From an optimization exercise on the open Yosys and OpenROAD flow, aimed at small area; shortcuts taken in it are not production practice. The RTL was checked by simulation tests, not by an equivalence proof against the original design. Not every run is shown, and edits may drop behaviour that the tests do not exercise. Power and IR drop assume default switching activity.

### Where the registers sit, run 1

Scale bar: 50 um. Other sequential cells in the stronger gray, the rest of the logic in the fainter gray.
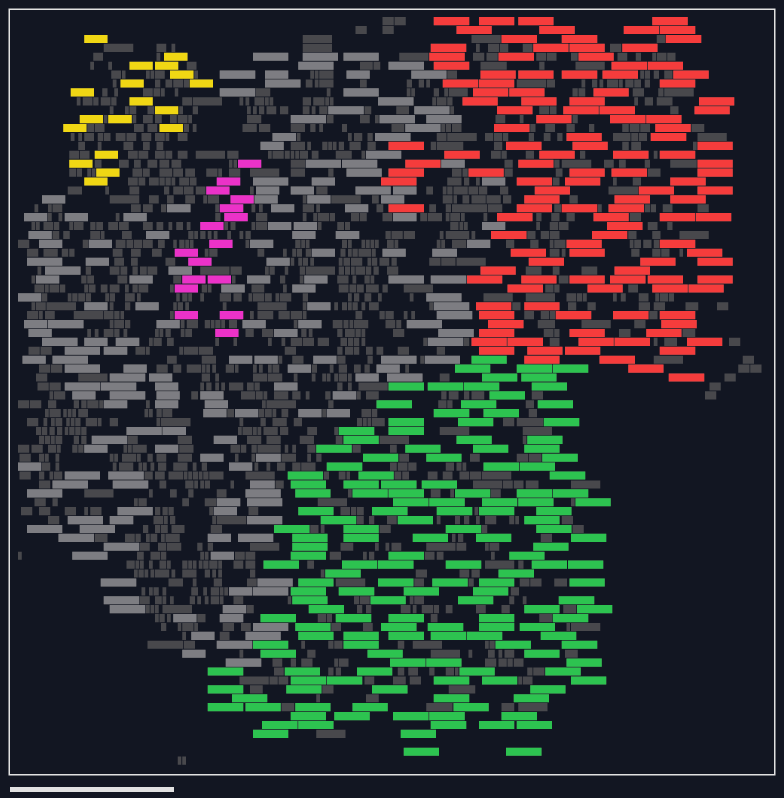
### Placement density heat map, run 1

Scale bar: 50 um. 23 x 23 tiles, from dark blue (low) to red (high), 0 to 100% covered.
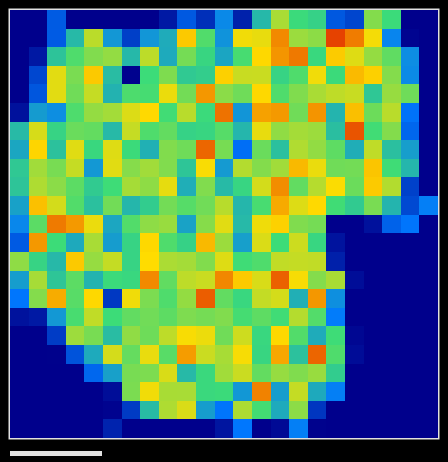
### Placement by cell class, run 1

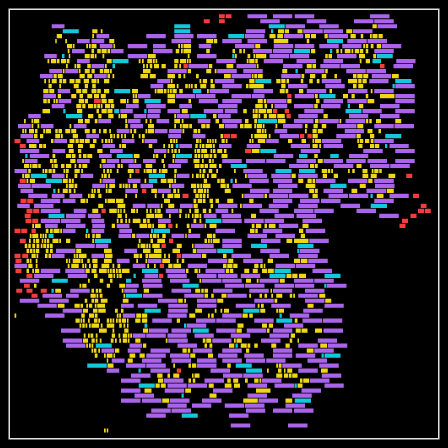
[flow/config.mk]
export PLATFORM = sky130hd
export DESIGN_NAME = uart
export DESIGN_NICKNAME = uart
export VERILOG_FILES = /design/flow/design.v
export SDC_FILE = /design/flow/constraint.sdc
export NUM_CORES = 4
export LEC_CHECK = 0
export CAP_MARGIN = 20
export CORE_MARGIN = 2
export CORE_UTILIZATION = 40
export SLEW_MARGIN = 20
[flow/design.v]
`timescale 1ns / 10ps
module uart_fifo
  #
  (
   parameter WRITE_DATA_WIDTH = 11
   )
  (
   input wire                         clk,
   input wire                         rst,    
   input wire                         wr_en,
   input wire [WRITE_DATA_WIDTH-1:0]  din,
   output wire                        full,
   output wire [4:0]                  wr_data_count,
   input wire                         rd_en,
   output wire [WRITE_DATA_WIDTH-1:0] dout,
   output wire                        empty
   );
  localparam W = WRITE_DATA_WIDTH;
  logic [W-1:0] mem [0:15];
  logic [4:0]   count;
  wire do_wr = wr_en & ~full;
  wire do_rd = rd_en & ~empty;
  always @(posedge clk) begin
    if (do_wr) begin
      mem[1] <= din;
      for (int i = 2; i < 16; i++) mem[i] <= mem[i-1];
      mem[0] <= mem[15];
    end
    if (rst)
      count <= '0;
    else
      count <= count + {4'b0, do_wr} - {4'b0, do_rd};
  end
  assign full          = count[4];
  assign empty         = (count == '0);
  assign wr_data_count = count;
  assign dout          = empty ? '0 : mem[count[3:0]];
endmodule
`timescale 1ns / 10ps
module uart_cpu
  (
   input               sys_clk,  
   input               sys_rstn,  
   input               baud_en,  
   output logic        cpu_int,  
   input wire          reg_awvalid,
   output logic        reg_awready,
   input wire [2:0]    reg_awaddr,
   input wire          reg_wvalid,
   output logic        reg_wready,
   input wire [7:0]    reg_wdata,
   input wire          reg_bready,
   output logic        reg_bvalid,
   output logic [1:0]  reg_bresp,
   input wire          reg_arvalid,
   output logic        reg_arready,
   input wire [2:0]    reg_araddr,
   input wire          reg_rready,
   output logic        reg_rvalid,
   output logic [7:0]  reg_rdata,
   output logic [1:0]  reg_rresp,
   output logic [15:0] baud_terminal_count,  
   output logic [2:0]  parity,  
   output logic        force_rts,  
   output logic        autoflow,  
   output logic        loopback,  
   output logic        baud_reset,  
   input               rx_fifo_push,  
   input [7:0]         rx_fifo_din,  
   input               rx_break_det,  
   input               rx_parity_err,  
   input               rx_frame_err,  
   output              rx_fifo_full,  
   input               tx_fifo_pop,  
   input               tx_shift_empty,  
   output              tx_data_avail,  
   output [7:0]        tx_fifo_dout,  
   input               uart_cts  
   );
  typedef enum         bit [2:0]
                       {
                        REG_IDLE,
                        REG_W4ADDR,
                        REG_W4DATA,
                        REG_BRESP,
                        REG_W4RDREADY
                        } reg_cs_t;
  (* mark_debug = "true" *) reg_cs_t reg_cs;
  localparam
    RBR_THR    = 4'h0,  
    IER_IER    = 4'h1,  
    IIR_FCR0   = 4'h2,  
    LCR0       = 4'h3,  
    MCR0       = 4'h4,  
    LSR0       = 4'h5,  
    MSR0       = 4'h6,  
    SCR0       = 4'h7,  
    DLL        = 4'h8,  
    DLM        = 4'h9,  
    IIR_FCR1   = 4'hA,  
    LCR1       = 4'hB,  
    MCR1       = 4'hC,  
    LSR1       = 4'hD,  
    MSR1       = 4'hE,  
    SCR1       = 4'hF;  
  localparam AXI4_OKAY              = 2'b00;
  localparam AXI4_SLVERR            = 2'b10;
  logic [2:0]          reg_addr;
  logic                reg_we;
  logic [7:0]          reg_din;
  logic                dlab;                
  logic                break_en;            
  logic                fifo_enable;         
  logic                reset_rx_fifo;       
  logic                reset_tx_fifo;       
  logic [7:0]          scratch_reg;         
  logic                cts_change;          
  logic                cts_last;            
  (* mark_debug = "true" *) wire [7:0]           rx_fifo_out;         
  (* mark_debug = "true" *) logic                rx_fifo_pop;         
  (* mark_debug = "true" *) wire                 rx_fifo_empty;       
  (* mark_debug = "true" *) wire                 rx_data_avail;       
  logic [3:0]          rx_fifo_count;       
  logic [2:0]          rx_thresh;           
  logic                en_rx_data_avail;    
  logic                en_tx_fifo_empty;   
  logic                en_rx_status_change;
  logic                en_msr_change;
  wire                 tx_fifo_empty;
  logic                rx_status_change;
  logic                msr_change;
  logic                thr_empty, tx_shift_empty_d;
  logic [2:0]          int_status;     
  wire                 char_timeout = 0;  
  wire                 frame_err;      
  logic                tx_fifo_push;   
  logic [7:0]          tx_fifo_din;    
  wire                 break_det;      
  logic                overrun_error;  
  wire                 parity_err;
  wire                 rx_fifo_error;
  always @(posedge sys_clk) begin
    rx_fifo_pop   <= '0;
    reg_we        <= '0;
    reg_bvalid    <= '0;
    baud_reset    <= '0;
    reg_rresp     <= AXI4_OKAY;  
    cts_last <= uart_cts;
    if (baud_en & (cts_last ^ uart_cts)) cts_change <= 1'b1;
    case (reg_cs)
      REG_IDLE: begin
        reg_arready <= '1;
        reg_awready <= '1;
        reg_wready  <= '1;
        reg_rvalid  <= '0;
        if (reg_arvalid) begin
          reg_rvalid  <= '1;
          if (~reg_rready) begin
            reg_arready <= '0;
            reg_cs      <= REG_W4RDREADY;
          end
          case ({dlab, reg_araddr})
            RBR_THR: begin
              reg_rdata     <=  rx_fifo_out[7:0];
              rx_fifo_pop   <= ~rx_fifo_empty;
              if (~reg_rready) begin
                reg_arready <= '0;
                reg_cs      <= REG_W4RDREADY;
              end
            end
            IER_IER: begin
              reg_rdata <= {4'h0,  
                            en_rx_data_avail,
                            en_tx_fifo_empty,
                            en_rx_status_change,
                            en_msr_change};
            end
            IIR_FCR0, IIR_FCR1: begin
              reg_rdata[7:6] <= {2{fifo_enable}};
              reg_rdata[5:4] <= 2'b00;
              reg_rdata[3:0] <= {int_status, cpu_int};
            end
            LCR0, LCR1: begin
              reg_rdata <= {dlab,      
                            break_en,  
                            parity,   
                            1'b0,      
                            2'h0};     
            end  
            MCR0, MCR1: begin
              reg_rdata <= {2'b0,        
                            autoflow,    
                            loopback,    
                            2'b0,        
                            force_rts,   
                            1'b0};       
            end
            LSR0, LSR1: begin
              reg_rdata <= {rx_fifo_error & ~rx_fifo_empty,  
                            tx_shift_empty,   
                            tx_fifo_empty,  
                            break_det & ~rx_fifo_empty,  
                            frame_err & ~rx_fifo_empty,  
                            parity_err & ~rx_fifo_empty,  
                            overrun_error,  
                            ~rx_fifo_empty};    
            end
            MSR0, MSR1: begin
              cts_change <= '0;
              reg_rdata <= {3'h0,         
                            uart_cts,     
                            3'h0,
                            cts_change};  
            end
            SCR0, SCR1: reg_rdata <= scratch_reg;  
            DLL: begin
              reg_rdata  <= baud_terminal_count[7:0];
              baud_reset <= '1;
            end
            DLM: begin
              reg_rdata  <= baud_terminal_count[15:8];
              baud_reset <= '1;
            end
            default: begin
              reg_rdata <= '0;  
              reg_rresp <= AXI4_SLVERR;  
            end
          endcase  
        end else begin  
          case ({reg_awvalid, reg_wvalid})
            2'b11: begin
              reg_addr    <= reg_awaddr;
              reg_we      <= '1;
              reg_din     <= reg_wdata;
              if (reg_bready) begin
                reg_awready <= '1;
                reg_wready  <= '1;
                reg_bvalid  <= '1;
              end else begin
                reg_awready <= '0;
                reg_wready  <= '0;
                reg_cs      <= REG_BRESP;
              end
            end
            2'b10: begin
              reg_awready <= '0;
              reg_addr    <= reg_awaddr;
              reg_cs      <= REG_W4DATA;
            end
            2'b01: begin
              reg_wready <= '0;
              reg_din    <= reg_wdata;
              reg_cs     <= REG_W4ADDR;
            end
          endcase  
        end  
      end  
      REG_W4DATA: begin
        reg_we      <= '1;
        reg_din     <= reg_wdata;
        if (reg_bready) begin
          reg_awready <= '1;
          reg_wready  <= '1;
          reg_bvalid  <= '1;
          reg_cs      <= REG_IDLE;
        end else begin
          reg_awready <= '0;
          reg_wready  <= '0;
          reg_cs      <= REG_BRESP;
        end
      end
      REG_W4ADDR: begin
        reg_addr    <= reg_awaddr;
        reg_we      <= '1;
        if (reg_bready) begin
          reg_awready <= '1;
          reg_wready  <= '1;
          reg_bvalid  <= '1;
          reg_cs      <= REG_IDLE;
        end else begin
          reg_awready <= '0;
          reg_wready  <= '0;
          reg_cs      <= REG_BRESP;
        end
      end
      REG_BRESP: begin
        if (reg_bready) begin
          reg_awready <= '1;
          reg_wready  <= '1;
          reg_bvalid  <= '1;
          reg_cs      <= REG_IDLE;
        end else begin
          reg_awready <= '0;
          reg_wready  <= '0;
          reg_cs      <= REG_BRESP;
        end
      end
      REG_W4RDREADY: begin
        if (reg_rready) begin
          reg_arready <= '1;
          reg_cs      <= REG_IDLE;
        end
      end
    endcase  
    if (~sys_rstn) begin
      rx_fifo_pop         <= '0;
      reg_cs              <= REG_IDLE;
      cts_change          <= 1'b0;
      cts_last            <= 1'b0;
    end
  end  
  always @(posedge sys_clk) begin
    tx_fifo_push  <= '0;
    reset_rx_fifo <= '0;
    reset_tx_fifo <= '0;
    reg_bresp     <= AXI4_OKAY;  
    if (rx_fifo_push & ~rx_fifo_pop & rx_fifo_full) overrun_error <= 1'b1;
    else if (~rx_fifo_full) overrun_error <= 1'b0;
    if (en_rx_status_change && (overrun_error ||
                                parity_err & ~rx_fifo_empty ||
                                break_det & ~rx_fifo_empty ||
                                frame_err & ~rx_fifo_empty))
      {int_status, cpu_int} <= 4'b0110;
    else if (en_rx_data_avail && rx_data_avail)
      {int_status, cpu_int} <= 4'b0100;
    else if (char_timeout)
      {int_status, cpu_int} <= 4'b1100;
    else if (en_tx_fifo_empty && thr_empty)
      {int_status, cpu_int} <= 4'b0010;
    else if (en_msr_change && cts_change)
      {int_status, cpu_int} <= 4'b0000;
    else
      cpu_int <= 1'b1;
    tx_shift_empty_d <= tx_shift_empty;
    if (tx_shift_empty & ~tx_shift_empty_d && tx_fifo_empty) thr_empty <= 1'b1;
    if (reg_we) begin
      case ({dlab, reg_addr})
        RBR_THR: begin
          thr_empty <= 1'b0;
          tx_fifo_push      <= '1;
          tx_fifo_din[7:0]  <= reg_din;
        end
        IER_IER: begin
          {en_rx_data_avail,
           en_tx_fifo_empty,
           en_rx_status_change,
           en_msr_change} <= reg_din[3:0];
        end
        IIR_FCR0, IIR_FCR1: begin
          fifo_enable   <= reg_din[0];
          if (reg_din[1]) begin
            reset_rx_fifo <= '1;
          end
          if (reg_din[2]) begin
            reset_tx_fifo <= '1;
          end
          case (reg_din[7:6])
            2'h0: rx_thresh <= 4'h1;
            2'h1: rx_thresh <= 4'h2;
            2'h2: rx_thresh <= 4'h4;
            2'h3: rx_thresh <= 4'h7;
          endcase  
        end  
        LCR0, LCR1: begin
          dlab     <= reg_din[7];  
          break_en <= reg_din[6];  
          parity   <= reg_din[5:3];   
        end  
        MCR0, MCR1: begin
          autoflow  <= reg_din[5];  
          loopback  <= reg_din[4];  
          force_rts <= reg_din[1];  
        end
        SCR0, SCR1: scratch_reg <= reg_din;  
        DLL:        baud_terminal_count[7:0]  <= reg_din;
        DLM:        baud_terminal_count[15:8] <= reg_din;
        default:    reg_bresp  <= AXI4_SLVERR;  
      endcase  
    end  
    if (reg_cs == REG_IDLE && reg_arvalid &&
        ({dlab, reg_araddr} == IIR_FCR0 || {dlab, reg_araddr} == IIR_FCR1))
      thr_empty <= 1'b0;
    if (~sys_rstn) begin
      thr_empty           <= 1'b0;
      dlab                <= 1'b0;
      break_en            <= 1'b0;
      parity              <= 3'h0;
      autoflow            <= 1'b0;
      loopback            <= 1'b0;
      force_rts           <= 1'b0;
      fifo_enable         <= 1'b1;
      reset_rx_fifo       <= 1'b0;
      reset_tx_fifo       <= 1'b0;
      rx_thresh           <= '0;  
      en_rx_data_avail    <= 1'b0;
      en_tx_fifo_empty    <= 1'b0;
      en_rx_status_change <= 1'b0;
      en_msr_change       <= 1'b0;
      tx_fifo_push        <= 1'b0;
      overrun_error       <= 1'b0;
      baud_terminal_count <= 16'd247;  
      int_status          <= 3'h0;
      cpu_int             <= 1'b1;
      scratch_reg         <= 8'h0;
    end  
  end  
  logic [4:0] wr_data_count;
  wire        data_avail;
  wire        tx_fifo_full;
  assign data_avail = wr_data_count > rx_thresh;
  assign rx_data_avail = data_avail;
  uart_fifo
    #
    (
     .WRITE_DATA_WIDTH (10)
     )
  u_rx
    (
     .rst              (reset_rx_fifo | ~sys_rstn),
     .clk              (sys_clk),
     .wr_en            (rx_fifo_push),
     .din              ({rx_parity_err,
                         rx_frame_err,
                         rx_fifo_din}),
     .full             (rx_fifo_full),
     .wr_data_count    (wr_data_count),
     .rd_en            (rx_fifo_pop),
     .dout             ({parity_err,
                         frame_err,
                         rx_fifo_out}),
     .empty            (rx_fifo_empty)
     );
  assign break_det = 1'b0;  
  assign rx_fifo_error = break_det | parity_err | frame_err;
  uart_fifo
    #
    (
     .WRITE_DATA_WIDTH (8)
     )
  u_tx
    (
     .rst              (reset_tx_fifo | ~sys_rstn),
     .clk              (sys_clk),
     .wr_en            (tx_fifo_push),
     .din              (tx_fifo_din),
     .full             (tx_fifo_full),
     .rd_en            (tx_fifo_pop),
     .dout             (tx_fifo_dout),
     .empty            (tx_fifo_empty)
     );
  assign tx_data_avail = ~tx_fifo_empty;
endmodule  
`timescale 1ns / 10ps
module uart
  (
   input wire         sys_clk,  
   input wire         sys_rstn,  
   output logic       cpu_int,  
   input wire         reg_awvalid,
   output logic       reg_awready,
   input wire [2:0]   reg_awaddr,
   input wire         reg_wvalid,
   output logic       reg_wready,
   input wire [7:0]   reg_wdata,
   input wire         reg_bready,
   output logic       reg_bvalid,
   output logic [1:0] reg_bresp,
   input wire         reg_arvalid,
   output logic       reg_arready,
   input wire [2:0]   reg_araddr,
   input wire         reg_rready,
   output logic       reg_rvalid,
   output logic [7:0] reg_rdata,
   output logic [1:0] reg_rresp,
   input              uart_ctsn,  
   input              uart_rx,  
   output             uart_rtsn,  
   output             uart_tx    
   );
  typedef enum bit [1:0]
               {
                TX_IDLE       = 2'h0,
                TX_START      = 2'h1,
                TX_WAIT       = 2'h2,
                TX_TX         = 2'h3} tx_t;
  typedef enum bit [1:0]
               {
                RX_IDLE       = 2'h0,
                RX_START      = 2'h1,
                RX_SHIFT      = 2'h2,
                RX_PUSH       = 2'h3} rx_t;
  (* mark_debug = "true" *)rx_t                 rx_sm;
  tx_t                 tx_sm;
  logic [17:0]         tx_clken_count; 
  (* mark_debug = "true" *)logic [17:0]         rx_clken_count; 
  logic                tx_baudclk_en;  
  (* mark_debug = "true" *)logic                rx_baudclk_en;  
  logic [2:0]          tx_clk_cnt;     
  logic [3:0]          tx_data_cnt;    
  (* mark_debug = "true" *)logic [2:0]          rx_clk_cnt;     
  (* mark_debug = "true" *)logic [4:0]          rx_data_cnt;    
  (* mark_debug = "true" *)logic [6:0]          rx_data_shift;  
  wire                 tx_data_avail;  
  logic                tx_fifo_pop;    
  logic [10:0]         tx_shift;       
  (* mark_debug = "true" *)logic [10:0]         rx_shift;       
  wire [7:0]           tx_fifo_dout;   
  wire [2:0]           parity;         
  wire                 force_rts;     
  wire                 autoflow;       
  wire                 loopback;       
  logic                tx_rtsn;        
  logic [2:0]          din_shift;      
  wire                 rx_fifo_full;   
  (* mark_debug = "true" *) logic [6:0]          uart_rxd;       
  logic                rx_parity_err;  
  logic                rx_frame_err;   
  (* mark_debug = "true" *) logic                rx_fifo_push;   
  (* mark_debug = "true" *) logic [7:0]          rx_fifo_din;    
  logic                vote_bit;       
  logic                voted;          
  (* mark_debug = "true" *)wire [15:0]          baud_terminal_count;
  wire                 baud_reset;     
  logic                tx_shift_empty; 
  logic                enable_tx;      
  wire                 int_rx;
  (* mark_debug = "true" *)logic                rx_baud_reset;  
  wire                 tx_ctsn;        
  always @(posedge sys_clk) begin
    tx_baudclk_en <= '0;
    rx_baudclk_en <= '0;
    if (tx_clken_count == {1'b0, baud_terminal_count[15:1]}) begin
      tx_baudclk_en <= '1;
      tx_clken_count <= '0;
    end else
      tx_clken_count <= tx_clken_count + 1'b1;
    if (rx_clken_count == {2'b0,baud_terminal_count[15:2]}) begin
      rx_baudclk_en <= '1;
      rx_clken_count <= rx_clken_count + 1'b1;
    end else if (rx_clken_count == {1'b0, baud_terminal_count[15:1]}) begin
      rx_clken_count <= 16'h0;
    end else
      rx_clken_count <= rx_clken_count + 1'b1;
    if (~sys_rstn | baud_reset) begin
      tx_clken_count <= '0;
      tx_baudclk_en  <= '0;
    end
    if (~sys_rstn | baud_reset | rx_baud_reset) begin
      rx_clken_count <= '0;
      rx_baudclk_en  <= '0;
    end
  end  
  uart_cpu u_cpu
    (
     .sys_clk             (sys_clk),
     .sys_rstn            (sys_rstn),
     .baud_en             (tx_baudclk_en),
     .cpu_int             (cpu_int),
     .reg_awvalid         (reg_awvalid),
     .reg_awready         (reg_awready),
     .reg_awaddr          (reg_awaddr),
     .reg_wvalid          (reg_wvalid),
     .reg_wready          (reg_wready),
     .reg_wdata           (reg_wdata),
     .reg_bready          (reg_bready),
     .reg_bvalid          (reg_bvalid),
     .reg_bresp           (reg_bresp),
     .reg_arvalid         (reg_arvalid),
     .reg_arready         (reg_arready),
     .reg_araddr          (reg_araddr),
     .reg_rready          (reg_rready),
     .reg_rvalid          (reg_rvalid),
     .reg_rdata           (reg_rdata),
     .reg_rresp           (reg_rresp),
     .baud_terminal_count (baud_terminal_count),
     .baud_reset          (baud_reset),
     .rx_break_det        ('0),  
     .parity              (parity),
     .force_rts           (force_rts),
     .autoflow            (autoflow),
     .loopback            (loopback),
     .rx_fifo_push        (rx_fifo_push),
     .rx_fifo_din         (rx_fifo_din),
     .rx_parity_err       (rx_parity_err),
     .rx_frame_err        (rx_frame_err),
     .rx_fifo_full        (rx_fifo_full),
     .tx_fifo_pop         (tx_fifo_pop),
     .tx_shift_empty      (tx_shift_empty),
     .tx_data_avail       (tx_data_avail),
     .tx_fifo_dout        (tx_fifo_dout),
     .uart_cts            (uart_ctsn)  
     );
  assign uart_rtsn = autoflow ? rx_fifo_full : !force_rts;
  assign tx_ctsn = loopback ? uart_rtsn : uart_ctsn;  
  assign int_rx  = loopback ? uart_tx : uart_rx;
  assign uart_tx = enable_tx ? tx_shift[0] : '1;
  always @* begin
    case (rx_data_shift[4:2])
      3'b000: vote_bit = '0;
      3'b001: vote_bit = '0;
      3'b010: vote_bit = '0;
      3'b011: vote_bit = '1;
      3'b100: vote_bit = '0;
      3'b101: vote_bit = '1;
      3'b110: vote_bit = '1;
      3'b111: vote_bit = '1;
    endcase  
  end  
  always @(posedge sys_clk) begin
    enable_tx   <= '0;
    tx_fifo_pop <= '0;
    case (tx_sm)
      TX_IDLE: begin
        tx_shift_empty <= '1;
        tx_rtsn <= '1;  
        if (tx_data_avail) begin
          tx_sm       <= TX_START;
          tx_fifo_pop <= '1;
        end
      end
      TX_START: begin
        tx_shift_empty <= '0;
        casex (parity)
          3'bxx0: tx_shift <= {2'b11,tx_fifo_dout,1'b0};  
          3'b001: tx_shift <= {1'b1, ~^tx_fifo_dout,
                               tx_fifo_dout,1'b0};  
          3'b011: tx_shift <= {1'b1,  ^tx_fifo_dout,
                               tx_fifo_dout,1'b0};  
          3'b101: tx_shift <= {2'b11,tx_fifo_dout,1'b0};  
          3'b111: tx_shift <= {2'b10,tx_fifo_dout,1'b0};  
        endcase  
        tx_clk_cnt  <= '0;
        tx_data_cnt <= '0;
        tx_rtsn     <= '0;
        tx_sm       <= TX_WAIT;
      end  
      TX_WAIT: begin
        if (tx_baudclk_en && !tx_ctsn) begin
          enable_tx <= '1;
          tx_sm <= TX_TX;
        end
      end
      TX_TX: begin
        enable_tx <= '1;
        if (tx_baudclk_en) begin
          tx_clk_cnt <= tx_clk_cnt + 1'b1;  
          if (tx_clk_cnt == 6) begin
            tx_clk_cnt  <= 3'b0;
            if (( parity[0] && (tx_data_cnt != 10)) ||
                (~parity[0] && (tx_data_cnt != 9))) begin
              tx_data_cnt <= tx_data_cnt + 1'b1;
              tx_shift    <= tx_shift >> 1;
            end else begin
              tx_data_cnt <= 4'b0;
              tx_sm       <= TX_IDLE;
            end
          end  
        end  
      end  
    endcase  
    uart_rxd <= (uart_rxd << 1) | int_rx;  
    rx_fifo_push <= '0;
    rx_baud_reset <= '0;
    case (rx_sm)
      RX_IDLE: begin
        rx_clk_cnt  <= '0;
        rx_data_cnt <= '0;
        if (uart_rxd == 7'b1000000) begin
          rx_baud_reset <= '1;
          rx_data_shift <= (rx_data_shift << 1) | '0;
          rx_sm         <= RX_START;
        end
      end
      RX_START: begin
        if (rx_baudclk_en) begin
          rx_data_shift <= (rx_data_shift << 1) | uart_rxd[6];
          rx_clk_cnt    <= rx_clk_cnt + 1'b1;
          if (rx_clk_cnt == 4) begin
            voted <= ~(&rx_data_shift[4:2] | ~|rx_data_shift[4:2]);
            rx_shift[rx_data_cnt] <= vote_bit;
            if (~vote_bit) begin
              rx_data_cnt <= rx_data_cnt + 1'b1;
              rx_sm <= RX_SHIFT;
            end else begin
              rx_sm <= RX_IDLE;
            end
          end
        end
      end  
      RX_SHIFT: begin
        if (( parity[0] && (rx_data_cnt == 11)) ||
            (~parity[0] && (rx_data_cnt == 10))) begin
          rx_data_shift <= (rx_data_shift << 1) | uart_rxd[6];
          rx_clk_cnt    <= rx_clk_cnt + 1'b1;
          rx_data_cnt   <= 4'b0;
          rx_sm         <= RX_PUSH;
        end
        if (rx_baudclk_en) begin
          rx_data_shift <= (rx_data_shift << 1) | uart_rxd[6];
          rx_clk_cnt    <= rx_clk_cnt + 1'b1;
          if (rx_clk_cnt == 4) begin
            voted <= ~(&rx_data_shift[4:2] | ~|rx_data_shift[4:2]);
            rx_shift[rx_data_cnt] <= vote_bit;
            if (( parity[0] && (rx_data_cnt != 11)) ||
                (~parity[0] && (rx_data_cnt != 10))) begin
              rx_data_cnt <= rx_data_cnt + 1'b1;
            end else begin
              rx_data_cnt <= 4'b0;
              rx_sm       <= RX_PUSH;
            end
          end else if (rx_clk_cnt == 6) begin
            rx_clk_cnt  <= 3'b0;
          end  
        end
      end  
      RX_PUSH: begin
        rx_fifo_din <= rx_shift[8:1];
        if (~parity[0])
          rx_frame_err <= ~rx_shift[9];
        else
          rx_frame_err <= ~rx_shift[10];
        casex (parity)
          3'bxx0: rx_parity_err <= '0;  
          3'b001: rx_parity_err <= ~^rx_shift[9:1];  
          3'b011: rx_parity_err <=  ^rx_shift[9:1];  
          3'b101: rx_parity_err <= ~^rx_shift[9:1];  
          3'b111: rx_parity_err <= ~^rx_shift[9:1];  
          endcase  
        rx_fifo_push <= '1;
        rx_sm        <= RX_IDLE;
      end  
    endcase  
    if (~sys_rstn) begin
      tx_sm        <= TX_IDLE;
      rx_sm        <= RX_IDLE;
      tx_fifo_pop  <= '0;
      enable_tx    <= '0;
      rx_fifo_push <= '0;
      rx_baud_reset<= '0;
      rx_shift     <= '0;
    end
  end
endmodule  
[flow/run.sh]
#!/bin/bash
# synth_recipe.tcl (not shown) runs the flow's synth.tcl, then flattens the netlist and writes it again
# the make line also repeats each setting of config.mk as NAME=value (left out here)
make -C /OpenROAD-flow-scripts/flow DESIGN_CONFIG=/design/flow/config.mk WORK_HOME=/design/flow/orfs CLKGATE_MAP_FILE= SYNTH_SCRIPT=/design/flow/synth_recipe.tcl finish
[flow/constraint.sdc]
create_clock -name core_clock -period 10.0 [get_ports {sys_clk}]
set_input_delay 2.0000 -clock core_clock [delete_from_list [all_inputs] [get_ports {sys_clk}]]
set_output_delay 2.0000 -clock core_clock [all_outputs]
set_load 0.01 [all_outputs]
==> flow_metrics.tcl, run 1 <==
set metrics [dict create \
    status "timing/DRC/antenna clean" \
    drc 0 \
    dp.cells 2329 \
    power.density_mw_per_mm2 218 \
    total_power_mw 5.16 \
    hold-path-cell-count 0 \
    combPwrFrac_pct 17.0 \
    rsz0062_at_grt "no" \
    final_common_cell "edfxtp_1" \
    worstPathCellList "o21ai_0 -> clkdlybuf4s50_1" \
    switching_share_pct 27.1 \
    critPathTopFamily "buffers and inverters" \
    stdcell_count 2424 \
    async_reset_ff_share_pct 0 \
    syn2layout_area_growth_pct 12.5 \
    ios 43 \
    rr_worst_depth 10 \
    fin_ws_ns 6.06 \
    max_freq_mhz 254 \
    drt_iter0_markers 1386 \
    ir_drop_uv 148 \
    slowest_stage "clkdlybuf4s50_1" \
    top_regs "u_cpu.u_rx.mem x160, u_cpu.u_tx.mem x128" \
    crit_path_end_kind "output port" \
    wl_per_cell_um 19.4 \
    firstDrtPassIters 6 \
    root_buffer "clkbuf_16" \
    cts_buffers 52 \
    synth-seq-cells 494 \
    period_minus_slack_ns 3.94 \
    htree_levels 2 \
    gp_congestion 0.804 \
    antenna_found_initial 1 \
    regMostFlops "u_cpu.u_rx.mem" \
    syn_inst 1682 \
    dpl.hpwl_um 30700 \
    grt_max_degree 82 \
    leakagePower_nw 8.06 \
    ys.flop_type "edfxtp_1" \
    grt_util_all_layers_pct 17.4 \
    viasPerCell 5.50 \
    cts.clk_slew.worst_paths_ns 0.06 \
    max-slew-margin-rel_pct 33.4 \
    finalMaxSlewViolations 0 \
    place_ws_ns 5.30 \
    numPortBuffers 39 \
    cts_tree "built" \
    hold_viol 0 \
    p_seq_share_pct 47.0 \
    grt_pass1_vias 12900 \
    setup_viol 0 \
    row_count 84 \
    holdWs_ns 0.356 \
    ys_types 70 \
    die_width_um 233 \
    finClkSkew_ns 0.0174 \
    placed_area_mm2 0.0220 \
    power_switching_mw 1.40 \
    cp_max_fo 4 \
    drive_gt1_share_pct 7.95 \
    fp.dieH_um 233 \
    critPathMaxStageDelay_ns 0.62 \
    fin_nets 1769 \
    hold_class "register to register" \
    vias 13300 \
    p_int_mw 3.76 \
    ys_warn_count 6 \
    numClockSinks 494 \
    synth_enable_flop_cells 361 \
    cts_max_path_buffers 3 \
    cts-resized-gates 0 \
    final_area_mm2 0.0236 \
    crit_arrival_ns 1.94 \
    worst-path-buf-inv 1 \
    ys_seq_area_share_pct 64.2 \
    wl_um 47100 \
]
-- 'Where the registers sit' (at the start) --
[green] u_cpu.u_rx.mem | placed flops: 160
[red] u_cpu.u_tx.mem | placed flops: 128
[yellow] rx_clken_count | placed flops: 18 | where: north-west
[magenta] u_cpu.baud_terminal_count | placed flops: 16
not colored: 172
P_seq: 2.42 mW
Final Util: 45.3%
fraction of area in registers: 57.1%
register area: 0.0135 mm2

-- 'Placement density heat map' (at the start) --
mean over tiles: 42%
emptiest ninth of the die: south-east
densest ninth of the die: center
core area: 0.0522 mm2
initial cell density of the core: 40.2%

-- 'Placement by cell class' (at the start) --
[yellow] remaining logic cells | cells: 1088 | share of their area: 31%
[red] remaining buffers and delay cells | cells: 59 | share of their area: 2.4%
[purple] registers | cells: 494 | share of their area: 59%
[cyan] clock drivers and dummy loads | cells: 94 | share of their area: 7.1%

-- run 1: layer usage --
layer	up-vias	global-route usage, %	wire length, um
met5	-	0	0
met4	0	4.70	972
met3	62	3.54	3170
met2	422	26.4	21100
met1	6608	25.2	21800
li1	6239	-	-
-- run 1: power by group through the flow --
stage          sequential [mW]  combinational [mW]  clock (mW)
6_report                  2.42               0.879        1.86
4_1_cts                   2.42               0.883        1.90
3_5_place_dp              2.47               0.877           0
2_1_floorplan             2.42               0.659           0
5_1_grt                   2.44               0.971        1.98
3_3_place_gp              2.46               0.857           0
-- run 1: path summary, 6_finish.rpt --
check	startpoint	endpoint	slack, ns
setup / recovery	u_cpu.autoflow$_SDFFE_PN0P_	uart_rtsn	6.06
hold / removal	uart_rxd[1]$_DFF_P_	uart_rxd[2]$_DFF_P_	0.36
setup reg to reg	u_cpu.u_tx.count[0]$_SDFF_PP0_	tx_shift[9]$_DFFE_PP_	6.18
hold reg to reg	uart_rxd[1]$_DFF_P_	uart_rxd[2]$_DFF_P_	0.36
-- run 1: area by class of cell --
type / count / area (um2)
fill: 4676 / 28600
timing repair buffer: 59 / 544
clock buffer: 78 / 1490
sequential: 494 / 13500
clock inverter: 16 / 133
multi-input combinational: 1033 / 6890
antenna: 1 / 2.50
inverter: 55 / 214
tap: 688 / 861
-- run 1: Yosys cell counts, drive strengths merged, types with 5 or more instances --
cell / n / area (um2)
a211oi: 9 / 67.6
a21o: 5 / 37.5
and2: 13 / 81.3
mux4: 5 / 113
nand3: 61 / 305
ha: 49 / 613
buf: 33 / 176
a222oi: 16 / 160
a311oi: 5 / 43.8
nand2: 128 / 483
nor3: 24 / 120
nor2: 161 / 604
a21oi: 65 / 325
inv: 54 / 203
a221oi: 20 / 181
o21ai: 61 / 305
a32oi: 15 / 131
nand2b: 9 / 56.3
clkbuf: 69 / 259
nor2b: 16 / 100
a31oi: 12 / 75.1
and3: 23 / 144
a21boi: 6 / 45.0
mux2: 28 / 315
or3: 6 / 37.5
a22o: 15 / 131
xnor2: 56 / 498
xor2: 43 / 377
nand4: 19 / 119
a22oi: 41 / 308
dfxtp: 133 / 2660
a32o: 5 / 50.1
edfxtp: 361 / 10800
mux2i: 46 / 460
nor4: 7 / 43.8
o221ai: 7 / 67.6
o211ai: 9 / 67.6
nor3b: 7 / 52.6
-- run 1: logic make-up (layout without fill, tap and decap cells) --
kind of cell | after synthesis | count (layout) | synth area share [%]
buffers and inverters | 157 | 208 | 3.05
xor gates and xnor gates | 100 | 100 | 4.27
DFF | 494 | 494 | 64.2
AOI/OAI and AO/OA | 307 | 307 | 10.1
muxes | 79 | 79 | 4.23
and+or+nand+nor | 492 | 492 | 10.9
other | 1 | 4 | 0.0178
adders and majority gates | 52 | 52 | 3.15
### Clock network drawn from the DEF, run 1

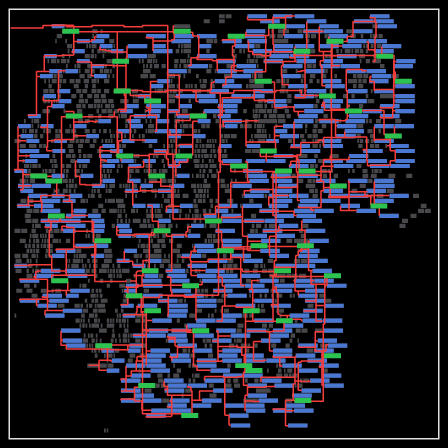

--- run 2 (diff from run 1) ---
--- a/flow/design.v
+++ b/flow/design.v
@@ -35,5 +35,12 @@
   assign empty         = (count == '0);
   assign wr_data_count = count;
-  assign dout          = empty ? '0 : mem[count[3:0]];
+  logic [15:0] sel;
+  logic [W-1:0] mm;
+  always @* begin
+    for (int i = 0; i < 16; i++) sel[i] = (count == 5'(i == 0 ? 16 : i));
+    mm = '0;
+    for (int i = 0; i < 16; i++) mm = mm | ({W{sel[i]}} & mem[i]);
+  end
+  assign dout = mm;
 endmodule
 `timescale 1ns / 10ps
@@ -517,5 +524,5 @@
   logic                rx_frame_err;   
   (* mark_debug = "true" *) logic                rx_fifo_push;   
-  (* mark_debug = "true" *) logic [7:0]          rx_fifo_din;    
+  wire [7:0]           rx_fifo_din;    
   logic                vote_bit;       
   logic                voted;          
@@ -592,4 +599,5 @@
      );
   assign uart_rtsn = autoflow ? rx_fifo_full : !force_rts;
+  assign rx_fifo_din = rx_shift[8:1];
   assign tx_ctsn = loopback ? uart_rtsn : uart_ctsn;  
   assign int_rx  = loopback ? uart_tx : uart_rx;
@@ -715,20 +723,19 @@
       end  
       RX_PUSH: begin
-        rx_fifo_din <= rx_shift[8:1];
-        if (~parity[0])
-          rx_frame_err <= ~rx_shift[9];
-        else
-          rx_frame_err <= ~rx_shift[10];
-        casex (parity)
-          3'bxx0: rx_parity_err <= '0;  
-          3'b001: rx_parity_err <= ~^rx_shift[9:1];  
-          3'b011: rx_parity_err <=  ^rx_shift[9:1];  
-          3'b101: rx_parity_err <= ~^rx_shift[9:1];  
-          3'b111: rx_parity_err <= ~^rx_shift[9:1];  
-          endcase  
         rx_fifo_push <= '1;
         rx_sm        <= RX_IDLE;
       end  
     endcase  
+    if (~parity[0])
+      rx_frame_err <= ~rx_shift[9];
+    else
+      rx_frame_err <= ~rx_shift[10];
+    casex (parity)
+      3'bxx0: rx_parity_err <= '0;  
+      3'b001: rx_parity_err <= ~^rx_shift[9:1];  
+      3'b011: rx_parity_err <=  ^rx_shift[9:1];  
+      3'b101: rx_parity_err <= ~^rx_shift[9:1];  
+      3'b111: rx_parity_err <= ~^rx_shift[9:1];  
+    endcase  
     if (~sys_rstn) begin
       tx_sm        <= TX_IDLE;
--- a/flow/config.mk
+++ b/flow/config.mk
@@ -9,3 +9,6 @@
 export CORE_MARGIN = 2
 export CORE_UTILIZATION = 40
+export CTS_BUF_LIST = sky130_fd_sc_hd__clkbuf_16
+export CTS_CLUSTER_DIAMETER = 60
+export CTS_CLUSTER_SIZE = 35
 export SLEW_MARGIN = 20
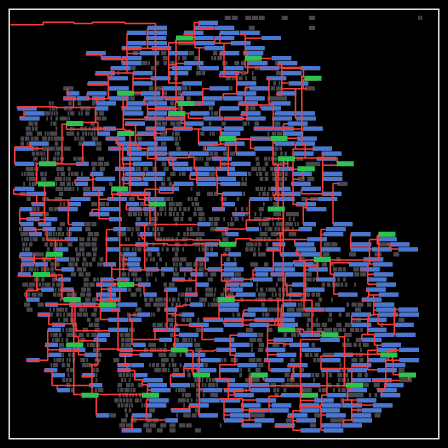
*Clock network drawn from the DEF, run 2*
[blue] flip-flops | count: 486
[green] clock-net drivers | count: 39
[red] clock wires | length: 5750 um
routed clock nets: 40

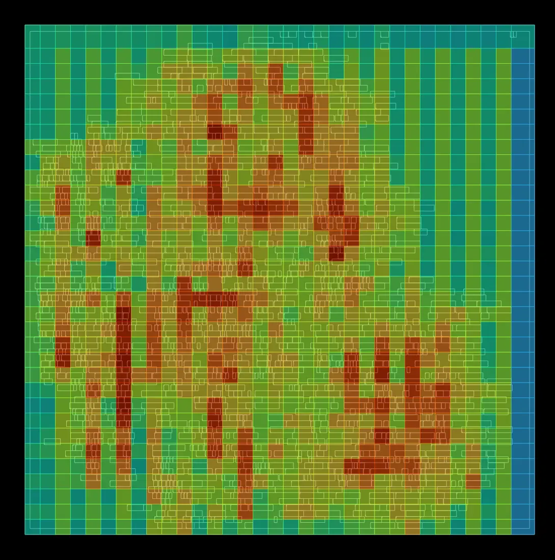
*Routing congestion, run 2*
GRT met3 Usage: 2.92%
GR Util met1: 25.2%
Final Util: 45.0%

==> run 2 against run 1 <==
  * Still clean on timing, DRC and antenna
  * Synthesized area down 1.6%
  * Design area decreased by 2.5%
  * Critical path depth up 1
  * Synthesized cell count decreased by 2.9%
  * Wire length grew 0.66%
  * Global-route usage rose by 0.33 points
  * Count of clock-buffer cells in the layout shrank 37
  * Setup slack got worse by 0.35 ns
  * Non-clock buffer count shrank 10
  * Die area decreased by 1.6%
  * First-iteration DRC count grew 8.9%
  * Largest cell class unchanged
  * Largest power group unchanged
==> flow_metrics.tcl, run 2 <==
set metrics [dict create \
    status "timing/DRC/antenna clean" \
    fin_nets 1718 \
    cts-resized-gates 0 \
    regMostFlops "u_cpu.u_rx.mem" \
    place_ws_ns 5.53 \
    critPathTopFamily "flip-flops" \
    cts_setup_buffers 0 \
    multi_input_area_mm2 0.00688 \
    top_regs "u_cpu.u_rx.mem x160, u_cpu.u_tx.mem x128" \
    synth_enable_flop_cells 351 \
    antenna_found_initial 2 \
    grt_pass1_wl_um 73700 \
    yosys.area.top_type_share_pct 51.0 \
    most-common-layout-cells "351 x edfxtp_1, 135 x dfxtp_1, 132 x nor2_1" \
    wl_per_cell_um 20.1 \
    ir_drop_uv 125 \
    row_count 83 \
    drc 0 \
    worstSetupStartpointType "register" \
    syn2layout_area_growth_pct 11.5 \
    finalMaxSlewViolations 0 \
    grt_max_degree 87 \
    final_common_cell "edfxtp_1" \
    worst-path-buf-inv 1 \
    yosys-top-cells-count "351 x edfxtp_1, 135 x dfxtp_1, 133 x nor2_1" \
    cts.clk_slew.worst_paths_ns 0.08 \
    cts_hold_buf 0 \
    vias 13000 \
    finClkSkew_ns 0.0368 \
    overflow 0 \
    crit_arrival_ns 2.28 \
    period_minus_slack_ns 4.28 \
    switching_share_pct 29.2 \
    critPathMaxStageDelay_ns 0.75 \
    combPwrFrac_pct 17.0 \
    root_buffer "clkbuf_16" \
    yosysMostFrequentCell "edfxtp_1" \
    ys_warn_count 6 \
    synth_area_leaders "edfxtp_1 51%, dfxtp_1 13%, ha_1 3.0%, xnor2_1 2.5%, nor2_1 2.4%" \
    grt_pass1_vias 12500 \
    numPortBuffers 39 \
    power_switching_mw 1.43 \
    drt_iter0_markers 1510 \
    regArea_mm2 0.0132 \
    layout_worst_path_cycle_share_pct 42.8 \
    ant_nets 0 \
    numClockSinks 486 \
    synth-seq-cells 486 \
    yosys.area.top_type "edfxtp_1" \
    fp.dieH_um 231 \
    firstDrtPassIters 8 \
    p_seq_share_pct 48.6 \
    crit_path_end_kind "output port" \
    hold_viol 0 \
    fin_ws_ns 5.72 \
    p_int_mw 3.46 \
    ys_types 78 \
    rsz0062_at_grt "no" \
    placed_area_mm2 0.0217 \
    cts_max_path_buffers 3 \
    final_area_mm2 0.0231 \
    drive_gt1_share_pct 7.41 \
    setup_viol 0 \
    core_mm2 0.0512 \
    max-slew-margin-rel_pct 20.8 \
    maxCapViolations 0 \
    worstPathRequired_ns 8.00 \
    cts_buffers 39 \
    worstPathCellList "nand2_1 -> o21ai_0 -> clkdlybuf4s50_1" \
    gp_congestion 0.858 \
    critical_path_class "register to output port" \
    cp_max_fo 16 \
    htree_levels 2 \
    dpl.hpwl_um 31400 \
    nFillCells 4604 \
    clockPowerShare_pct 34.4 \
    worst-slew-pin-transition_ns 1.19 \
    start_util_pct 40.4 \
    syn_avg_cell_area_um2 12.7 \
    tns_ns 0 \
    max_freq_mhz 233 \
    die_width_um 231 \
    ys.flop_type "edfxtp_1" \
    ys_seq_area_share_pct 64.0 \
    hold_class "register to register" \
    grt_util_all_layers_pct 17.7 \
    async_reset_ff_share_pct 0 \
    cts_tree "built" \
    syn_inst 1633 \
    viasPerCell 5.51 \
    wl_um 47400 \
    leakagePower_nw 7.74 \
    ios 43 \
    slowest_stage "dfxtp_1" \
    power.density_mw_per_mm2 212 \
]
-- run 2: cell count changes after synthesis, sizes merged, moves of 9 or more --
cell	change
buf	-11
edfxtp	-10
a22oi	+20
nor2	-28
clkbuf	-10
nor2b	+31
nand2	-11
a32oi	-9
nand3	-13
o21ai	-24
-- run 2: final timing paths --
| kind | start | end | slack (ns) | depth (start not counted) |
|---|---|---|---|---|
| worst max-delay path | u_cpu.u_rx.count[4]$_SDFF_PP0_ | uart_rtsn | 5.72 | 3 |
| worst max register to register | u_cpu.u_tx.count[2]$_SDFF_PP0_ | u_cpu.u_tx.count[4]$_SDFF_PP0_ | 5.94 | 15 |
| worst min-delay path | uart_rxd[5]$_DFF_P_ | uart_rxd[6]$_DFF_P_ | 0.36 | 0 |
| worst min register to register | uart_rxd[5]$_DFF_P_ | uart_rxd[6]$_DFF_P_ | 0.36 | 0 |
-- run 2: power groups by stage --
| stage | Sequential (mW) | Combinational, mW | Clock, mW |
|---|---|---|---|
| after floorplan | 2.37 | 0.647 | 0 |
| after global placement | 2.42 | 0.816 | 0 |
| after detailed placement | 2.42 | 0.830 | 0 |
| after CTS | 2.38 | 0.836 | 1.72 |
| after global routing | 2.39 | 0.919 | 1.80 |
| final | 2.38 | 0.832 | 1.68 |
-- run 2: layout make-up --
cell class	instances	area share (%)
Antenna cell	1	0.0109
Timing Repair Buffer	49	2.00
Inverter	58	0.977
Tap cell	680	3.69
Multi-Input combinational cell	1010	29.8
Sequential cell	486	57.4
Clock inverter	29	1.62
Clock buffer	41	4.45
-- run 2: metrics by stage --
| step | utilization, % | std cells | power [mW] | hold WS, ns |
|---|---|---|---|---|
| 6_report | 45.0 | 2354 | 4.89 | 0.356 |
| 3_5_place_dp | 42.3 | 2283 | 3.25 | 0.343 |
| 3_3_place_gp | 42.3 | 2283 | 3.23 | 0.334 |
| 5_1_grt | 45.0 | 2354 | 5.10 | 0.363 |
| 4_1_cts | 45.0 | 2353 | 4.93 | 0.357 |
| 2_1_floorplan | - | 1635 | 3.02 | 0.332 |
-- run 2: metal layers --
layer / up-vias / share of wire, % / global-route usage, %
li1: 6063 / - / -
met1: 6407 / 45 / 25.2
met2: 418 / 45 / 27.0
met3: 87 / 6.1 / 2.92
met4: 2 / 3.2 / 7.02
met5: - / 0.034 / 0
-- run 2: cells by family after synthesis --
| group | after synthesis | share of synthesized area (%) |
|---|---|---|
| and+or+nand+nor | 500 | 12.1 |
| DFF | 486 | 64.0 |
| AOI/OAI and AO/OA | 283 | 9.60 |
| buffers and inverters | 139 | 2.89 |
| xor gates and xnor gates | 100 | 4.24 |
| muxes | 72 | 3.91 |
| adders and majority gates | 52 | 3.21 |
| other | 1 | 0.0181 |
### Where the registers sit, run 2

Scale bar: 50 um. Other sequential cells in the stronger gray, the rest of the logic in the fainter gray.
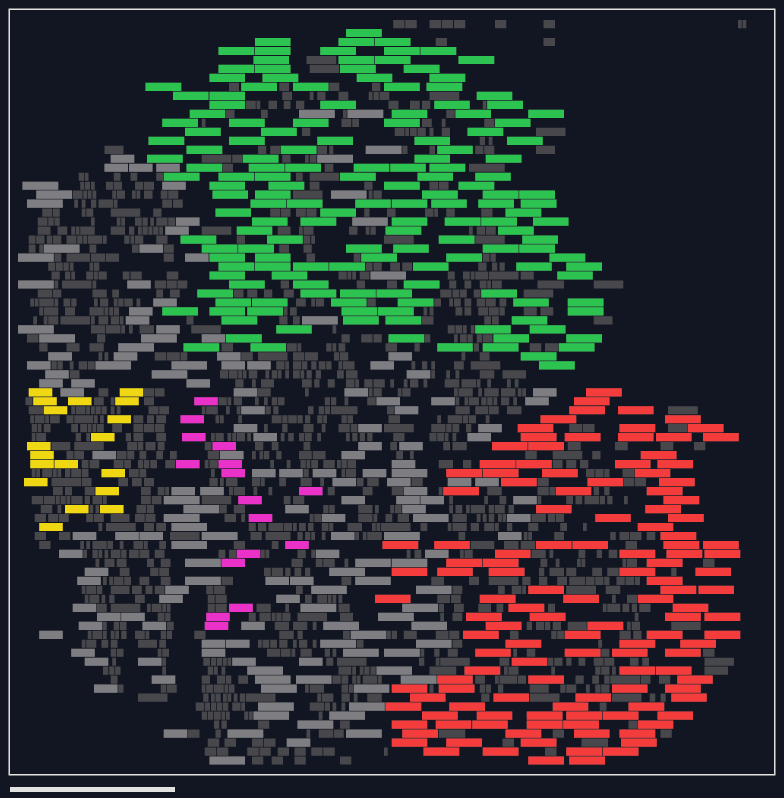

--- run 3 (diff from run 2) ---
--- a/flow/config.mk
+++ b/flow/config.mk
@@ -9,6 +9,6 @@
 export CORE_MARGIN = 2
 export CORE_UTILIZATION = 40
-export CTS_BUF_LIST = sky130_fd_sc_hd__clkbuf_16
-export CTS_CLUSTER_DIAMETER = 60
-export CTS_CLUSTER_SIZE = 35
+export CTS_BUF_LIST = sky130_fd_sc_hd__clkbuf_8
+export CTS_CLUSTER_DIAMETER = 50
+export CTS_CLUSTER_SIZE = 16
 export SLEW_MARGIN = 20
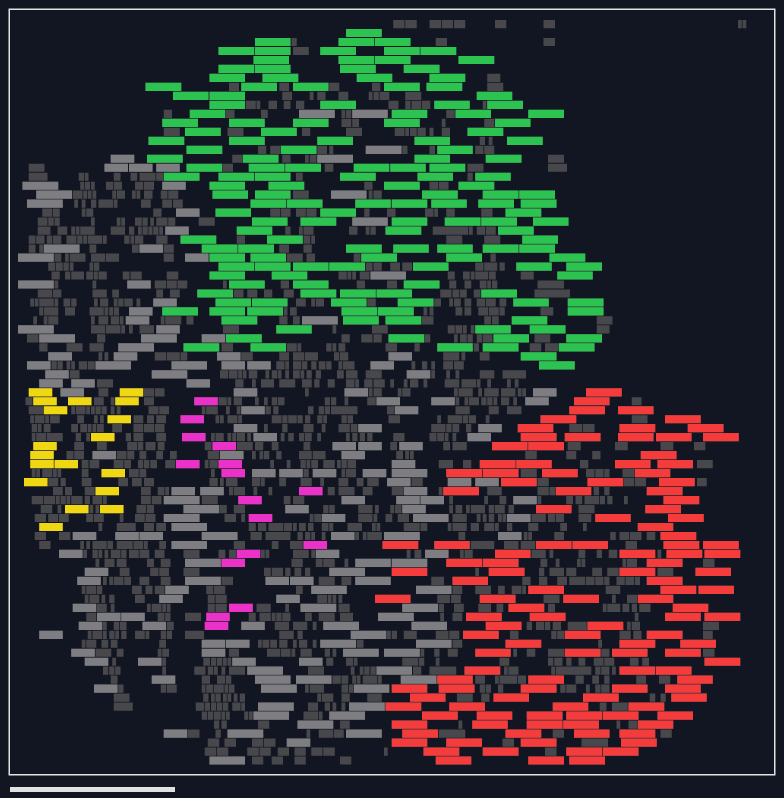
*Where the registers sit, run 3*
Scale bar: 50 um. Other sequential cells in the stronger gray, the rest of the logic in the fainter gray.
[magenta] u_cpu.baud_terminal_count | placed flops: 16
[yellow] rx_clken_count | placed flops: 18 | where: west
[red] u_cpu.u_tx.mem | placed flops: 128
[green] u_cpu.u_rx.mem | placed flops: 160
register area: 0.0132 mm2
P_seq: 2.37 mW
Final Util: 44.6%
fraction of area in registers: 58.0%

==> run 3 against run 2 <==
  * Still clean
  * Clock power is 14% lower
  * Setup slack got worse by 0.11 ns
  * Sequential power hardly changed
  * Core utilization down 0.45 points
  * Non-clock buffer count stayed put
  * Sequential share of layout area up 0.59 points
  * Clock skew is 0.017 ns higher
==> flow_metrics.tcl, run 3 <==
set metrics [dict create \
    yosysMostFrequentCell "edfxtp_1" \
    worstSetupStartpointType "register" \
    slowest_stage "dfxtp_1" \
    max_freq_mhz 228 \
    ant_nets 0 \
    tns_ns 0 \
    r2r_start "u_cpu.u_tx.count[2]$_SDFF_PP0_" \
    worstHoldStart "uart_rxd[5]$_DFF_P_" \
    ios 43 \
    synth_enable_flop_cells 351 \
    critPathTopFamily "flip-flops" \
    ir_drop_uv 103 \
    worst-slew-pin-transition_ns 1.15 \
    cp_max_fo 16 \
    drc 0 \
    drive_gt1_share_pct 8.48 \
    leakagePower_nw 7.67 \
    fin_nets 1731 \
    placed_area_mm2 0.0217 \
    final_common_cell "edfxtp_1" \
    antenna_found_initial 2 \
    overflow 0 \
    cts_max_path_buffers 3 \
    yosys-mux-area-fraction_pct 3.91 \
    numClockSinks 486 \
    viasPerCell 5.48 \
    critical_path_class "register to output port" \
    final_area_mm2 0.0228 \
    grt_pass1_wl_um 74300 \
    synthXorXnorAreaFrac_pct 4.24 \
    setup_viol 0 \
    cts_buffers 52 \
    numPortBuffers 39 \
    ys.flop_type "edfxtp_1" \
    crit_path_end_kind "output port" \
    ys_seq_area_share_pct 64.0 \
    ys_warn_count 6 \
    syn_avg_cell_area_um2 12.7 \
    hold_class "register to register" \
    synthSimpleGateAreaFrac_pct 12.1 \
    dpl.hpwl_um 31400 \
    vias 13000 \
    regMostFlops "u_cpu.u_rx.mem" \
    period_minus_slack_ns 4.39 \
    maxCapViolations 0 \
    ys_types 78 \
    synth-seq-cells 486 \
    reg2reg_slack_ns 5.92 \
    root_buffer "clkbuf_8" \
    stdcell_count 2380 \
    cts-resized-gates 0 \
    synth_top_family_by_area "simple AND/OR/NAND/NOR gates" \
    syn2layout_area_growth_pct 10.4 \
    status "timing/DRC/antenna clean" \
    worstPathRequired_ns 8.00 \
    yosys.area.top_type "edfxtp_1" \
    async_reset_ff_share_pct 0 \
    htree_levels 2 \
    fin_ws_ns 5.61 \
    finClkSkew_ns 0.0535 \
    hold_path_end "uart_rxd[6]$_DFF_P_" \
    cts_hold_buf 0 \
    die_width_um 231 \
    grt_pass1_vias 12600 \
    grt_max_degree 87 \
    r2r-end "u_cpu.u_tx.count[4]$_SDFF_PP0_" \
    top_regs "u_cpu.u_rx.mem x160, u_cpu.u_tx.mem x128" \
    start_util_pct 40.4 \
    cts_tree "built" \
    rr_worst_depth 15 \
    fp.dieH_um 231 \
    most-common-layout-cells "351 x edfxtp_1, 135 x dfxtp_1, 132 x nor2_1" \
    rsz0062_at_grt "no" \
]
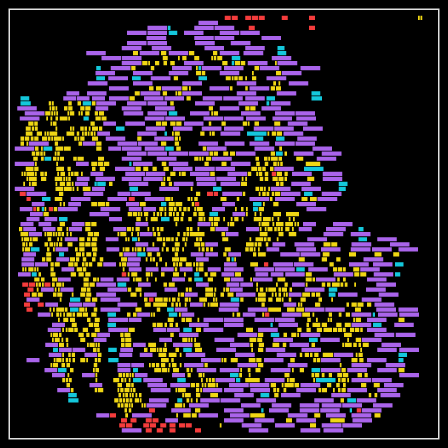
*Placement by cell class, run 3*
[purple] registers | cells: 486 | share of their area: 60%
[yellow] remaining logic cells | cells: 1068 | share of their area: 32%
[cyan] clock drivers and dummy loads | cells: 96 | share of their area: 5.3%
[red] remaining buffers and delay cells | cells: 49 | share of their area: 2.1%

run 3: cell counts after synthesis:
No cell type changed its count.
run 3: stage by stage:
step,power (mW),hold slack [ns]
detailed placement,3.25,0.343
CTS,4.70,0.358
floorplan,3.02,0.332
finish,4.65,0.359
global placement,3.23,0.334
global route,4.87,0.365
run 3: power by group:
part / internal [mW] / switching (mW)
combinational: 0.346 / 0.487
sequential: 2.27 / 0.103
clock: 0.631 / 0.811
total: 3.25 / 1.40
run 3: kinds of logic (layout without fill, tap and decap cells):
kind of cell	Yosys count	count (layout)
flops	486	486
fa+ha+maj	52	52
other cells	1	4
buf+inv	139	203
compound gates	283	283
xor+xnor	100	100
simple gates	500	500
mux	72	72
run 3: worst reg2reg max path: cells and delay by family (launching register included):
| kind | cells | cell delay, ns |
|---|---|---|
| compound gates | 2 | 0.30 |
| buf+inv | 4 | 0.29 |
| fa+ha+maj | 4 | 1.39 |
| simple gates | 5 | 1.70 |
| flops | 1 | 0.34 |
run 3: area by class of cell:
class	count	area [um2]
fill	4645	28400
sequential	486	13200
multi-input combinational	1010	6880
tap	680	851
clock buffer	54	743
timing repair buffer	49	460
clock inverter	42	423
inverter	58	225
antenna	1	2.50
run 3: metal layers:
layer	GRT usage, %	vias up	part of all wire (%)
li1	-	6084	-
met1	25.2	6444	45
met2	27.5	422	45
met3	3.60	90	6.5
met4	6.21	2	2.6
met5	0	-	0.033
run 3: worst max-delay path by stage:
| stage | from | slack [ns] | end | cells after the start |
|---|---|---|---|---|
| final | u_cpu.u_rx.count[4]$_SDFF_PP0_ | 5.61 | uart_rtsn | 3 |
| after detailed placement | reg_araddr[1] | 5.53 | u_cpu.reg_rdata[3]$_DFFE_PP_ | 6 |
| after global placement | reg_araddr[1] | 5.66 | u_cpu.reg_rdata[1]$_DFFE_PP_ | 6 |
| after CTS | u_cpu.u_rx.count[4]$_SDFF_PP0_ | 5.55 | uart_rtsn | 3 |
| after floorplan | u_cpu.u_rx.count[4]$_SDFF_PP0_ | 5.69 | u_cpu.u_rx.mem[0][0]$_DFFE_PP_ | 4 |
| after global routing | u_cpu.u_rx.count[4]$_SDFF_PP0_ | 5.49 | uart_rtsn | 3 |
### Placement density heat map, run 3

Scale bar: 50 um. 23 x 23 tiles, from dark blue (low) to red (high), 0 to 100% covered.
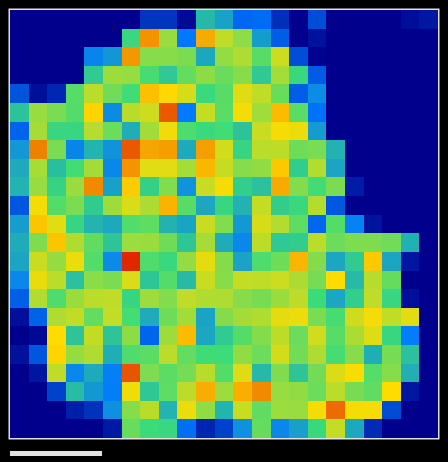

--- run 4 (diff from run 3) ---
==> flow/flow/run.sh (new file) <==
#!/bin/bash
# Own layout flow: the standard flow, with two changes.
#  1. After the standard synthesis, the combinational logic is mapped again for
#     area by flow/resynth.tcl (the flip-flops are kept: same instances, names
#     and cells). The new netlist replaces 1_2_yosys.v and the flow goes on.
#  2. The clock tree is built from fewer, larger clusters, without dummy loads.
set -euo pipefail
WORK=$(pwd)
R=$WORK/orfs/results/$FLOW_PLATFORM/uart/base
YOSYS=$(command -v yosys || echo "$FLOW_HOME/../tools/install/yosys/bin/yosys")
LIB=$FLOW_HOME/platforms/$FLOW_PLATFORM/lib/sky130_fd_sc_hd__tt_025C_1v80.lib

export CTS_ARGS="-sink_clustering_enable -repair_clock_nets -dont_use_dummy_load -buf_list sky130_fd_sc_hd__clkbuf_16 -sink_clustering_size 28 -sink_clustering_max_diameter 70"

bash standard.sh synth > standard_synth.log 2>&1

cp "$R/1_2_yosys.v" "$WORK/1_2_yosys_standard.v"
RS_LIB=$LIB RS_IN=$WORK/1_2_yosys_standard.v RS_TOP=$FLOW_TOP \
  RS_STAT_BEFORE=$WORK/resynth_stat_before.txt RS_STAT_AFTER=$WORK/resynth_stat_after.txt \
  RS_SCRIPT=$WORK/flow/area.script RS_OUT=$WORK/1_2_yosys_resynth.v \
  "$YOSYS" -c "$WORK/flow/resynth.tcl" > resynth.log 2>&1
cp "$WORK/1_2_yosys_resynth.v" "$R/1_2_yosys.v"
touch "$R/1_2_yosys.v"

bash standard.sh finish > standard_finish.log 2>&1
==> flow/flow/area.script (new file) <==
strash
&get -n
&deepsyn -T 60
&put
dch -f
amap
==> flow/flow/resynth.tcl (new file) <==
# Re-map the combinational logic of the standard synthesis netlist for area.
# The flip-flops are kept as they are (same instances, names and cells).
yosys -import
set lib $::env(RS_LIB)
read_liberty -ignore_miss_func $lib
blackbox sky130_fd_sc_hd__*df* sky130_fd_sc_hd__*dl* sky130_fd_sc_hd__conb*
read_verilog $::env(RS_IN)
hierarchy -top $::env(RS_TOP)
tee -o $::env(RS_STAT_BEFORE) stat -liberty $lib
flatten
opt_clean
abc -script $::env(RS_SCRIPT) -liberty $lib -dont_use sky130_fd_sc_hd__lpflow_* -dont_use sky130_fd_sc_hd__probe*
opt_clean -purge
hilomap -singleton -hicell sky130_fd_sc_hd__conb_1 HI -locell sky130_fd_sc_hd__conb_1 LO
splitnets
opt_clean -purge
tee -o $::env(RS_STAT_AFTER) stat -liberty $lib
write_verilog -noattr -noexpr -nohex -nodec $::env(RS_OUT)
==> flow/standard.sh (new file) <==
#!/bin/bash
# synth_recipe.tcl (not shown) runs the flow's synth.tcl, then flattens the netlist and writes it again
# the make line also repeats each setting of config.mk as NAME=value (left out here)
make -C /OpenROAD-flow-scripts/flow DESIGN_CONFIG=/design/flow/config.mk WORK_HOME=/design/flow/orfs CLKGATE_MAP_FILE= SYNTH_SCRIPT=/design/flow/synth_recipe.tcl "${@:-finish}"
--- a/flow/config.mk
+++ b/flow/config.mk
@@ -9,6 +9,3 @@
 export CORE_MARGIN = 2
 export CORE_UTILIZATION = 40
-export CTS_BUF_LIST = sky130_fd_sc_hd__clkbuf_8
-export CTS_CLUSTER_DIAMETER = 50
-export CTS_CLUSTER_SIZE = 16
 export SLEW_MARGIN = 20
removed: flow/run.sh
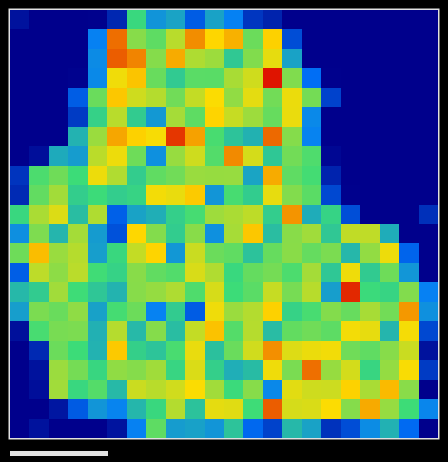
*Placement density heat map, run 4*
Scale bar: 50 um. 22 x 22 tiles, from dark blue (low) to red (high), 0 to 100% covered.
tiles over 75% full: 7.4%
emptiest ninth of the die: north-east
nearly empty tiles: 22%
Final Util: 45.2%
initial cell density of the core: 40.7%
core area: 0.0456 mm2

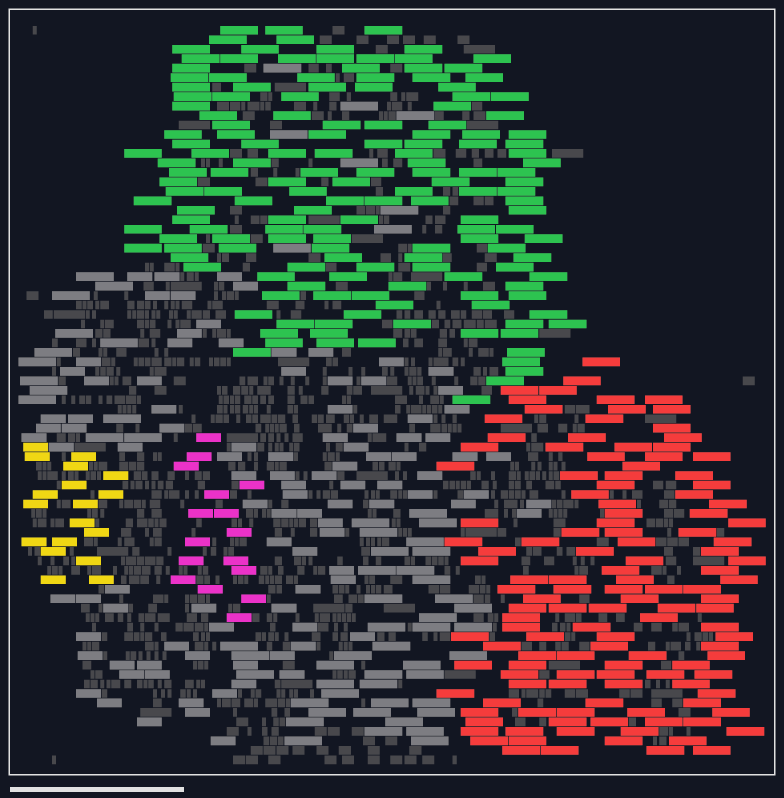
*Where the registers sit, run 4*
Scale bar: 50 um. Other sequential cells in the stronger gray, the rest of the logic in the fainter gray.
[red] u_cpu.u_tx.mem | placed flops: 128
[green] u_cpu.u_rx.mem | placed flops: 160
[yellow] rx_clken_count | placed flops: 18
[magenta] u_cpu.baud_terminal_count | placed flops: 16

==> run 4 against run 3 <==
  * Count of clock-buffer cells in the layout down 26
  * Wire length decreased by 6.8%
  * Synthesized cell count down 9.7%
  * Die area decreased by 10%
  * First-iteration DRC count decreased by 5.2%
  * Sequential power is 3% lower
  * Synthesized area fell by 10%
  * Critical path type is now input port to register
  * Critical endpoint is now u_cpu.reg_rdata[2]$_DFFE_PP_
  * Largest power group unchanged
  * Highest routed layer is now met4
==> flow_metrics.tcl, run 4 <==
set metrics [dict create \
    cts-resized-gates 0 \
    final_common_cell "edfxtp_1" \
    placed_area_mm2 0.0199 \
    wl_um 44800 \
    power.density_mw_per_mm2 176 \
    layout_worst_path_cycle_share_pct 44.9 \
    numPortBuffers 39 \
    finalMaxSlewViolations 0 \
    gp_congestion 0.934 \
    grt_pass1_wl_um 69400 \
    hold_viol 0 \
    synthesis.area_mm2 0.0185 \
    syn_inst 1474 \
    critical_path_class "input port to register" \
    firstDrtPassIters 7 \
    clock_latency_ns 0.60 \
    cts_tree "built" \
    vias 12400 \
    drc 0 \
    grt_util_all_layers_pct 18.6 \
    dieArea_mm2 0.0481 \
    fp.dieH_um 219 \
    grt_pass1_vias 12000 \
    cp_max_fo 10 \
    die_width_um 219 \
    ir_drop_uv 135 \
    rsz0062_at_grt "no" \
    tns_ns 0 \
    total_power_mw 3.62 \
    cts_max_path_buffers 3 \
    grt_max_degree 96 \
    antenna_found_initial 0 \
    hold_path_end "uart_rxd[1]$_DFF_P_" \
    hold_class "register to register" \
    hold-path-cell-count 0 \
    setup_viol 0 \
    nFillCells 4100 \
    finClkSkew_ns 0.0921 \
    worstSetupStartpointType "input port" \
    max-slew-margin-rel_pct 27.2 \
    htree_levels 1 \
    regMostFlops "u_cpu.u_rx.mem" \
    largest_register_ff_count 160 \
    multi_input_area_mm2 0.00469 \
    syn2layout_area_growth_pct 11.0 \
    status "timing/DRC/antenna clean" \
    holdWs_ns 0.330 \
    cts_hold_buf 0 \
    reg2reg_slack_ns 5.76 \
    regArea_mm2 0.0132 \
    cts_setup_buffers 0 \
    root_buffer "clkbuf_16" \
    fin_nets 1590 \
    maxCapViolations 0 \
    r2r_start "u_cpu.u_tx.count[3]$_SDFF_PP0_" \
    final_area_mm2 0.0206 \
    ant_nets 0 \
    crit_path_end_kind "register" \
    diodes 0 \
    worstHoldStart "uart_rxd[0]$_DFF_P_" \
    syn_avg_cell_area_um2 12.6 \
    ios 43 \
    wl_per_cell_um 20.7 \
    overflow 0 \
    max_freq_mhz 223 \
    leakagePower_nw 6.36 \
    crit_arrival_ns 4.77 \
    worst-slew-pin-transition_ns 1.09 \
    drive_gt1_share_pct 3.45 \
    ys_warn_count 6 \
    row_count 78 \
    most-common-layout-cells "351 x edfxtp_1, 194 x nor2_1, 167 x clkinv_1" \
    dpl.hpwl_um 30700 \
    numClockSinks 486 \
    viasPerCell 5.73 \
    period_minus_slack_ns 4.49 \
    r2r-end "tx_shift[9]$_DFFE_PP_" \
    drt_iter0_markers 1329 \
    cts_buffers 28 \
    cts.clk_slew.worst_paths_ns 0.09 \
    top_regs "u_cpu.u_rx.mem x160, u_cpu.u_tx.mem x128" \
    rr_worst_depth 16 \
    worstPathRequired_ns 10.28 \
]
run 4: worst max-delay path, cell delays in order:
cell and delay [ns]:
clkdlybuf4s50_1 0.57, nor2_1 0.36, nand2_1 0.26, nor2_1 0.86
nand4_1 0.15, a2111oi_0 0.44, a31oi_1 0.13
run 4: where the power goes:
group / leakage (nW) / total [mW] / switching [mW] / internal, mW
clock: 0.345 / 1.11 / 0.611 / 0.495
sequential: 4.29 / 2.29 / 0.0516 / 2.24
combinational: 1.73 / 0.231 / 0.155 / 0.0752
total: 6.36 / 3.62 / 0.818 / 2.81
run 4: cell type report:
cell class / count / share of cell area [%]
inverters: 169 / 3.12
repair buffers: 61 / 2.72
multi-input cells: 821 / 22.8
flip-flops and latches: 486 / 64.3
well taps: 600 / 3.65
clock buffers: 28 / 3.40
run 4: worst max-delay path by stage:
stage / end / startpoint / slack [ns] / depth (start not counted)
6_report: u_cpu.reg_rdata[2]$_DFFE_PP_ / reg_araddr[2] / 5.51 / 7
5_1_grt: u_cpu.reg_rdata[2]$_DFFE_PP_ / reg_araddr[2] / 5.42 / 7
4_1_cts: u_cpu.reg_rdata[2]$_DFFE_PP_ / reg_araddr[2] / 5.62 / 7
3_5_place_dp: u_cpu.reg_rdata[2]$_DFFE_PP_ / reg_araddr[2] / 5.02 / 7
3_3_place_gp: u_cpu.reg_rdata[2]$_DFFE_PP_ / reg_araddr[2] / 5.18 / 7
2_1_floorplan: u_cpu.u_rx.mem[0][0]$_DFFE_PP_ / u_cpu.u_rx.count[4]$_SDFF_PP0_ / 5.01 / 3
run 4: through the flow:
step,cells,setup WS [ns]
after global placement,2137,5.18
final,2165,5.51
after CTS,2165,5.62
after global routing,2165,5.42
after detailed placement,2137,5.02
after floorplan,1476,5.01
run 4: per-layer routing:
layer	track usage, %	wire length, um
met5	0	0
met4	5.97	1260
met1	25.9	19300
met2	30.1	20900
met3	2.86	3300
### Placement by cell class, run 4

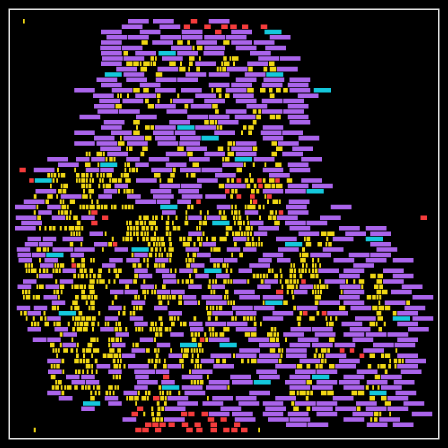

--- run 5 (diff from run 4) ---
--- a/flow/design.v
+++ b/flow/design.v
@@ -44,4 +44,53 @@
   assign dout = mm;
 endmodule
+module uart_txfifo
+  #
+  (
+   parameter WRITE_DATA_WIDTH = 8
+   )
+  (
+   input wire                         clk,
+   input wire                         rst,    
+   input wire                         pre_wr,
+   input wire [WRITE_DATA_WIDTH-1:0]  din,
+   input wire                         wr_en,
+   output wire                        full,
+   input wire                         rd_en,
+   output wire [WRITE_DATA_WIDTH-1:0] dout,
+   output wire                        empty
+   );
+  localparam W = WRITE_DATA_WIDTH;
+  logic [W-1:0] mem [0:15];
+  logic [4:0]   count;
+  logic [4:0]   count_next;
+  wire do_wr = wr_en & ~full;
+  wire do_rd = rd_en & ~empty;
+  always @* begin
+    if (rst)
+      count_next = '0;
+    else
+      count_next = count + {4'b0, do_wr} - {4'b0, do_rd};
+  end
+  always @(posedge clk) begin
+    if (pre_wr & ~count_next[4]) begin
+      mem[1] <= din;
+      for (int i = 2; i < 16; i++) mem[i] <= mem[i-1];
+      mem[0] <= mem[15];
+    end
+    count <= count_next;
+  end
+  assign full  = count[4];
+  assign empty = (count == '0);
+  logic [15:0] sel;
+  logic [W-1:0] mm;
+  always @* begin
+    for (int i = 0; i < 16; i++)
+      sel[i] = ~empty & (do_wr ? (count == 5'(i == 0 ? 15 : i - 1))
+                               : (count == 5'(i == 0 ? 16 : i)));
+    mm = '0;
+    for (int i = 0; i < 16; i++) mm = mm | ({W{sel[i]}} & mem[i]);
+  end
+  assign dout = mm;
+endmodule
 `timescale 1ns / 10ps
 module uart_cpu
@@ -142,5 +191,4 @@
   wire                 frame_err;      
   logic                tx_fifo_push;   
-  logic [7:0]          tx_fifo_din;    
   wire                 break_det;      
   logic                overrun_error;  
@@ -346,5 +394,4 @@
           thr_empty <= 1'b0;
           tx_fifo_push      <= '1;
-          tx_fifo_din[7:0]  <= reg_din;
         end
         IER_IER: begin
@@ -440,5 +487,6 @@
   assign break_det = 1'b0;  
   assign rx_fifo_error = break_det | parity_err | frame_err;
-  uart_fifo
+  wire        thr_we = reg_we & ({dlab, reg_addr} == RBR_THR);
+  uart_txfifo
     #
     (
@@ -447,8 +495,9 @@
   u_tx
     (
-     .rst              (reset_tx_fifo | ~sys_rstn),
      .clk              (sys_clk),
+     .rst              (reset_tx_fifo | ~sys_rstn),
+     .pre_wr           (thr_we),
+     .din              (reg_din),
      .wr_en            (tx_fifo_push),
-     .din              (tx_fifo_din),
      .full             (tx_fifo_full),
      .rd_en            (tx_fifo_pop),
--- a/flow/flow/run.sh
+++ b/flow/flow/run.sh
@@ -11,5 +11,5 @@
 LIB=$FLOW_HOME/platforms/$FLOW_PLATFORM/lib/sky130_fd_sc_hd__tt_025C_1v80.lib
 
-export CTS_ARGS="-sink_clustering_enable -repair_clock_nets -dont_use_dummy_load -buf_list sky130_fd_sc_hd__clkbuf_16 -sink_clustering_size 28 -sink_clustering_max_diameter 70"
+export CTS_ARGS="-sink_clustering_enable -repair_clock_nets -dont_use_dummy_load -buf_list sky130_fd_sc_hd__clkbuf_16 -sink_clustering_size 32 -sink_clustering_max_diameter 80"
 
 bash standard.sh synth > standard_synth.log 2>&1
==> flow/flow/area.script (replaced) <==
strash
dc2
&get -n
&deepsyn -T 60
&put
dc2
dch -f
amap
strash
dch -f
amap
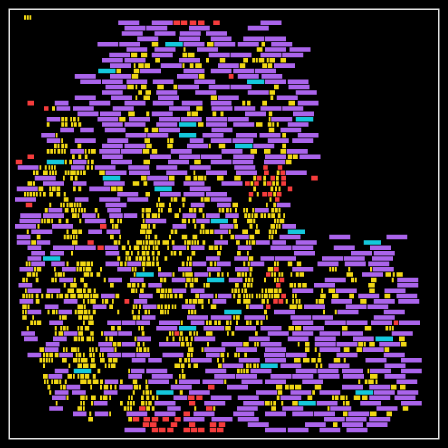
*Placement by cell class, run 5*
[purple] registers | cells: 478 | share of their area: 67%
[yellow] remaining logic cells | cells: 955 | share of their area: 27%
[red] remaining buffers and delay cells | cells: 69 | share of their area: 3.2%
[cyan] clock-net drivers | cells: 24 | share of their area: 3.1%

==> run 5 against run 4 <==
  * Maximum frequency decreased by 5.2%
  * Via count decreased by 0.88%
  * Core utilization decreased by 0.48 points
  * Worst hold slack improved by 0.022 ns
  * Design area decreased by 1.9%
==> flow_metrics.tcl, run 5 <==
set metrics [dict create \
    cts.clk_slew.worst_paths_ns 0.09 \
    power.density_mw_per_mm2 176 \
    max-slew-margin-rel_pct 32.2 \
    dieArea_mm2 0.0472 \
    regMostFlops "u_cpu.u_rx.mem" \
    holdWs_ns 0.353 \
    total_power_mw 3.55 \
    final_common_cell "edfxtp_1" \
    crit_arrival_ns 4.95 \
    maxCapViolations 0 \
    ant_nets 0 \
    tns_ns 0 \
    die_width_um 217 \
    gp_congestion 0.910 \
    cts_tree "built" \
    fin_nets 1551 \
    route.met2.wl_um 20600 \
    worst-slew-pin-transition_ns 0.991 \
    top_regs "u_cpu.u_rx.mem x160, u_cpu.u_tx.mem x128" \
    start_util_pct 40.3 \
    grt_pass1_vias 11900 \
    clock_latency_ns 0.60 \
    cts_setup_buffers 0 \
    firstDrtPassIters 6 \
    period_minus_slack_ns 4.74 \
    finalMaxSlewViolations 0 \
    grt_max_degree 103 \
    grt_pass1_wl_um 68500 \
    antenna_found_initial 0 \
    critPathMaxStageDelay_ns 0.85 \
    most-common-layout-cells "343 x edfxtp_1, 180 x nor2_1, 135 x clkinv_1, 135 x dfxtp_1, 101 x nand2_1" \
    hold_viol 0 \
    hold_class "register to register" \
    max_freq_mhz 211 \
    clockPowerShare_pct 28.7 \
    syn_avg_cell_area_um2 12.7 \
    wl_met3_um 3750 \
    syn2layout_area_growth_pct 11.0 \
    cp_max_fo 78 \
    worstSetupStartpointType "input port" \
    row_count 78 \
    finClkSkew_ns 0.0935 \
    critical_path_class "input port to register" \
    synthesis.area_mm2 0.0182 \
    ios 43 \
    fp.dieH_um 217 \
    ys_warn_count 6 \
    crit_path_end_kind "register" \
    numClockSinks 478 \
    crit_top_cell "buf_4" \
    core_mm2 0.0452 \
    syn_inst 1431 \
    drc 0 \
    dp.cells 2102 \
    numPortBuffers 39 \
    cts_hold_buf 0 \
    worstPathRequired_ns 10.22 \
    p_int_mw 2.73 \
    wl_um 44700 \
    wl_met1_um 19200 \
    root_buffer "clkbuf_16" \
    ir_drop_uv 129 \
    status "timing/DRC/antenna clean" \
]
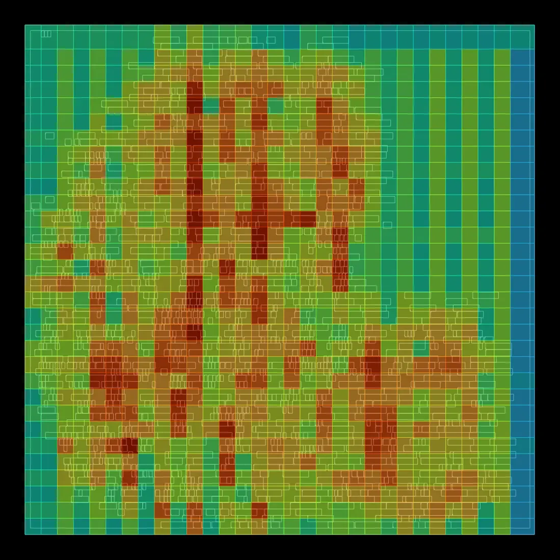
*Routing congestion, run 5*
Final Util: 44.7%
mean routed wirelength per cell: 21.0 um
grt peak-use layer: met2
met2 Resource Use GR: 30.3%
GRT Util Overall: 18.8%

[run 5: power by group through the flow]
stage | sequential [mW] | combinational [mW] | clock, mW
final | 2.28 | 0.246 | 1.02
after global routing | 2.29 | 0.269 | 1.10
after CTS | 2.28 | 0.245 | 1.04
after detailed placement | 2.33 | 0.244 | 0
after global placement | 2.33 | 0.241 | 0
after floorplan | 2.32 | 0.137 | 0
[run 5: final timing paths]
check,from,to,slack (ns),cells past startpoint
min reg2reg,uart_rxd[3]$_DFF_P_,uart_rxd[4]$_DFF_P_,0.35,0
min,uart_rxd[3]$_DFF_P_,uart_rxd[4]$_DFF_P_,0.35,0
max reg2reg,u_cpu.u_rx.count[1]$_SDFF_PP0_,u_cpu.reg_rdata[3]$_DFFE_PP_,5.67,12
max,sys_rstn,u_cpu.u_tx.mem[10][1]$_DFFE_PP_,5.26,9
[run 5: metal layers]
metal	vias to the layer above	GRT usage, %
met4	0	6.35
li1	5718	-
met1	6009	26.0
met5	-	0
met3	77	3.02
met2	497	30.3
[run 5: final cells by class]
type / count / area (um2)
clock buffers: 24 / 601
fillers: 4081 / 25000
inverters: 136 / 515
multi-input cells: 819 / 4710
flip-flops and latches: 478 / 13000
well taps: 600 / 751
repair buffers: 69 / 616
[run 5: worst max-delay path: cells and delay by family]
| kind | cells | cell delay, ns |
|---|---|---|
| buffers and inverters | 6 | 2.47 |
| and+or+nand+nor | 3 | 0.36 |
[run 5: stage by stage]
stage | util [%] | cell area (um2)
global placement | 43.3 | 19600
floorplan | - | 18200
finish | 44.7 | 20200
CTS | 44.7 | 20200
global route | 44.7 | 20200
detailed placement | 43.3 | 19600
### Placement density heat map, run 5

Scale bar: 50 um. 22 x 22 tiles, from dark blue (low) to red (high), 0 to 100% covered.
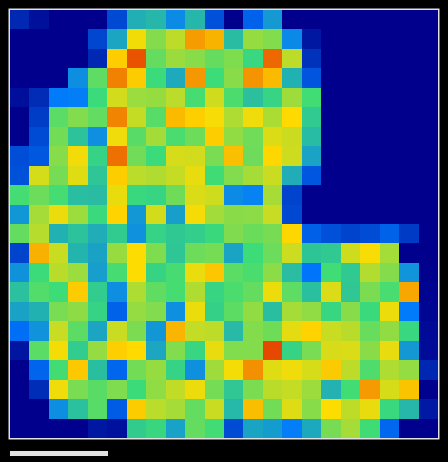

--- run 6 (diff from run 5) ---
--- a/flow/config.mk
+++ b/flow/config.mk
@@ -6,6 +6,6 @@
 export NUM_CORES = 4
 export LEC_CHECK = 0
-export CAP_MARGIN = 20
+export CAP_MARGIN = 0
 export CORE_MARGIN = 2
-export CORE_UTILIZATION = 40
-export SLEW_MARGIN = 20
+export CORE_UTILIZATION = 55
+export SLEW_MARGIN = 0
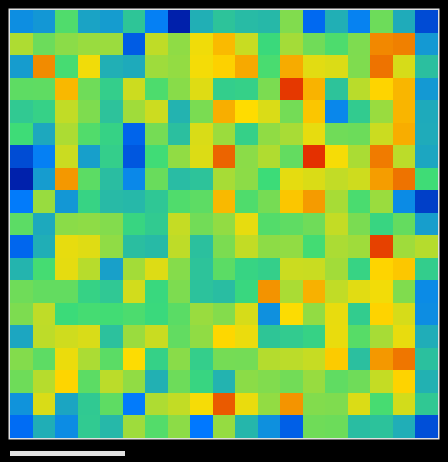
*Placement density heat map, run 6*
Scale bar: 50 um. 19 x 19 tiles, from dark blue (low) to red (high), 0 to 100% covered.
mean over tiles: 56%
tiles over 75% full: 11%
fullest tile: 95%

==> run 6 against run 5 <==
  * Combinational power hardly changed
  * Total power down 1.8%
  * Design area fell by 1.5%
  * Final cell count is 7.7% lower
  * Maximum frequency grew 5.8%
  * Non-clock buffer count is 2 lower
  * Worst hold slack got worse by 0.00096 ns
  * Sequential cell count unchanged
  * Critical path type is now register to register
  * Critical endpoint is now tx_shift[9]$_DFFE_PP_
==> flow_metrics.tcl, run 6 <==
set metrics [dict create \
    dieArea_mm2 0.0346 \
    numClockSinks 478 \
    grt_pass1_vias 11800 \
    worstSetupStartpointType "register" \
    overflow 0 \
    start_util_pct 55.9 \
    numPortBuffers 39 \
    setup_viol 0 \
    most-common-layout-cells "343 x edfxtp_1, 181 x nor2_1, 135 x clkinv_1, 135 x dfxtp_1, 101 x nand2_1" \
    combPwrFrac_pct 7.0 \
    finClkSkew_ns 0.0430 \
    cts_hold_buf 0 \
    grt_util_all_layers_pct 26.3 \
    worst-path-buf-inv 2 \
    clockPowerShare_pct 27.5 \
    grt_max_degree 92 \
    crit_end "tx_shift[9]$_DFFE_PP_" \
    p_int_mw 2.68 \
    worst-slew-pin-transition_ns 1.18 \
    synthesis.area_mm2 0.0182 \
    tns_ns 0 \
    syn2layout_area_growth_pct 9.34 \
    vias 12200 \
    fin_nets 1546 \
    hold_class "register to register" \
    drive_gt1_share_pct 3.35 \
    max-slew-margin-rel_pct 20.8 \
    die_width_um 186 \
    rr_worst_depth 16 \
    crit_path_end_kind "register" \
    critPathMaxStageDelay_ns 0.80 \
    core_mm2 0.0325 \
    viasPerCell 6.20 \
    largest_register_ff_count 160 \
    drc 0 \
    power.density_mw_per_mm2 175 \
    final_common_cell "edfxtp_1" \
    status "timing/DRC/antenna clean" \
    crit_arrival_ns 4.81 \
    ant_nets 0 \
    drt_iter0_markers 1195 \
    cts_max_path_buffers 3 \
    wl_um 45000 \
    cts_setup_buffers 0 \
    layout_worst_path_cycle_share_pct 44.8 \
    gp_congestion 0.945 \
    maxCapViolations 0 \
    slowest_stage "a32oi_1" \
    htree_levels 1 \
    grt_pass1_wl_um 68300 \
    ir_drop_uv 143 \
    cts_tree "built" \
    rsz0062_at_grt "no" \
    cts-resized-gates 0 \
    antenna_found_initial 1 \
    worstPathCellList "clkinv_1 -> a32oi_1 -> clkinv_1 -> a222oi_1 -> o2111ai_1 -> a221oi_1 -> nor2_1 -> a21oi_1 -> nand2_1 -> o21ai_0 -> o21ai_0 -> a21oi_1 -> o21ai_0 -> nor2_1 -> a21oi_1 -> o32a_1" \
    firstDrtPassIters 6 \
    startpoint "u_cpu.u_tx.count[4]$_DFF_P_" \
    worstPathRequired_ns 10.33 \
    finalMaxSlewViolations 0 \
    r2r_start "u_cpu.u_tx.count[4]$_DFF_P_" \
    leakagePower_nw 6.20 \
    cts.clk_slew.worst_paths_ns 0.12 \
    reg2reg_slack_ns 5.52 \
    row_count 66 \
    hold_viol 0 \
    path_depth 16 \
    root_buffer "clkbuf_16" \
    wl_per_cell_um 22.9 \
    p_seq_share_pct 65.5 \
    syn_avg_cell_area_um2 12.7 \
    switching_share_pct 23.1 \
    total_power_mw 3.48 \
    critical_path_class "register to register" \
    clock_latency_ns 0.56 \
    critPathTopFamily "compound AO/OA/AOI/OAI gates" \
    ios 43 \
    max_freq_mhz 223 \
    fp.dieH_um 186 \
    period_minus_slack_ns 4.48 \
    cts_buffers 21 \
    r2r-end "tx_shift[9]$_DFFE_PP_" \
    power_switching_mw 0.803 \
    cp_max_fo 7 \
    dpl.hpwl_um 30600 \
    top_regs "u_cpu.u_rx.mem x160, u_cpu.u_tx.mem x128" \
    diodes 0 \
    syn_inst 1431 \
    regMostFlops "u_cpu.u_rx.mem" \
    ys_warn_count 6 \
]
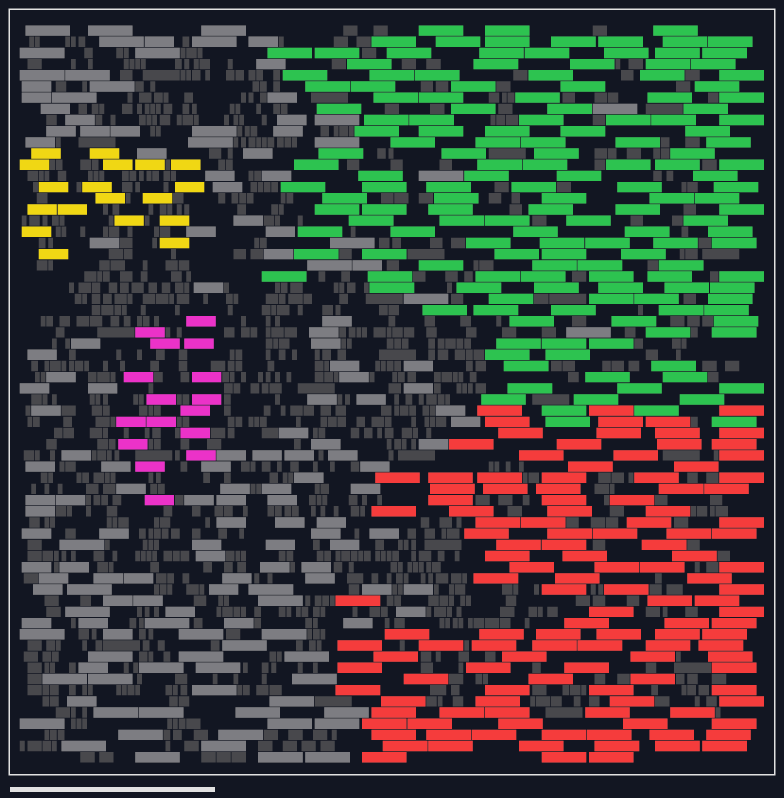
*Where the registers sit, run 6*
Scale bar: 50 um. Other sequential cells in the stronger gray, the rest of the logic in the fainter gray.
[red] u_cpu.u_tx.mem | placed flops: 128
[magenta] u_cpu.baud_terminal_count | placed flops: 16 | where: west
[green] u_cpu.u_rx.mem | placed flops: 160
[yellow] rx_clken_count | placed flops: 18 | where: north-west

==> run 6: how the worst min path moves through the flow <==
stage | from | to | cells past startpoint
floorplan | uart_rxd[4]$_DFF_P_ | uart_rxd[5]$_DFF_P_ | 0
global placement | uart_rxd[5]$_DFF_P_ | uart_rxd[6]$_DFF_P_ | 0
detailed placement | uart_rxd[5]$_DFF_P_ | uart_rxd[6]$_DFF_P_ | 0
CTS | uart_rxd[5]$_DFF_P_ | uart_rxd[6]$_DFF_P_ | 0
global route | uart_rxd[5]$_DFF_P_ | uart_rxd[6]$_DFF_P_ | 0
finish | uart_rxd[5]$_DFF_P_ | uart_rxd[6]$_DFF_P_ | 0
==> run 6: through the flow <==
stage,std cells,hold slack [ns],cell area [um2],setup WS (ns),util [%]
final,1963,0.352,19900,5.52,61.1
after global routing,1963,0.361,19900,5.10,61.1
after CTS,1963,0.355,19900,5.39,61.1
after detailed placement,1942,0.338,19400,5.18,59.5
after global placement,1942,0.329,19400,5.37,59.5
after floorplan,1433,0.323,18200,1.61,-
==> run 6: routing by layer <==
layer	track usage, %	vias up	part of all wire, %
met5	0	-	0
met4	6.58	0	2.3
met3	4.73	70	8.7
met2	42.5	498	47
met1	37.0	5891	42
li1	-	5716	-
==> run 6: power groups by stage <==
stage | Sequential, mW | Clock, mW | Combinational, mW
2_1_floorplan | 2.32 | 0 | 0.137
3_3_place_gp | 2.33 | 0 | 0.239
3_5_place_dp | 2.33 | 0 | 0.243
4_1_cts | 2.28 | 0.976 | 0.244
5_1_grt | 2.29 | 1.04 | 0.267
6_report | 2.28 | 0.958 | 0.243
==> run 6: layout make-up <==
| type | count | area, um2 |
|---|---|---|
| clock buffer | 21 | 526 |
| fill | 2673 | 12600 |
| inverter | 136 | 515 |
| multi-input combinational | 819 | 4700 |
| sequential | 478 | 13000 |
| tap | 442 | 553 |
| timing repair buffer | 67 | 601 |
### Placement by cell class, run 6

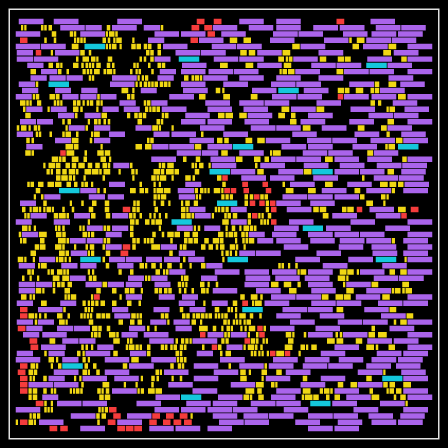

--- run 7 (diff from run 6) ---
==> flow/flow/run.sh (replaced) <==
#!/bin/bash
# Own layout flow: the standard flow, with these changes.
#  1. After the standard synthesis, the combinational logic is mapped again for
#     area by flow/resynth.tcl (the flip-flops are kept: same instances, names
#     and cells), with four ABC scripts that differ only in the random seed;
#     the smallest result replaces 1_2_yosys.v and the flow goes on.
#  2. The clock tree is built from fewer, larger clusters, without dummy loads.

set -euo pipefail
WORK=$(pwd)
R=$WORK/orfs/results/$FLOW_PLATFORM/uart/base
YOSYS=$(command -v yosys || echo "$FLOW_HOME/../tools/install/yosys/bin/yosys")
LIB=$FLOW_HOME/platforms/$FLOW_PLATFORM/lib/sky130_fd_sc_hd__tt_025C_1v80.lib

export CTS_ARGS="-sink_clustering_enable -repair_clock_nets -dont_use_dummy_load -buf_list sky130_fd_sc_hd__clkbuf_16 -sink_clustering_size 30 -sink_clustering_max_diameter 75"

bash standard.sh synth > standard_synth.log 2>&1

cp "$R/1_2_yosys.v" "$WORK/1_2_yosys_standard.v"
for S in 0 1 2 3; do
  RS_LIB=$LIB RS_IN=$WORK/1_2_yosys_standard.v RS_TOP=$FLOW_TOP \
    RS_STAT_BEFORE=$WORK/resynth_stat_before.txt RS_STAT_AFTER=$WORK/resynth_stat_after$S.txt \
    RS_SCRIPT=$WORK/flow/area$S.script RS_OUT=$WORK/1_2_yosys_resynth$S.v \
    "$YOSYS" -c "$WORK/flow/resynth.tcl" > resynth$S.log 2>&1 &
done
wait
BEST=""; BESTA=""
for S in 0 1 2 3; do
  A=$(awk '/Chip area for module/ {print $NF}' "$WORK/resynth_stat_after$S.txt" | tail -n 1)
  echo "seed script $S: area $A" >> resynth_choice.log
  if [[ -n "$A" && -s "$WORK/1_2_yosys_resynth$S.v" ]]; then
    if [[ -z "$BESTA" ]] || awk "BEGIN{exit !($A < $BESTA)}"; then BEST=$S; BESTA=$A; fi
  fi
done
echo "chosen: $BEST ($BESTA)" >> resynth_choice.log
cp "$WORK/1_2_yosys_resynth$BEST.v" "$R/1_2_yosys.v"
touch "$R/1_2_yosys.v"

bash standard.sh finish > standard_finish.log 2>&1
==> flow/flow/area0.script (new file) <==
strash
dc2
&get -n
&deepsyn -T 60 -S 1
&put
dc2
dch -f
amap
strash
dch -f
amap
==> flow/flow/area1.script (new file) <==
strash
dc2
&get -n
&deepsyn -T 60 -S 18
&put
dc2
dch -f
amap
strash
dch -f
amap
==> flow/flow/area2.script (new file) <==
strash
dc2
&get -n
&deepsyn -T 60 -S 35
&put
dc2
dch -f
amap
strash
dch -f
amap
==> flow/flow/area3.script (new file) <==
strash
dc2
&get -n
&deepsyn -T 60 -S 52
&put
dc2
dch -f
amap
strash
dch -f
amap
removed: flow/flow/area.script
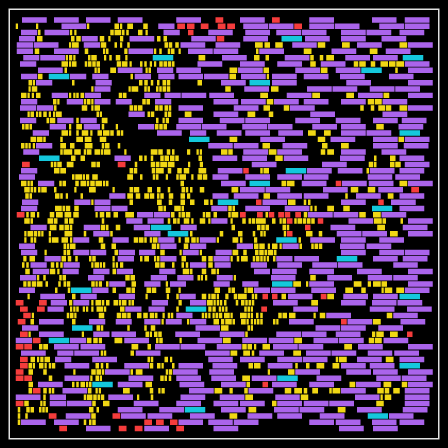
*Placement by cell class, run 7*
[cyan] clock-net drivers | cells: 28 | share of their area: 3.6%
[red] remaining buffers and delay cells | cells: 61 | share of their area: 2.9%
[yellow] remaining logic cells | cells: 915 | share of their area: 26%
[purple] registers | cells: 478 | share of their area: 67%

==> run 7 against run 6 <==
  * Still clean on timing, DRC and antenna
  * Combinational power down 11%
  * Clock skew grew 0.043 ns
  * Global-route usage fell by 0.47 points
  * Clock power rose by 13%
  * Synthesized area fell by 0.78%
  * Via count is 1.0% lower
  * Wire length fell by 2.0%
  * Maximum frequency fell by 13%
  * Worst hold slack worse by 0.0015 ns
  * Critical path depth is 7 lower
  * Largest cell class unchanged
  * Highest routed layer unchanged
==> flow_metrics.tcl, run 7 <==
set metrics [dict create \
    status "timing/DRC/antenna clean" \
    firstDrtPassIters 6 \
    maxCapViolations 0 \
    dieArea_mm2 0.0343 \
    vias 12000 \
    regArea_mm2 0.0130 \
    drive_gt1_share_pct 3.64 \
    row_count 66 \
    power_switching_mw 0.784 \
    drt_iter0_markers 1545 \
    clockPowerShare_pct 30.5 \
    hold_class "register to register" \
    root_buffer "clkbuf_16" \
    syn_avg_cell_area_um2 13.0 \
    grt_pass1_wl_um 66500 \
    numPortBuffers 39 \
    gp_congestion 0.936 \
    critical_path_class "input port to register" \
    top_layer_used "met4" \
    cts-resized-gates 0 \
    nFillCells 2548 \
    final_core_util_pct 61.3 \
    rsz0062_at_grt "no" \
    cp_max_fo 28 \
    startpoint "sys_rstn" \
    crit_arrival_ns 5.59 \
    cts_setup_buffers 0 \
    worst-slew-pin-transition_ns 1.18 \
    finalMaxSlewViolations 0 \
    period_minus_slack_ns 5.15 \
    top_regs "u_cpu.u_rx.mem x160, u_cpu.u_tx.mem x128" \
    grt_util_all_layers_pct 25.8 \
    power.density_mw_per_mm2 178 \
    r2r_start "u_cpu.u_tx.count[4]$_DFF_P_" \
    synthesis.area_mm2 0.0181 \
    multi_input_area_mm2 0.00459 \
    htree_levels 1 \
    worstPathRequired_ns 10.44 \
    wl_met3_um 3780 \
    clock_latency_ns 0.60 \
    finClkSkew_ns 0.0863 \
    fp.dieH_um 185 \
    tns_ns 0 \
    max_freq_mhz 194 \
    hold_viol 0 \
    antenna_found_initial 0 \
    layout_worst_path_cycle_share_pct 51.5 \
    largest_register_ff_count 160 \
    die_width_um 185 \
    setup_viol 0 \
    grt_max_degree 91 \
    most-common-layout-cells "343 x edfxtp_1, 181 x nor2_1, 135 x dfxtp_1" \
    max-slew-margin-rel_pct 19.4 \
    ir_drop_uv 132 \
    core_mm2 0.0325 \
    syn2layout_area_growth_pct 10.2 \
    wl_per_cell_um 22.9 \
    cts.clk_slew.worst_paths_ns 0.09 \
    p_seq_share_pct 63.4 \
    cts_max_path_buffers 3 \
    switching_share_pct 22.1 \
    cts_hold_buf 0 \
    wl_um 44100 \
    reg2reg_slack_ns 5.49 \
    ant_nets 0 \
    grt_pass1_vias 11200 \
    cts_tree "built" \
    start_util_pct 55.6 \
    regMostFlops "u_cpu.u_rx.mem" \
    worstSetupStartpointType "input port" \
    stdcell_count 1924 \
    ys_warn_count 6 \
    leakagePower_nw 6.29 \
    p_int_mw 2.77 \
    combPwrFrac_pct 6.1 \
    viasPerCell 6.26 \
    crit_path_end_kind "register" \
    ios 43 \
    cts_buffers 28 \
    overflow 0 \
    dpl.hpwl_um 30200 \
    worstHoldStart "uart_rxd[4]$_DFF_P_" \
    numClockSinks 478 \
    diodes 0 \
    syn_inst 1391 \
    final_common_cell "edfxtp_1" \
    dp.cells 1896 \
    wl_met1_um 19400 \
    route.met2.wl_um 19400 \
    drc 0 \
    fin_nets 1507 \
]
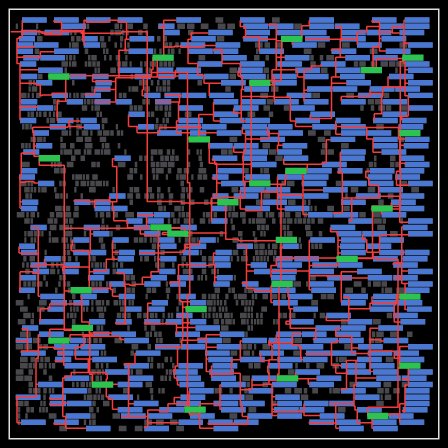
*Clock network drawn from the DEF, run 7*
[blue] flip-flops | count: 478
[red] clock wires | length: 4830 um
[green] clock-net drivers | count: 28
routed clock nets: 29
flops lie: widely spread

-- run 7: layout make-up --
class	count	area share, %
sequential	478	65.4
multi-input combinational	784	23.1
clock buffer	28	3.52
timing repair buffer	61	2.79
tap	442	2.78
inverter	131	2.50
-- run 7: metrics by stage --
step	setup slack [ns]	power (mW)	hold WS, ns	area [um2]
finish	4.85	3.55	0.350	19900
floorplan	1.52	2.41	0.323	18100
global placement	4.34	2.51	0.332	19200
detailed placement	4.29	2.51	0.329	19200
CTS	4.86	3.58	0.354	19900
global route	4.36	3.67	0.364	19900
-- run 7: layer usage --
| layer | vias up | track usage [%] |
|---|---|---|
| met1 | 5792 | 38.4 |
| met3 | 83 | 4.80 |
| met4 | 0 | 8.44 |
| met2 | 535 | 38.6 |
| li1 | 5638 | - |
| met5 | - | 0 |
-- run 7: power groups by stage --
stage	Combinational (mW)	Clock [mW]	Sequential, mW
detailed placement	0.216	0	2.30
finish	0.217	1.08	2.25
CTS	0.217	1.11	2.25
global placement	0.214	0	2.29
global route	0.240	1.17	2.26
floorplan	0.124	0	2.29
-- run 7: worst paths after layout --
kind                                         to  cells past startpoint
hold reg to reg             uart_rxd[5]$_DFF_P_                      0
setup reg to reg          tx_shift[9]$_DFFE_PP_                     15
setup / recovery  rx_clken_count[13]$_SDFF_PP0_                      9
hold / removal              uart_rxd[5]$_DFF_P_                      0
-- run 7: worst max-delay path: stages --
cell             delay (ns)
clkdlybuf4s50_1        0.46
buf_4                  0.31
clkinv_1               0.65
or3_1                  0.59
nor4b_1                0.34
nand4b_1               0.13
a2111oi_0              0.41
nor2_1                 0.38
a211oi_1               0.29
### Where the registers sit, run 7

Scale bar: 50 um. Other sequential cells in the stronger gray, the rest of the logic in the fainter gray.
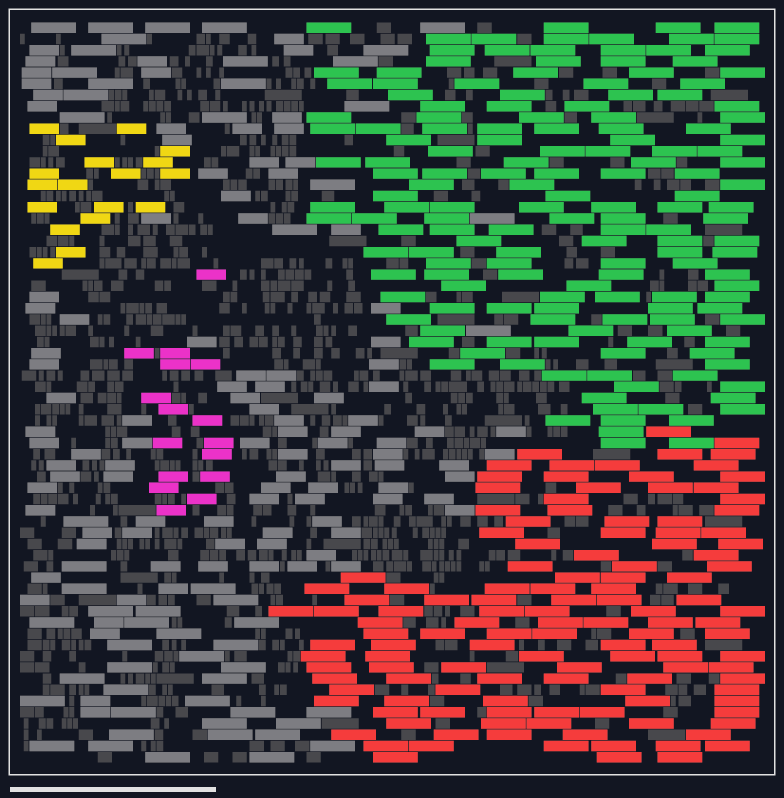

--- run 8 (diff from run 7) ---
--- a/flow/flow/run.sh
+++ b/flow/flow/run.sh
@@ -6,5 +6,5 @@
 #     the smallest result replaces 1_2_yosys.v and the flow goes on.
 #  2. The clock tree is built from fewer, larger clusters, without dummy loads.
-
+#  3. The port buffers are the smallest buffer cell.
 set -euo pipefail
 WORK=$(pwd)
@@ -14,4 +14,5 @@
 
 export CTS_ARGS="-sink_clustering_enable -repair_clock_nets -dont_use_dummy_load -buf_list sky130_fd_sc_hd__clkbuf_16 -sink_clustering_size 30 -sink_clustering_max_diameter 75"
+export BUFFER_PORTS_ARGS="-buffer_cell sky130_fd_sc_hd__buf_1"
 
 bash standard.sh synth > standard_synth.log 2>&1
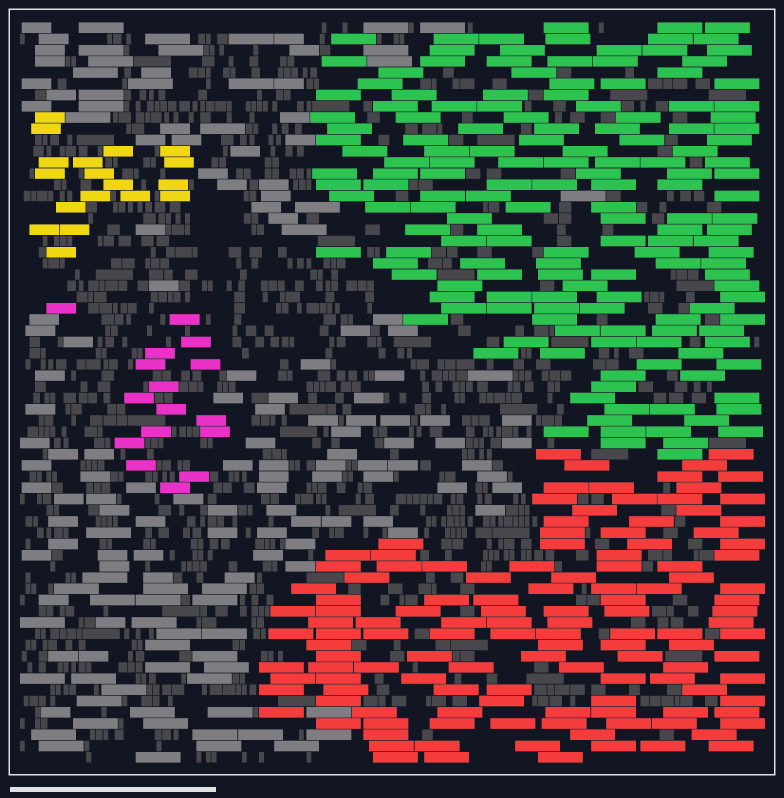
*Where the registers sit, run 8*
Scale bar: 50 um. Other sequential cells in the stronger gray, the rest of the logic in the fainter gray.
[red] u_cpu.u_tx.mem | placed flops: 128
[green] u_cpu.u_rx.mem | placed flops: 160
[magenta] u_cpu.baud_terminal_count | placed flops: 16 | where: west
[yellow] rx_clken_count | placed flops: 18 | where: north-west
not colored: 156

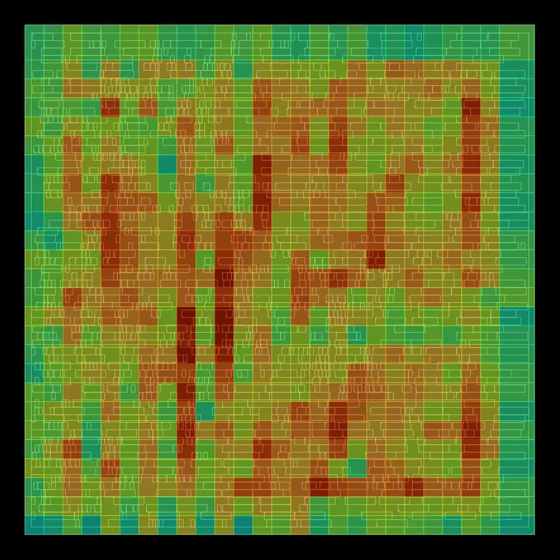
*Routing congestion, run 8*
met2 Resource Use GR: 41.1%
GRT Util Overall: 25.9%

==> run 8 against run 7 <==
  * Setup slack better by 0.41 ns
  * Global-route usage is 0.089 points higher
  * Clock power hardly changed
  * Combinational power is 8% lower
  * Count of clock-buffer cells in the layout is 1 lower
  * First-iteration DRC count is 8.7% lower
  * Synthesized cell count stayed put
  * Core utilization is 0.87 points lower
  * Final cell count is 0.10% lower
  * Maximum frequency is 8.7% higher
  * Wire length hardly changed
  * Largest cell class unchanged
==> flow_metrics.tcl, run 8 <==
set metrics [dict create \
    max-slew-margin-rel_pct 17.0 \
    firstDrtPassIters 8 \
    r2r-end "tx_shift[9]$_DFFE_PP_" \
    final_core_util_pct 60.4 \
    drc 0 \
    ir_drop_uv 127 \
    hold_path_end "uart_rxd[1]$_DFF_P_" \
    rsz0062_at_grt "no" \
    power_switching_mw 0.782 \
    dpl.hpwl_um 30700 \
    grt_pass1_vias 11200 \
    dieArea_mm2 0.0343 \
    diodes 0 \
    ys_warn_count 6 \
    top_regs "u_cpu.u_rx.mem x160, u_cpu.u_tx.mem x128" \
    cts_max_path_buffers 3 \
    worst-slew-pin-transition_ns 1.21 \
    max_freq_mhz 211 \
    cts_tree "built" \
    grt_pass1_wl_um 66600 \
    worstPathRequired_ns 10.46 \
    maxCapViolations 0 \
    grt_use_met1_pct 38.3 \
    hold-path-cell-count 0 \
    placed_area_mm2 0.0189 \
    fp.dieH_um 185 \
    slowest_stage "clkinv_1" \
    syn_avg_cell_area_um2 13.0 \
    holdWs_ns 0.356 \
    crit_arrival_ns 5.20 \
    rr_worst_depth 15 \
    fin_nets 1505 \
    p_seq_share_pct 64.1 \
    r2r_start "u_cpu.u_tx.count[4]$_DFF_P_" \
    ios 43 \
    combPwrFrac_pct 5.7 \
    regMostFlops "u_cpu.u_rx.mem" \
    grt_max_degree 88 \
    status "timing/DRC/antenna clean" \
    clockPowerShare_pct 30.3 \
    clock_latency_ns 0.58 \
    layout_worst_path_cycle_share_pct 47.4 \
    row_count 66 \
    finClkSkew_ns 0.0548 \
    tns_ns 0 \
    syn_inst 1391 \
    antenna_found_initial 0 \
    leakagePower_nw 6.16 \
    cts.clk_slew.worst_paths_ns 0.07 \
    dp.cells 1895 \
    reg2reg_slack_ns 5.63 \
    drive_gt1_share_pct 3.45 \
    gp_congestion 0.904 \
    cp_max_fo 28 \
    most-common-layout-cells "343 x edfxtp_1, 181 x nor2_1, 135 x dfxtp_1" \
    cts-resized-gates 0 \
    overflow 0 \
    cts_setup_buffers 0 \
    fin_ws_ns 5.26 \
    crit_path_end_kind "register" \
    worstPathCellList "buf_1 -> buf_4 -> clkinv_1 -> or3_1 -> nor4b_1 -> nand4b_1 -> a2111oi_0 -> nor2_1 -> a211oi_1" \
    p_int_mw 2.73 \
    syn2layout_area_growth_pct 8.64 \
    drt_iter0_markers 1411 \
    largest_register_ff_count 160 \
    place_ws_ns 4.72 \
    final_common_cell "edfxtp_1" \
    core_mm2 0.0325 \
    viasPerCell 6.19 \
    synthesis.area_mm2 0.0181 \
    vias 11900 \
    switching_share_pct 22.3 \
    worstHoldStart "uart_rxd[0]$_DFF_P_" \
    start_util_pct 55.6 \
    total_power_mw 3.51 \
    cts_hold_buf 0 \
    root_buffer "clkbuf_16" \
    numClockSinks 478 \
    period_minus_slack_ns 4.74 \
    power.density_mw_per_mm2 179 \
    cts_buffers 27 \
    critPathMaxStageDelay_ns 0.63 \
    wl_um 44100 \
    critical_path_class "input port to register" \
    wl_per_cell_um 23.0 \
    numPortBuffers 39 \
    htree_levels 1 \
    hold_class "register to register" \
    ant_nets 0 \
    critPathTopFamily "simple AND/OR/NAND/NOR gates" \
    final_area_mm2 0.0196 \
    finalMaxSlewViolations 0 \
    setup_viol 0 \
    worst-path-buf-inv 3 \
    stdcell_count 1922 \
    worstSetupStartpointType "input port" \
    top_usage_layer "met2" \
    die_width_um 185 \
]
[run 8: routing by layer]
metal / routed length, um / vias up
met5: 0 / -
met1: 19600 / 5757
met4: 958 / 0
li1: - / 5629
met2: 20200 / 466
met3: 3370 / 51
[run 8: cell type report]
class                      instances  area [um2]
fill                            2598       12800
multi-input combinational        784        4580
inverter                         131         497
tap                              442         553
sequential                       478       13000
timing repair buffer              60         304
clock buffer                      27         676
[run 8: worst max-delay path by stage]
stage,start,endpoint,cells past startpoint
after global placement,sys_rstn,rx_clken_count[17]$_SDFF_PP0_,9
after detailed placement,sys_rstn,rx_clken_count[13]$_SDFF_PP0_,9
after CTS,sys_rstn,rx_clken_count[13]$_SDFF_PP0_,9
after global routing,sys_rstn,rx_clken_count[9]$_SDFF_PP0_,9
after floorplan,sys_rstn,u_cpu.u_tx.mem[0][0]$_DFFE_PP_,4
final,sys_rstn,rx_clken_count[9]$_SDFF_PP0_,9
[run 8: worst register-to-register path, delay by kind of cell, from the launching register on]
family	cells	cell delay, ns
compound gates	9	2.66
flops	1	0.42
buf+inv	1	0.17
simple gates	5	0.90
[run 8: power by group through the flow]
stage | Clock [mW] | Sequential (mW) | Combinational [mW]
6_report | 1.06 | 2.25 | 0.200
5_1_grt | 1.14 | 2.26 | 0.221
4_1_cts | 1.08 | 2.25 | 0.199
3_5_place_dp | 0 | 2.30 | 0.199
3_3_place_gp | 0 | 2.29 | 0.197
2_1_floorplan | 0 | 2.29 | 0.124
### Placement by cell class, run 8

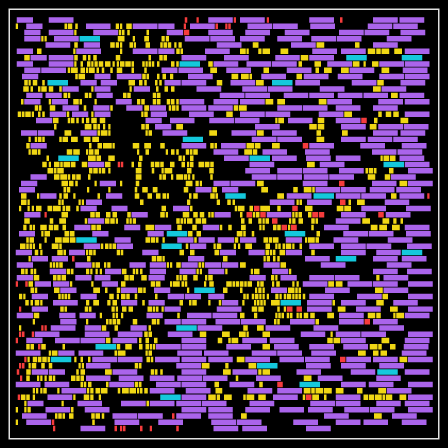

--- run 9 (diff from run 8) ---
--- a/flow/flow/run.sh
+++ b/flow/flow/run.sh
@@ -13,5 +13,5 @@
 LIB=$FLOW_HOME/platforms/$FLOW_PLATFORM/lib/sky130_fd_sc_hd__tt_025C_1v80.lib
 
-export CTS_ARGS="-sink_clustering_enable -repair_clock_nets -dont_use_dummy_load -buf_list sky130_fd_sc_hd__clkbuf_16 -sink_clustering_size 30 -sink_clustering_max_diameter 75"
+export CTS_ARGS="-sink_clustering_enable -repair_clock_nets -dont_use_dummy_load -buf_list sky130_fd_sc_hd__clkbuf_16 -sink_clustering_size 28 -sink_clustering_max_diameter 60"
 export BUFFER_PORTS_ARGS="-buffer_cell sky130_fd_sc_hd__buf_1"
 
--- a/flow/config.mk
+++ b/flow/config.mk
@@ -8,4 +8,4 @@
 export CAP_MARGIN = 0
 export CORE_MARGIN = 2
-export CORE_UTILIZATION = 55
+export CORE_UTILIZATION = 70
 export SLEW_MARGIN = 0
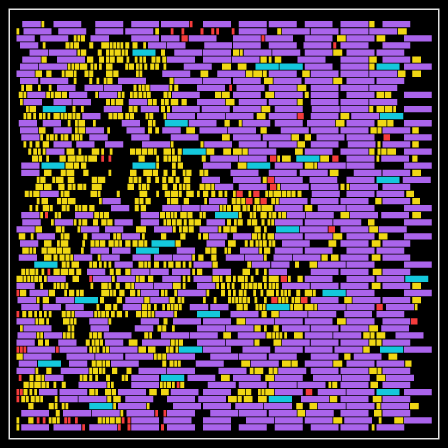
*Placement by cell class, run 9*
[yellow] remaining logic cells | cells: 915 | share of their area: 27%
[cyan] clock-net drivers | cells: 30 | share of their area: 3.9%
[red] remaining buffers and delay cells | cells: 57 | share of their area: 1.5%
[purple] registers | cells: 478 | share of their area: 68%

==> run 9 against run 8 <==
  * The layout now fails its checks (max-capacitance violations, max-slew violations)
  * Combinational power about the same
  * Synthesized area unchanged
  * Via count rose by 6.7%
  * Worst hold slack lost 0.0037 ns
  * Register-to-register slack got worse by 0.23 ns
  * Sequential power about the same
  * Global-route usage up 8.4 points
  * Final cell count down 5.8%
  * Total power grew 2.3%
  * Critical path depth down 1
  * Sequential share of layout area increased by 0.30 points
  * Clock skew shrank 0.0070 ns
  * Critical path type unchanged
==> flow_metrics.tcl, run 9 <==
set metrics [dict create \
    maxCapViolations 1 \
    worstPathCellList "buf_1 -> buf_4 -> clkinv_1 -> or2_0 -> nor3_1 -> nor2_4 -> buf_4 -> buf_4" \
    cts_hold_buf 0 \
    p_seq_share_pct 62.7 \
    cts_tree "built" \
    drc 0 \
    row_count 58 \
    slowest_stage "clkinv_1" \
    wl_um 46200 \
    largest_register_ff_count 160 \
    so_faults "max-capacitance violations, max-slew violations" \
    viasPerCell 7.02 \
    startpoint "sys_rstn" \
    fin_ws_ns 5.31 \
    ir_drop_uv 167 \
    cp_max_fo 77 \
    grt_pass1_vias 12000 \
    stdcell_count 1810 \
    fp.dieH_um 165 \
    most-common-layout-cells "343 x edfxtp_1, 181 x nor2_1, 135 x dfxtp_1" \
    cts.clk_slew.worst_paths_ns 0.09 \
    drt_iter0_markers 2380 \
    grt_max_degree 88 \
    gp_congestion 0.958 \
    drive_gt1_share_pct 3.45 \
    cts_max_path_buffers 3 \
    p_int_mw 2.78 \
    grt_pass1_wl_um 69200 \
    critical_path_class "input port to register" \
    period_minus_slack_ns 4.69 \
    rsz0062_at_grt "no" \
    overflow 0 \
    cts-resized-gates 0 \
    syn_avg_cell_area_um2 13.0 \
    ys_warn_count 6 \
    power_switching_mw 0.812 \
    crit_path_end_kind "register" \
    fin_nets 1505 \
    worstHoldStart "uart_rxd[0]$_DFF_P_" \
    syn_inst 1391 \
    hold_class "register to register" \
    setup_viol 0 \
    max-slew-margin-rel_pct -1.56 \
    firstDrtPassIters 8 \
    htree_levels 1 \
    ant_nets 0 \
    tns_ns 0 \
    ios 43 \
    diodes 0 \
    synthesis.area_mm2 0.0181 \
    crit_arrival_ns 4.88 \
    place_ws_ns 4.76 \
    cts_buffers 30 \
    layout_worst_path_cycle_share_pct 46.9 \
    worstPathRequired_ns 10.19 \
    status "failed layout checks" \
    switching_share_pct 22.6 \
    vias 12700 \
    regMostFlops "u_cpu.u_rx.mem" \
    die_width_um 165 \
    critPathMaxStageDelay_ns 0.62 \
    final_common_cell "edfxtp_1" \
    grt_util_all_layers_pct 34.3 \
    syn2layout_area_growth_pct 8.16 \
    finClkSkew_ns 0.0478 \
    dp.cells 1780 \
    dieArea_mm2 0.0271 \
    holdWs_ns 0.352 \
    dpl.hpwl_um 30300 \
    finalMaxSlewViolations 1 \
    critPathTopFamily "buffers and inverters" \
    core_mm2 0.0253 \
    worstSetupStartpointType "input port" \
]
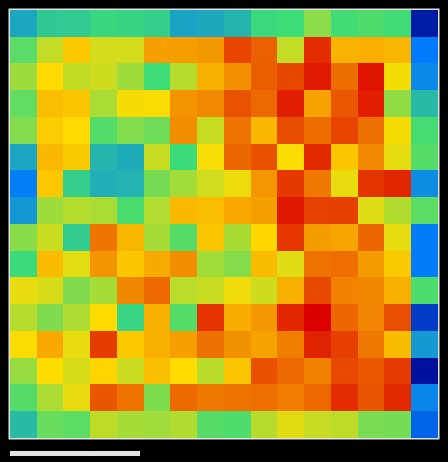
*Placement density heat map, run 9*
Scale bar: 50 um. 16 x 16 tiles, from dark blue (low) to red (high), 0 to 100% covered.
mean over tiles: 71%
fullest tile: 100%
tiles over 75% full: 49%
Final Util: 77.3%
initial cell density of the core: 71.5%

run 9: cell count changes in the layout (fill, tap and decap cells not counted):
cell	previous run	this run
buf_4	21	18
clkbuf_16	27	30
run 9: per-stage QoR:
stage	total power [mW]	area, um2
floorplan	2.41	18100
global placement	2.48	18800
detailed placement	2.49	18800
CTS	3.58	19500
global route	3.67	19500
finish	3.59	19500
run 9: layer usage:
metal / up-vias / GRT usage, % / share of wire [%]
met1: 5962 / 47.0 / 37
met3: 148 / 8.36 / 13
met4: 0 / 11.5 / 3.4
li1: 5624 / - / -
met2: 968 / 54.8 / 47
met5: - / 0 / 0
run 9: final cells by class:
type / count / area [um2]
sequential: 478 / 13000
fill: 1512 / 5730
multi-input combinational: 784 / 4580
clock buffer: 30 / 751
inverter: 131 / 497
tap: 330 / 413
timing repair buffer: 57 / 282
run 9: power by group through the flow:
stage          logic, mW  registers, mW  clock network [mW]
5_1_grt            0.219           2.26                1.19
3_3_place_gp       0.190           2.29                   0
2_1_floorplan      0.124           2.29                   0
6_report           0.200           2.25                1.14
3_5_place_dp       0.196           2.29                   0
4_1_cts            0.197           2.25                1.13
run 9: path summary, 6_finish.rpt:
check	endpoint	depth (start not counted)
max	u_cpu.u_tx.mem[1][5]$_DFFE_PP_	8
min	uart_rxd[1]$_DFF_P_	0
max reg2reg	tx_shift[9]$_DFFE_PP_	15
min reg2reg	uart_rxd[1]$_DFF_P_	0
run 9: worst register-to-register path, cell delays in order, from the launching register on:
cell,delay [ns]
dfxtp_1,0.46
clkinv_1,0.17
a32oi_1,0.49
nor2_1,0.36
and2_0,0.26
a2111oi_0,0.44
nand2_1,0.09
a2111oi_0,0.88
o21ai_0,0.27
nand2_1,0.12
o21ai_0,0.11
a21oi_1,0.13
o21ai_0,0.11
nor2_1,0.10
a21oi_1,0.05
o32a_1,0.29
### Routing congestion, run 9

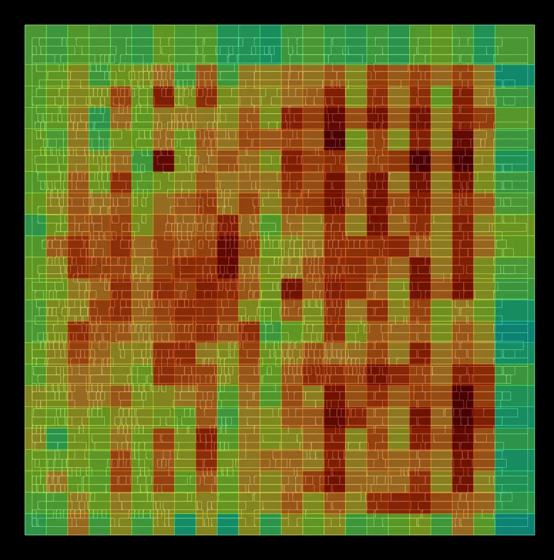

--- run 10 (diff from run 9) ---
--- a/flow/flow/run.sh
+++ b/flow/flow/run.sh
@@ -13,5 +13,5 @@
 LIB=$FLOW_HOME/platforms/$FLOW_PLATFORM/lib/sky130_fd_sc_hd__tt_025C_1v80.lib
 
-export CTS_ARGS="-sink_clustering_enable -repair_clock_nets -dont_use_dummy_load -buf_list sky130_fd_sc_hd__clkbuf_16 -sink_clustering_size 28 -sink_clustering_max_diameter 60"
+export CTS_ARGS="-sink_clustering_enable -repair_clock_nets -dont_use_dummy_load -buf_list sky130_fd_sc_hd__clkbuf_16 -sink_clustering_size 30 -sink_clustering_max_diameter 60"
 export BUFFER_PORTS_ARGS="-buffer_cell sky130_fd_sc_hd__buf_1"
 
--- a/flow/config.mk
+++ b/flow/config.mk
@@ -8,4 +8,4 @@
 export CAP_MARGIN = 0
 export CORE_MARGIN = 2
-export CORE_UTILIZATION = 70
+export CORE_UTILIZATION = 80
 export SLEW_MARGIN = 0
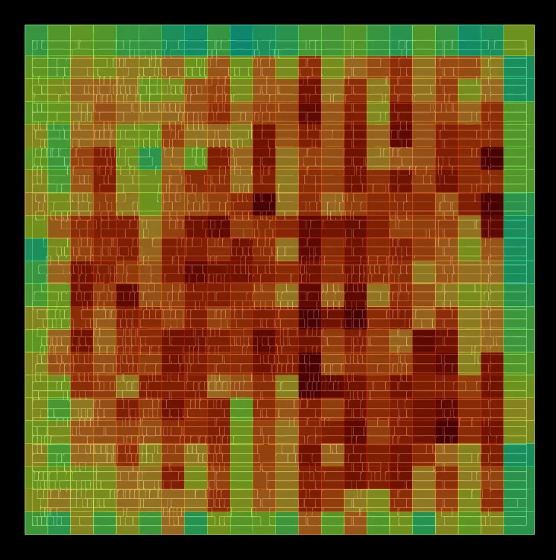
*Routing congestion, run 10*
mean routed wirelength per cell: 28.9 um
GRT met3 Usage: 13.1%
GRT Util Overall: 42.9%
GR Util met1: 53.4%

==> run 10 against run 9 <==
  * Now clean on timing, DRC and antenna
  * Global-route usage up 8.6 points
  * Total power grew 0.87%
  * Count of clock-buffer cells in the layout did not move
  * Setup slack lost 0.38 ns
  * Critical endpoint is now tx_shift[9]$_DFFE_PP_
  * Die area is 12% lower
  * Core utilization grew 11 points
  * Highest routed layer unchanged
==> flow_metrics.tcl, run 10 <==
set metrics [dict create \
    status "timing/DRC/antenna clean" \
    crit_arrival_ns 5.39 \
    period_minus_slack_ns 5.07 \
    wl_um 50900 \
    drt_iter0_markers 2895 \
    firstDrtPassIters 12 \
    max-slew-margin-rel_pct 9.87 \
    largest_register_ff_count 160 \
    drc 0 \
    viasPerCell 7.76 \
    overflow 0 \
    grt_max_degree 87 \
    total_power_mw 3.63 \
    worstSetupStartpointType "register" \
    critPathTopFamily "compound AO/OA/AOI/OAI gates" \
    ys_warn_count 6 \
    tns_ns 0 \
    cts_hold_buf 0 \
    critical_path_class "register to register" \
    diodes 0 \
    gp_congestion 0.961 \
    worstPathRequired_ns 10.32 \
    final_common_cell "edfxtp_1" \
    cts_buffers 30 \
    syn_avg_cell_area_um2 13.0 \
    crit_path_end_kind "register" \
    r2r-end "tx_shift[9]$_DFFE_PP_" \
    fp.dieH_um 154 \
    maxCapViolations 0 \
    finalMaxSlewViolations 0 \
    ir_drop_uv 157 \
    vias 13700 \
    dieArea_mm2 0.0238 \
    dpl.hpwl_um 31500 \
    die_width_um 154 \
    start_util_pct 82.2 \
    worst-slew-pin-transition_ns 1.35 \
    layout_worst_path_cycle_share_pct 50.7 \
    critPathMaxStageDelay_ns 1.01 \
    row_count 54 \
    regMostFlops "u_cpu.u_rx.mem" \
    rr_worst_depth 16 \
    stdcell_count 1761 \
    ant_nets 0 \
    most-common-layout-cells "343 x edfxtp_1, 181 x nor2_1, 135 x dfxtp_1" \
    worstHoldStart "uart_rxd[5]$_DFF_P_" \
    dp.cells 1730 \
    fin_nets 1506 \
    slowest_stage "a2111oi_0" \
    cp_max_fo 7 \
    worstPathCellList "clkinv_1 -> a32oi_1 -> nor2_1 -> a222oi_1 -> nand3_1 -> a2111oi_0 -> a21oi_1 -> nand2_1 -> o21ai_0 -> nand2_1 -> o21ai_0 -> a21oi_1 -> o21ai_0 -> nor2_1 -> a21oi_1 -> o32a_1" \
    syn2layout_area_growth_pct 7.87 \
    cts_max_path_buffers 3 \
    grt_pass1_vias 13400 \
    cts.clk_slew.worst_paths_ns 0.08 \
    grt_pass1_wl_um 76800 \
    hold-path-cell-count 0 \
    cts-resized-gates 0 \
    cts_tree "built" \
    rsz0062_at_grt "no" \
    hold_path_end "uart_rxd[6]$_DFF_P_" \
    syn_inst 1391 \
    ios 43 \
    synthesis.area_mm2 0.0181 \
]
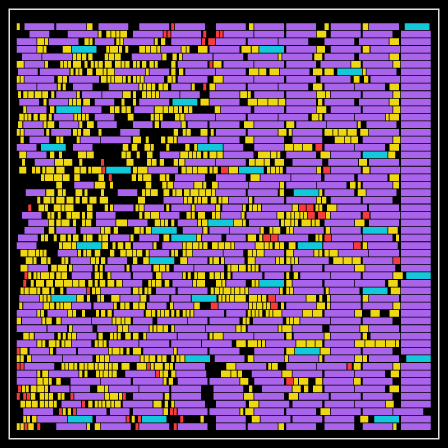
*Placement by cell class, run 10*
[purple] registers | cells: 478 | share of their area: 68%
[red] remaining buffers and delay cells | cells: 58 | share of their area: 1.5%
[cyan] clock-net drivers | cells: 30 | share of their area: 3.9%
[yellow] remaining logic cells | cells: 915 | share of their area: 27%
core area: 0.0220 mm2
Final Util: 88.7%
fraction of area in registers: 66.8%

-- run 10: cell count changes in the layout (fill, tap and decap cells not counted) --
cell       previous run  this run
a2111oi_0            12        11
a2111oi_1             1         2
clkbuf_2              0         1
nor3_1               44        43
nor3_2                0         1
-- run 10: layer usage --
| metal | routed length (um) | track usage [%] | vias up |
|---|---|---|---|
| met5 | 0 | 0 | - |
| met4 | 3710 | 24.2 | 0 |
| met3 | 8040 | 13.1 | 367 |
| met2 | 23200 | 68.1 | 1482 |
| met1 | 16000 | 53.4 | 6192 |
| li1 | - | - | 5629 |
-- run 10: area by class of cell --
| cell class | count | area (um2) |
|---|---|---|
| tap | 280 | 350 |
| fill | 866 | 2480 |
| multi-input combinational | 784 | 4590 |
| timing repair buffer | 58 | 287 |
| sequential | 478 | 13000 |
| inverter | 131 | 497 |
| clock buffer | 30 | 751 |
-- run 10: power breakdown --
group | switching (mW) | leakage, nW | total (mW) | internal [mW]
sequential | 0.0550 | 4.23 | 2.26 | 2.20
combinational | 0.155 | 1.59 | 0.207 | 0.0527
clock | 0.633 | 0.370 | 1.16 | 0.530
-- run 10: worst max-delay path by stage --
stage / slack, ns / end / from / cells past startpoint
3_5_place_dp: 5.15 / rx_clken_count[9]$_SDFF_PP0_ / sys_rstn / 10
5_1_grt: 4.82 / tx_shift[9]$_DFFE_PP_ / u_cpu.u_tx.count[4]$_DFF_P_ / 16
2_1_floorplan: 1.52 / u_cpu.u_tx.mem[0][0]$_DFFE_PP_ / sys_rstn / 4
6_report: 4.93 / tx_shift[9]$_DFFE_PP_ / u_cpu.u_tx.count[4]$_DFF_P_ / 16
3_3_place_gp: 5.34 / rx_clken_count[17]$_SDFF_PP0_ / sys_rstn / 10
4_1_cts: 5.33 / tx_shift[9]$_DFFE_PP_ / u_cpu.u_tx.count[4]$_DFF_P_ / 16
-- run 10: metrics by stage --
stage / cell area, um2 / setup slack, ns / hold WS (ns)
floorplan: 18100 / 1.52 / 0.323
global placement: 18700 / 5.34 / 0.332
detailed placement: 18700 / 5.15 / 0.331
CTS: 19500 / 5.33 / 0.345
global route: 19500 / 4.82 / 0.357
finish: 19500 / 4.93 / 0.343

## Gallery

Where the registers sit.
Scale bar: 50 um. Other sequential cells in the stronger gray, the rest of the logic in the fainter gray.
Plate I
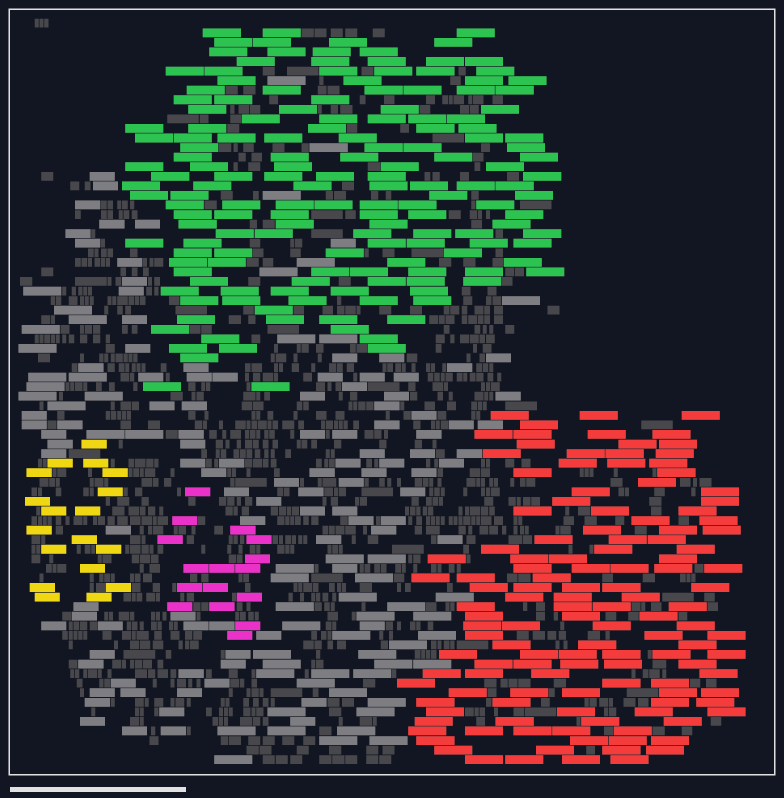
Plate II
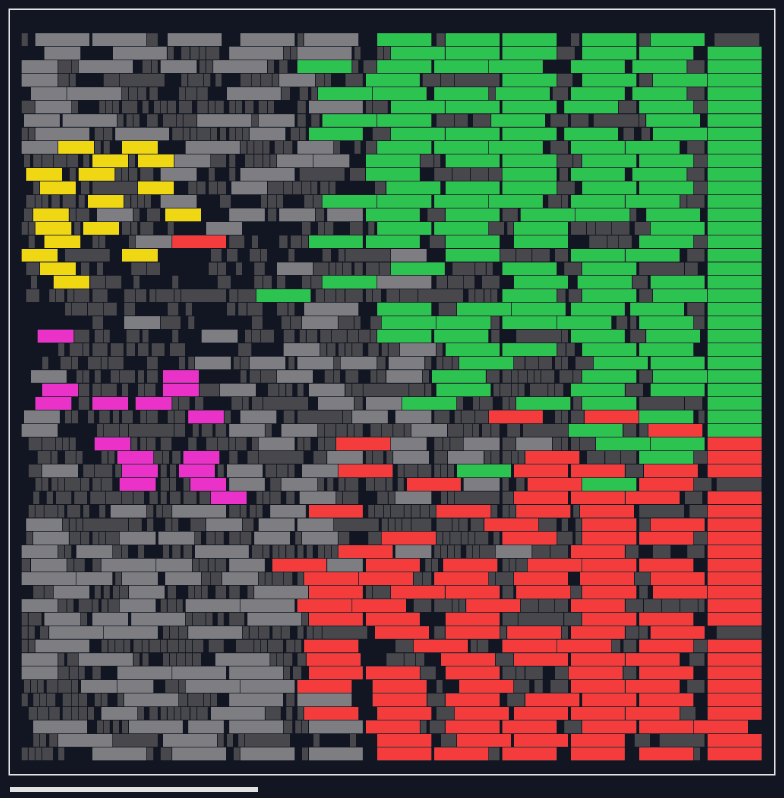
Plate III
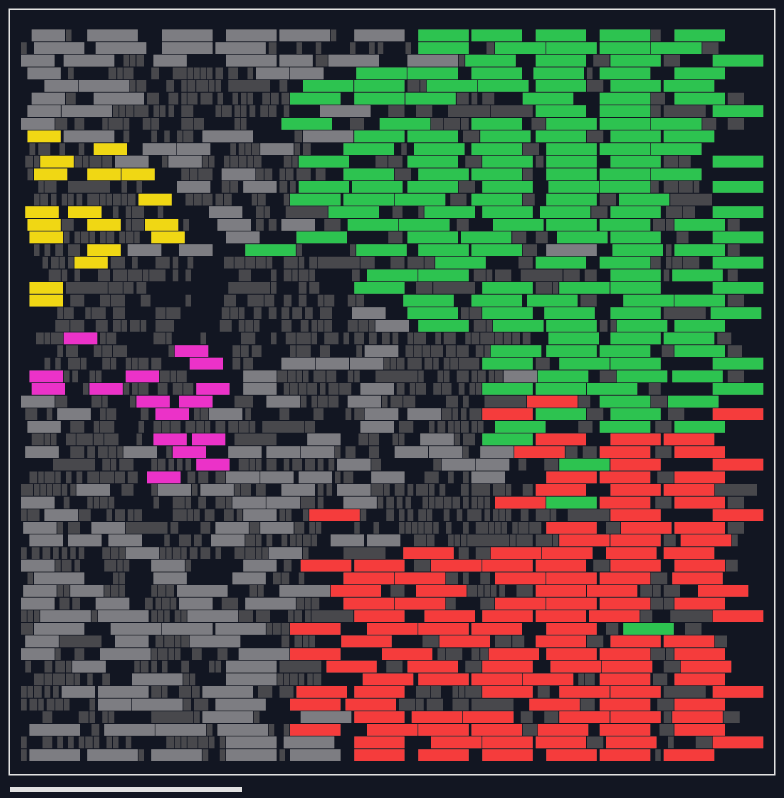
| from | picture |
|---|---|
| run 5 | Plate I |
| run 10 | Plate II |
| run 9 | Plate III |
Of these, most cells: Plate I
Of these, largest die: Plate I

Key to Plate II:
[magenta] u_cpu.baud_terminal_count | placed flops: 16 | where: west
[red] u_cpu.u_tx.mem | placed flops: 128
[yellow] rx_clken_count | placed flops: 18 | where: north-west
[green] u_cpu.u_rx.mem | placed flops: 160
not colored: 156


==> screenshots <==
Clock network drawn from the DEF.
picture 1
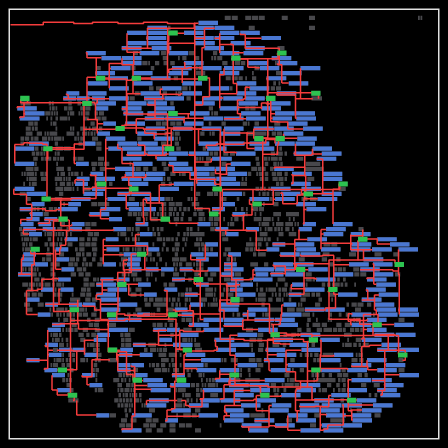
picture 2
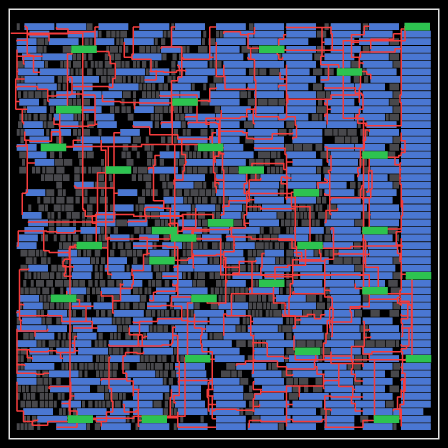
picture 3
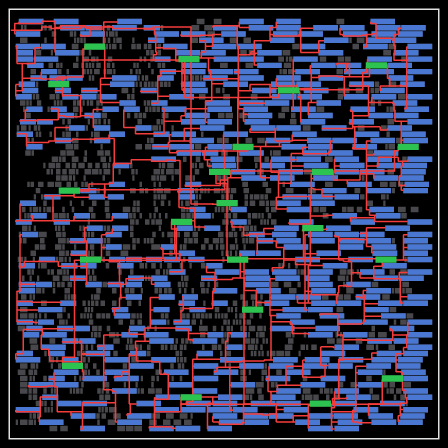
picture 4
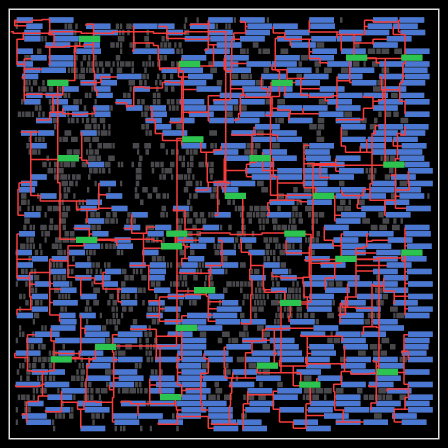
picture 5
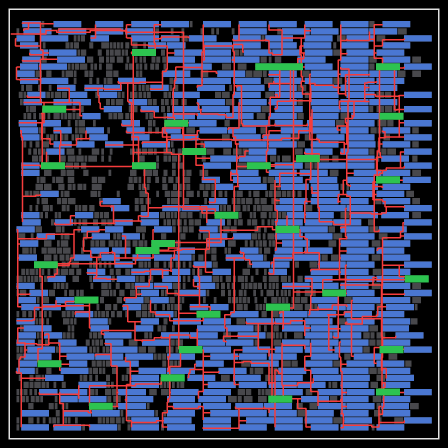
- run 3 = picture 1
- run 10 = picture 2
- run 6 = picture 3
- run 9 = picture 5
- run 8 = picture 4

Key to picture 4:
[blue] flip-flops | count: 478
[green] clock-net drivers | count: 27
[red] clock wires | length: 4710 um
flops lie: widely spread

Setup slack of run 10, layout unchanged: 4.928 ns with ideal ports, 4.928 ns with driving cells assumed (clock clkbuf_16, inputs buf_2), 4.928 ns with port delays also shifted by the 0.623 ns mid clock arrival.
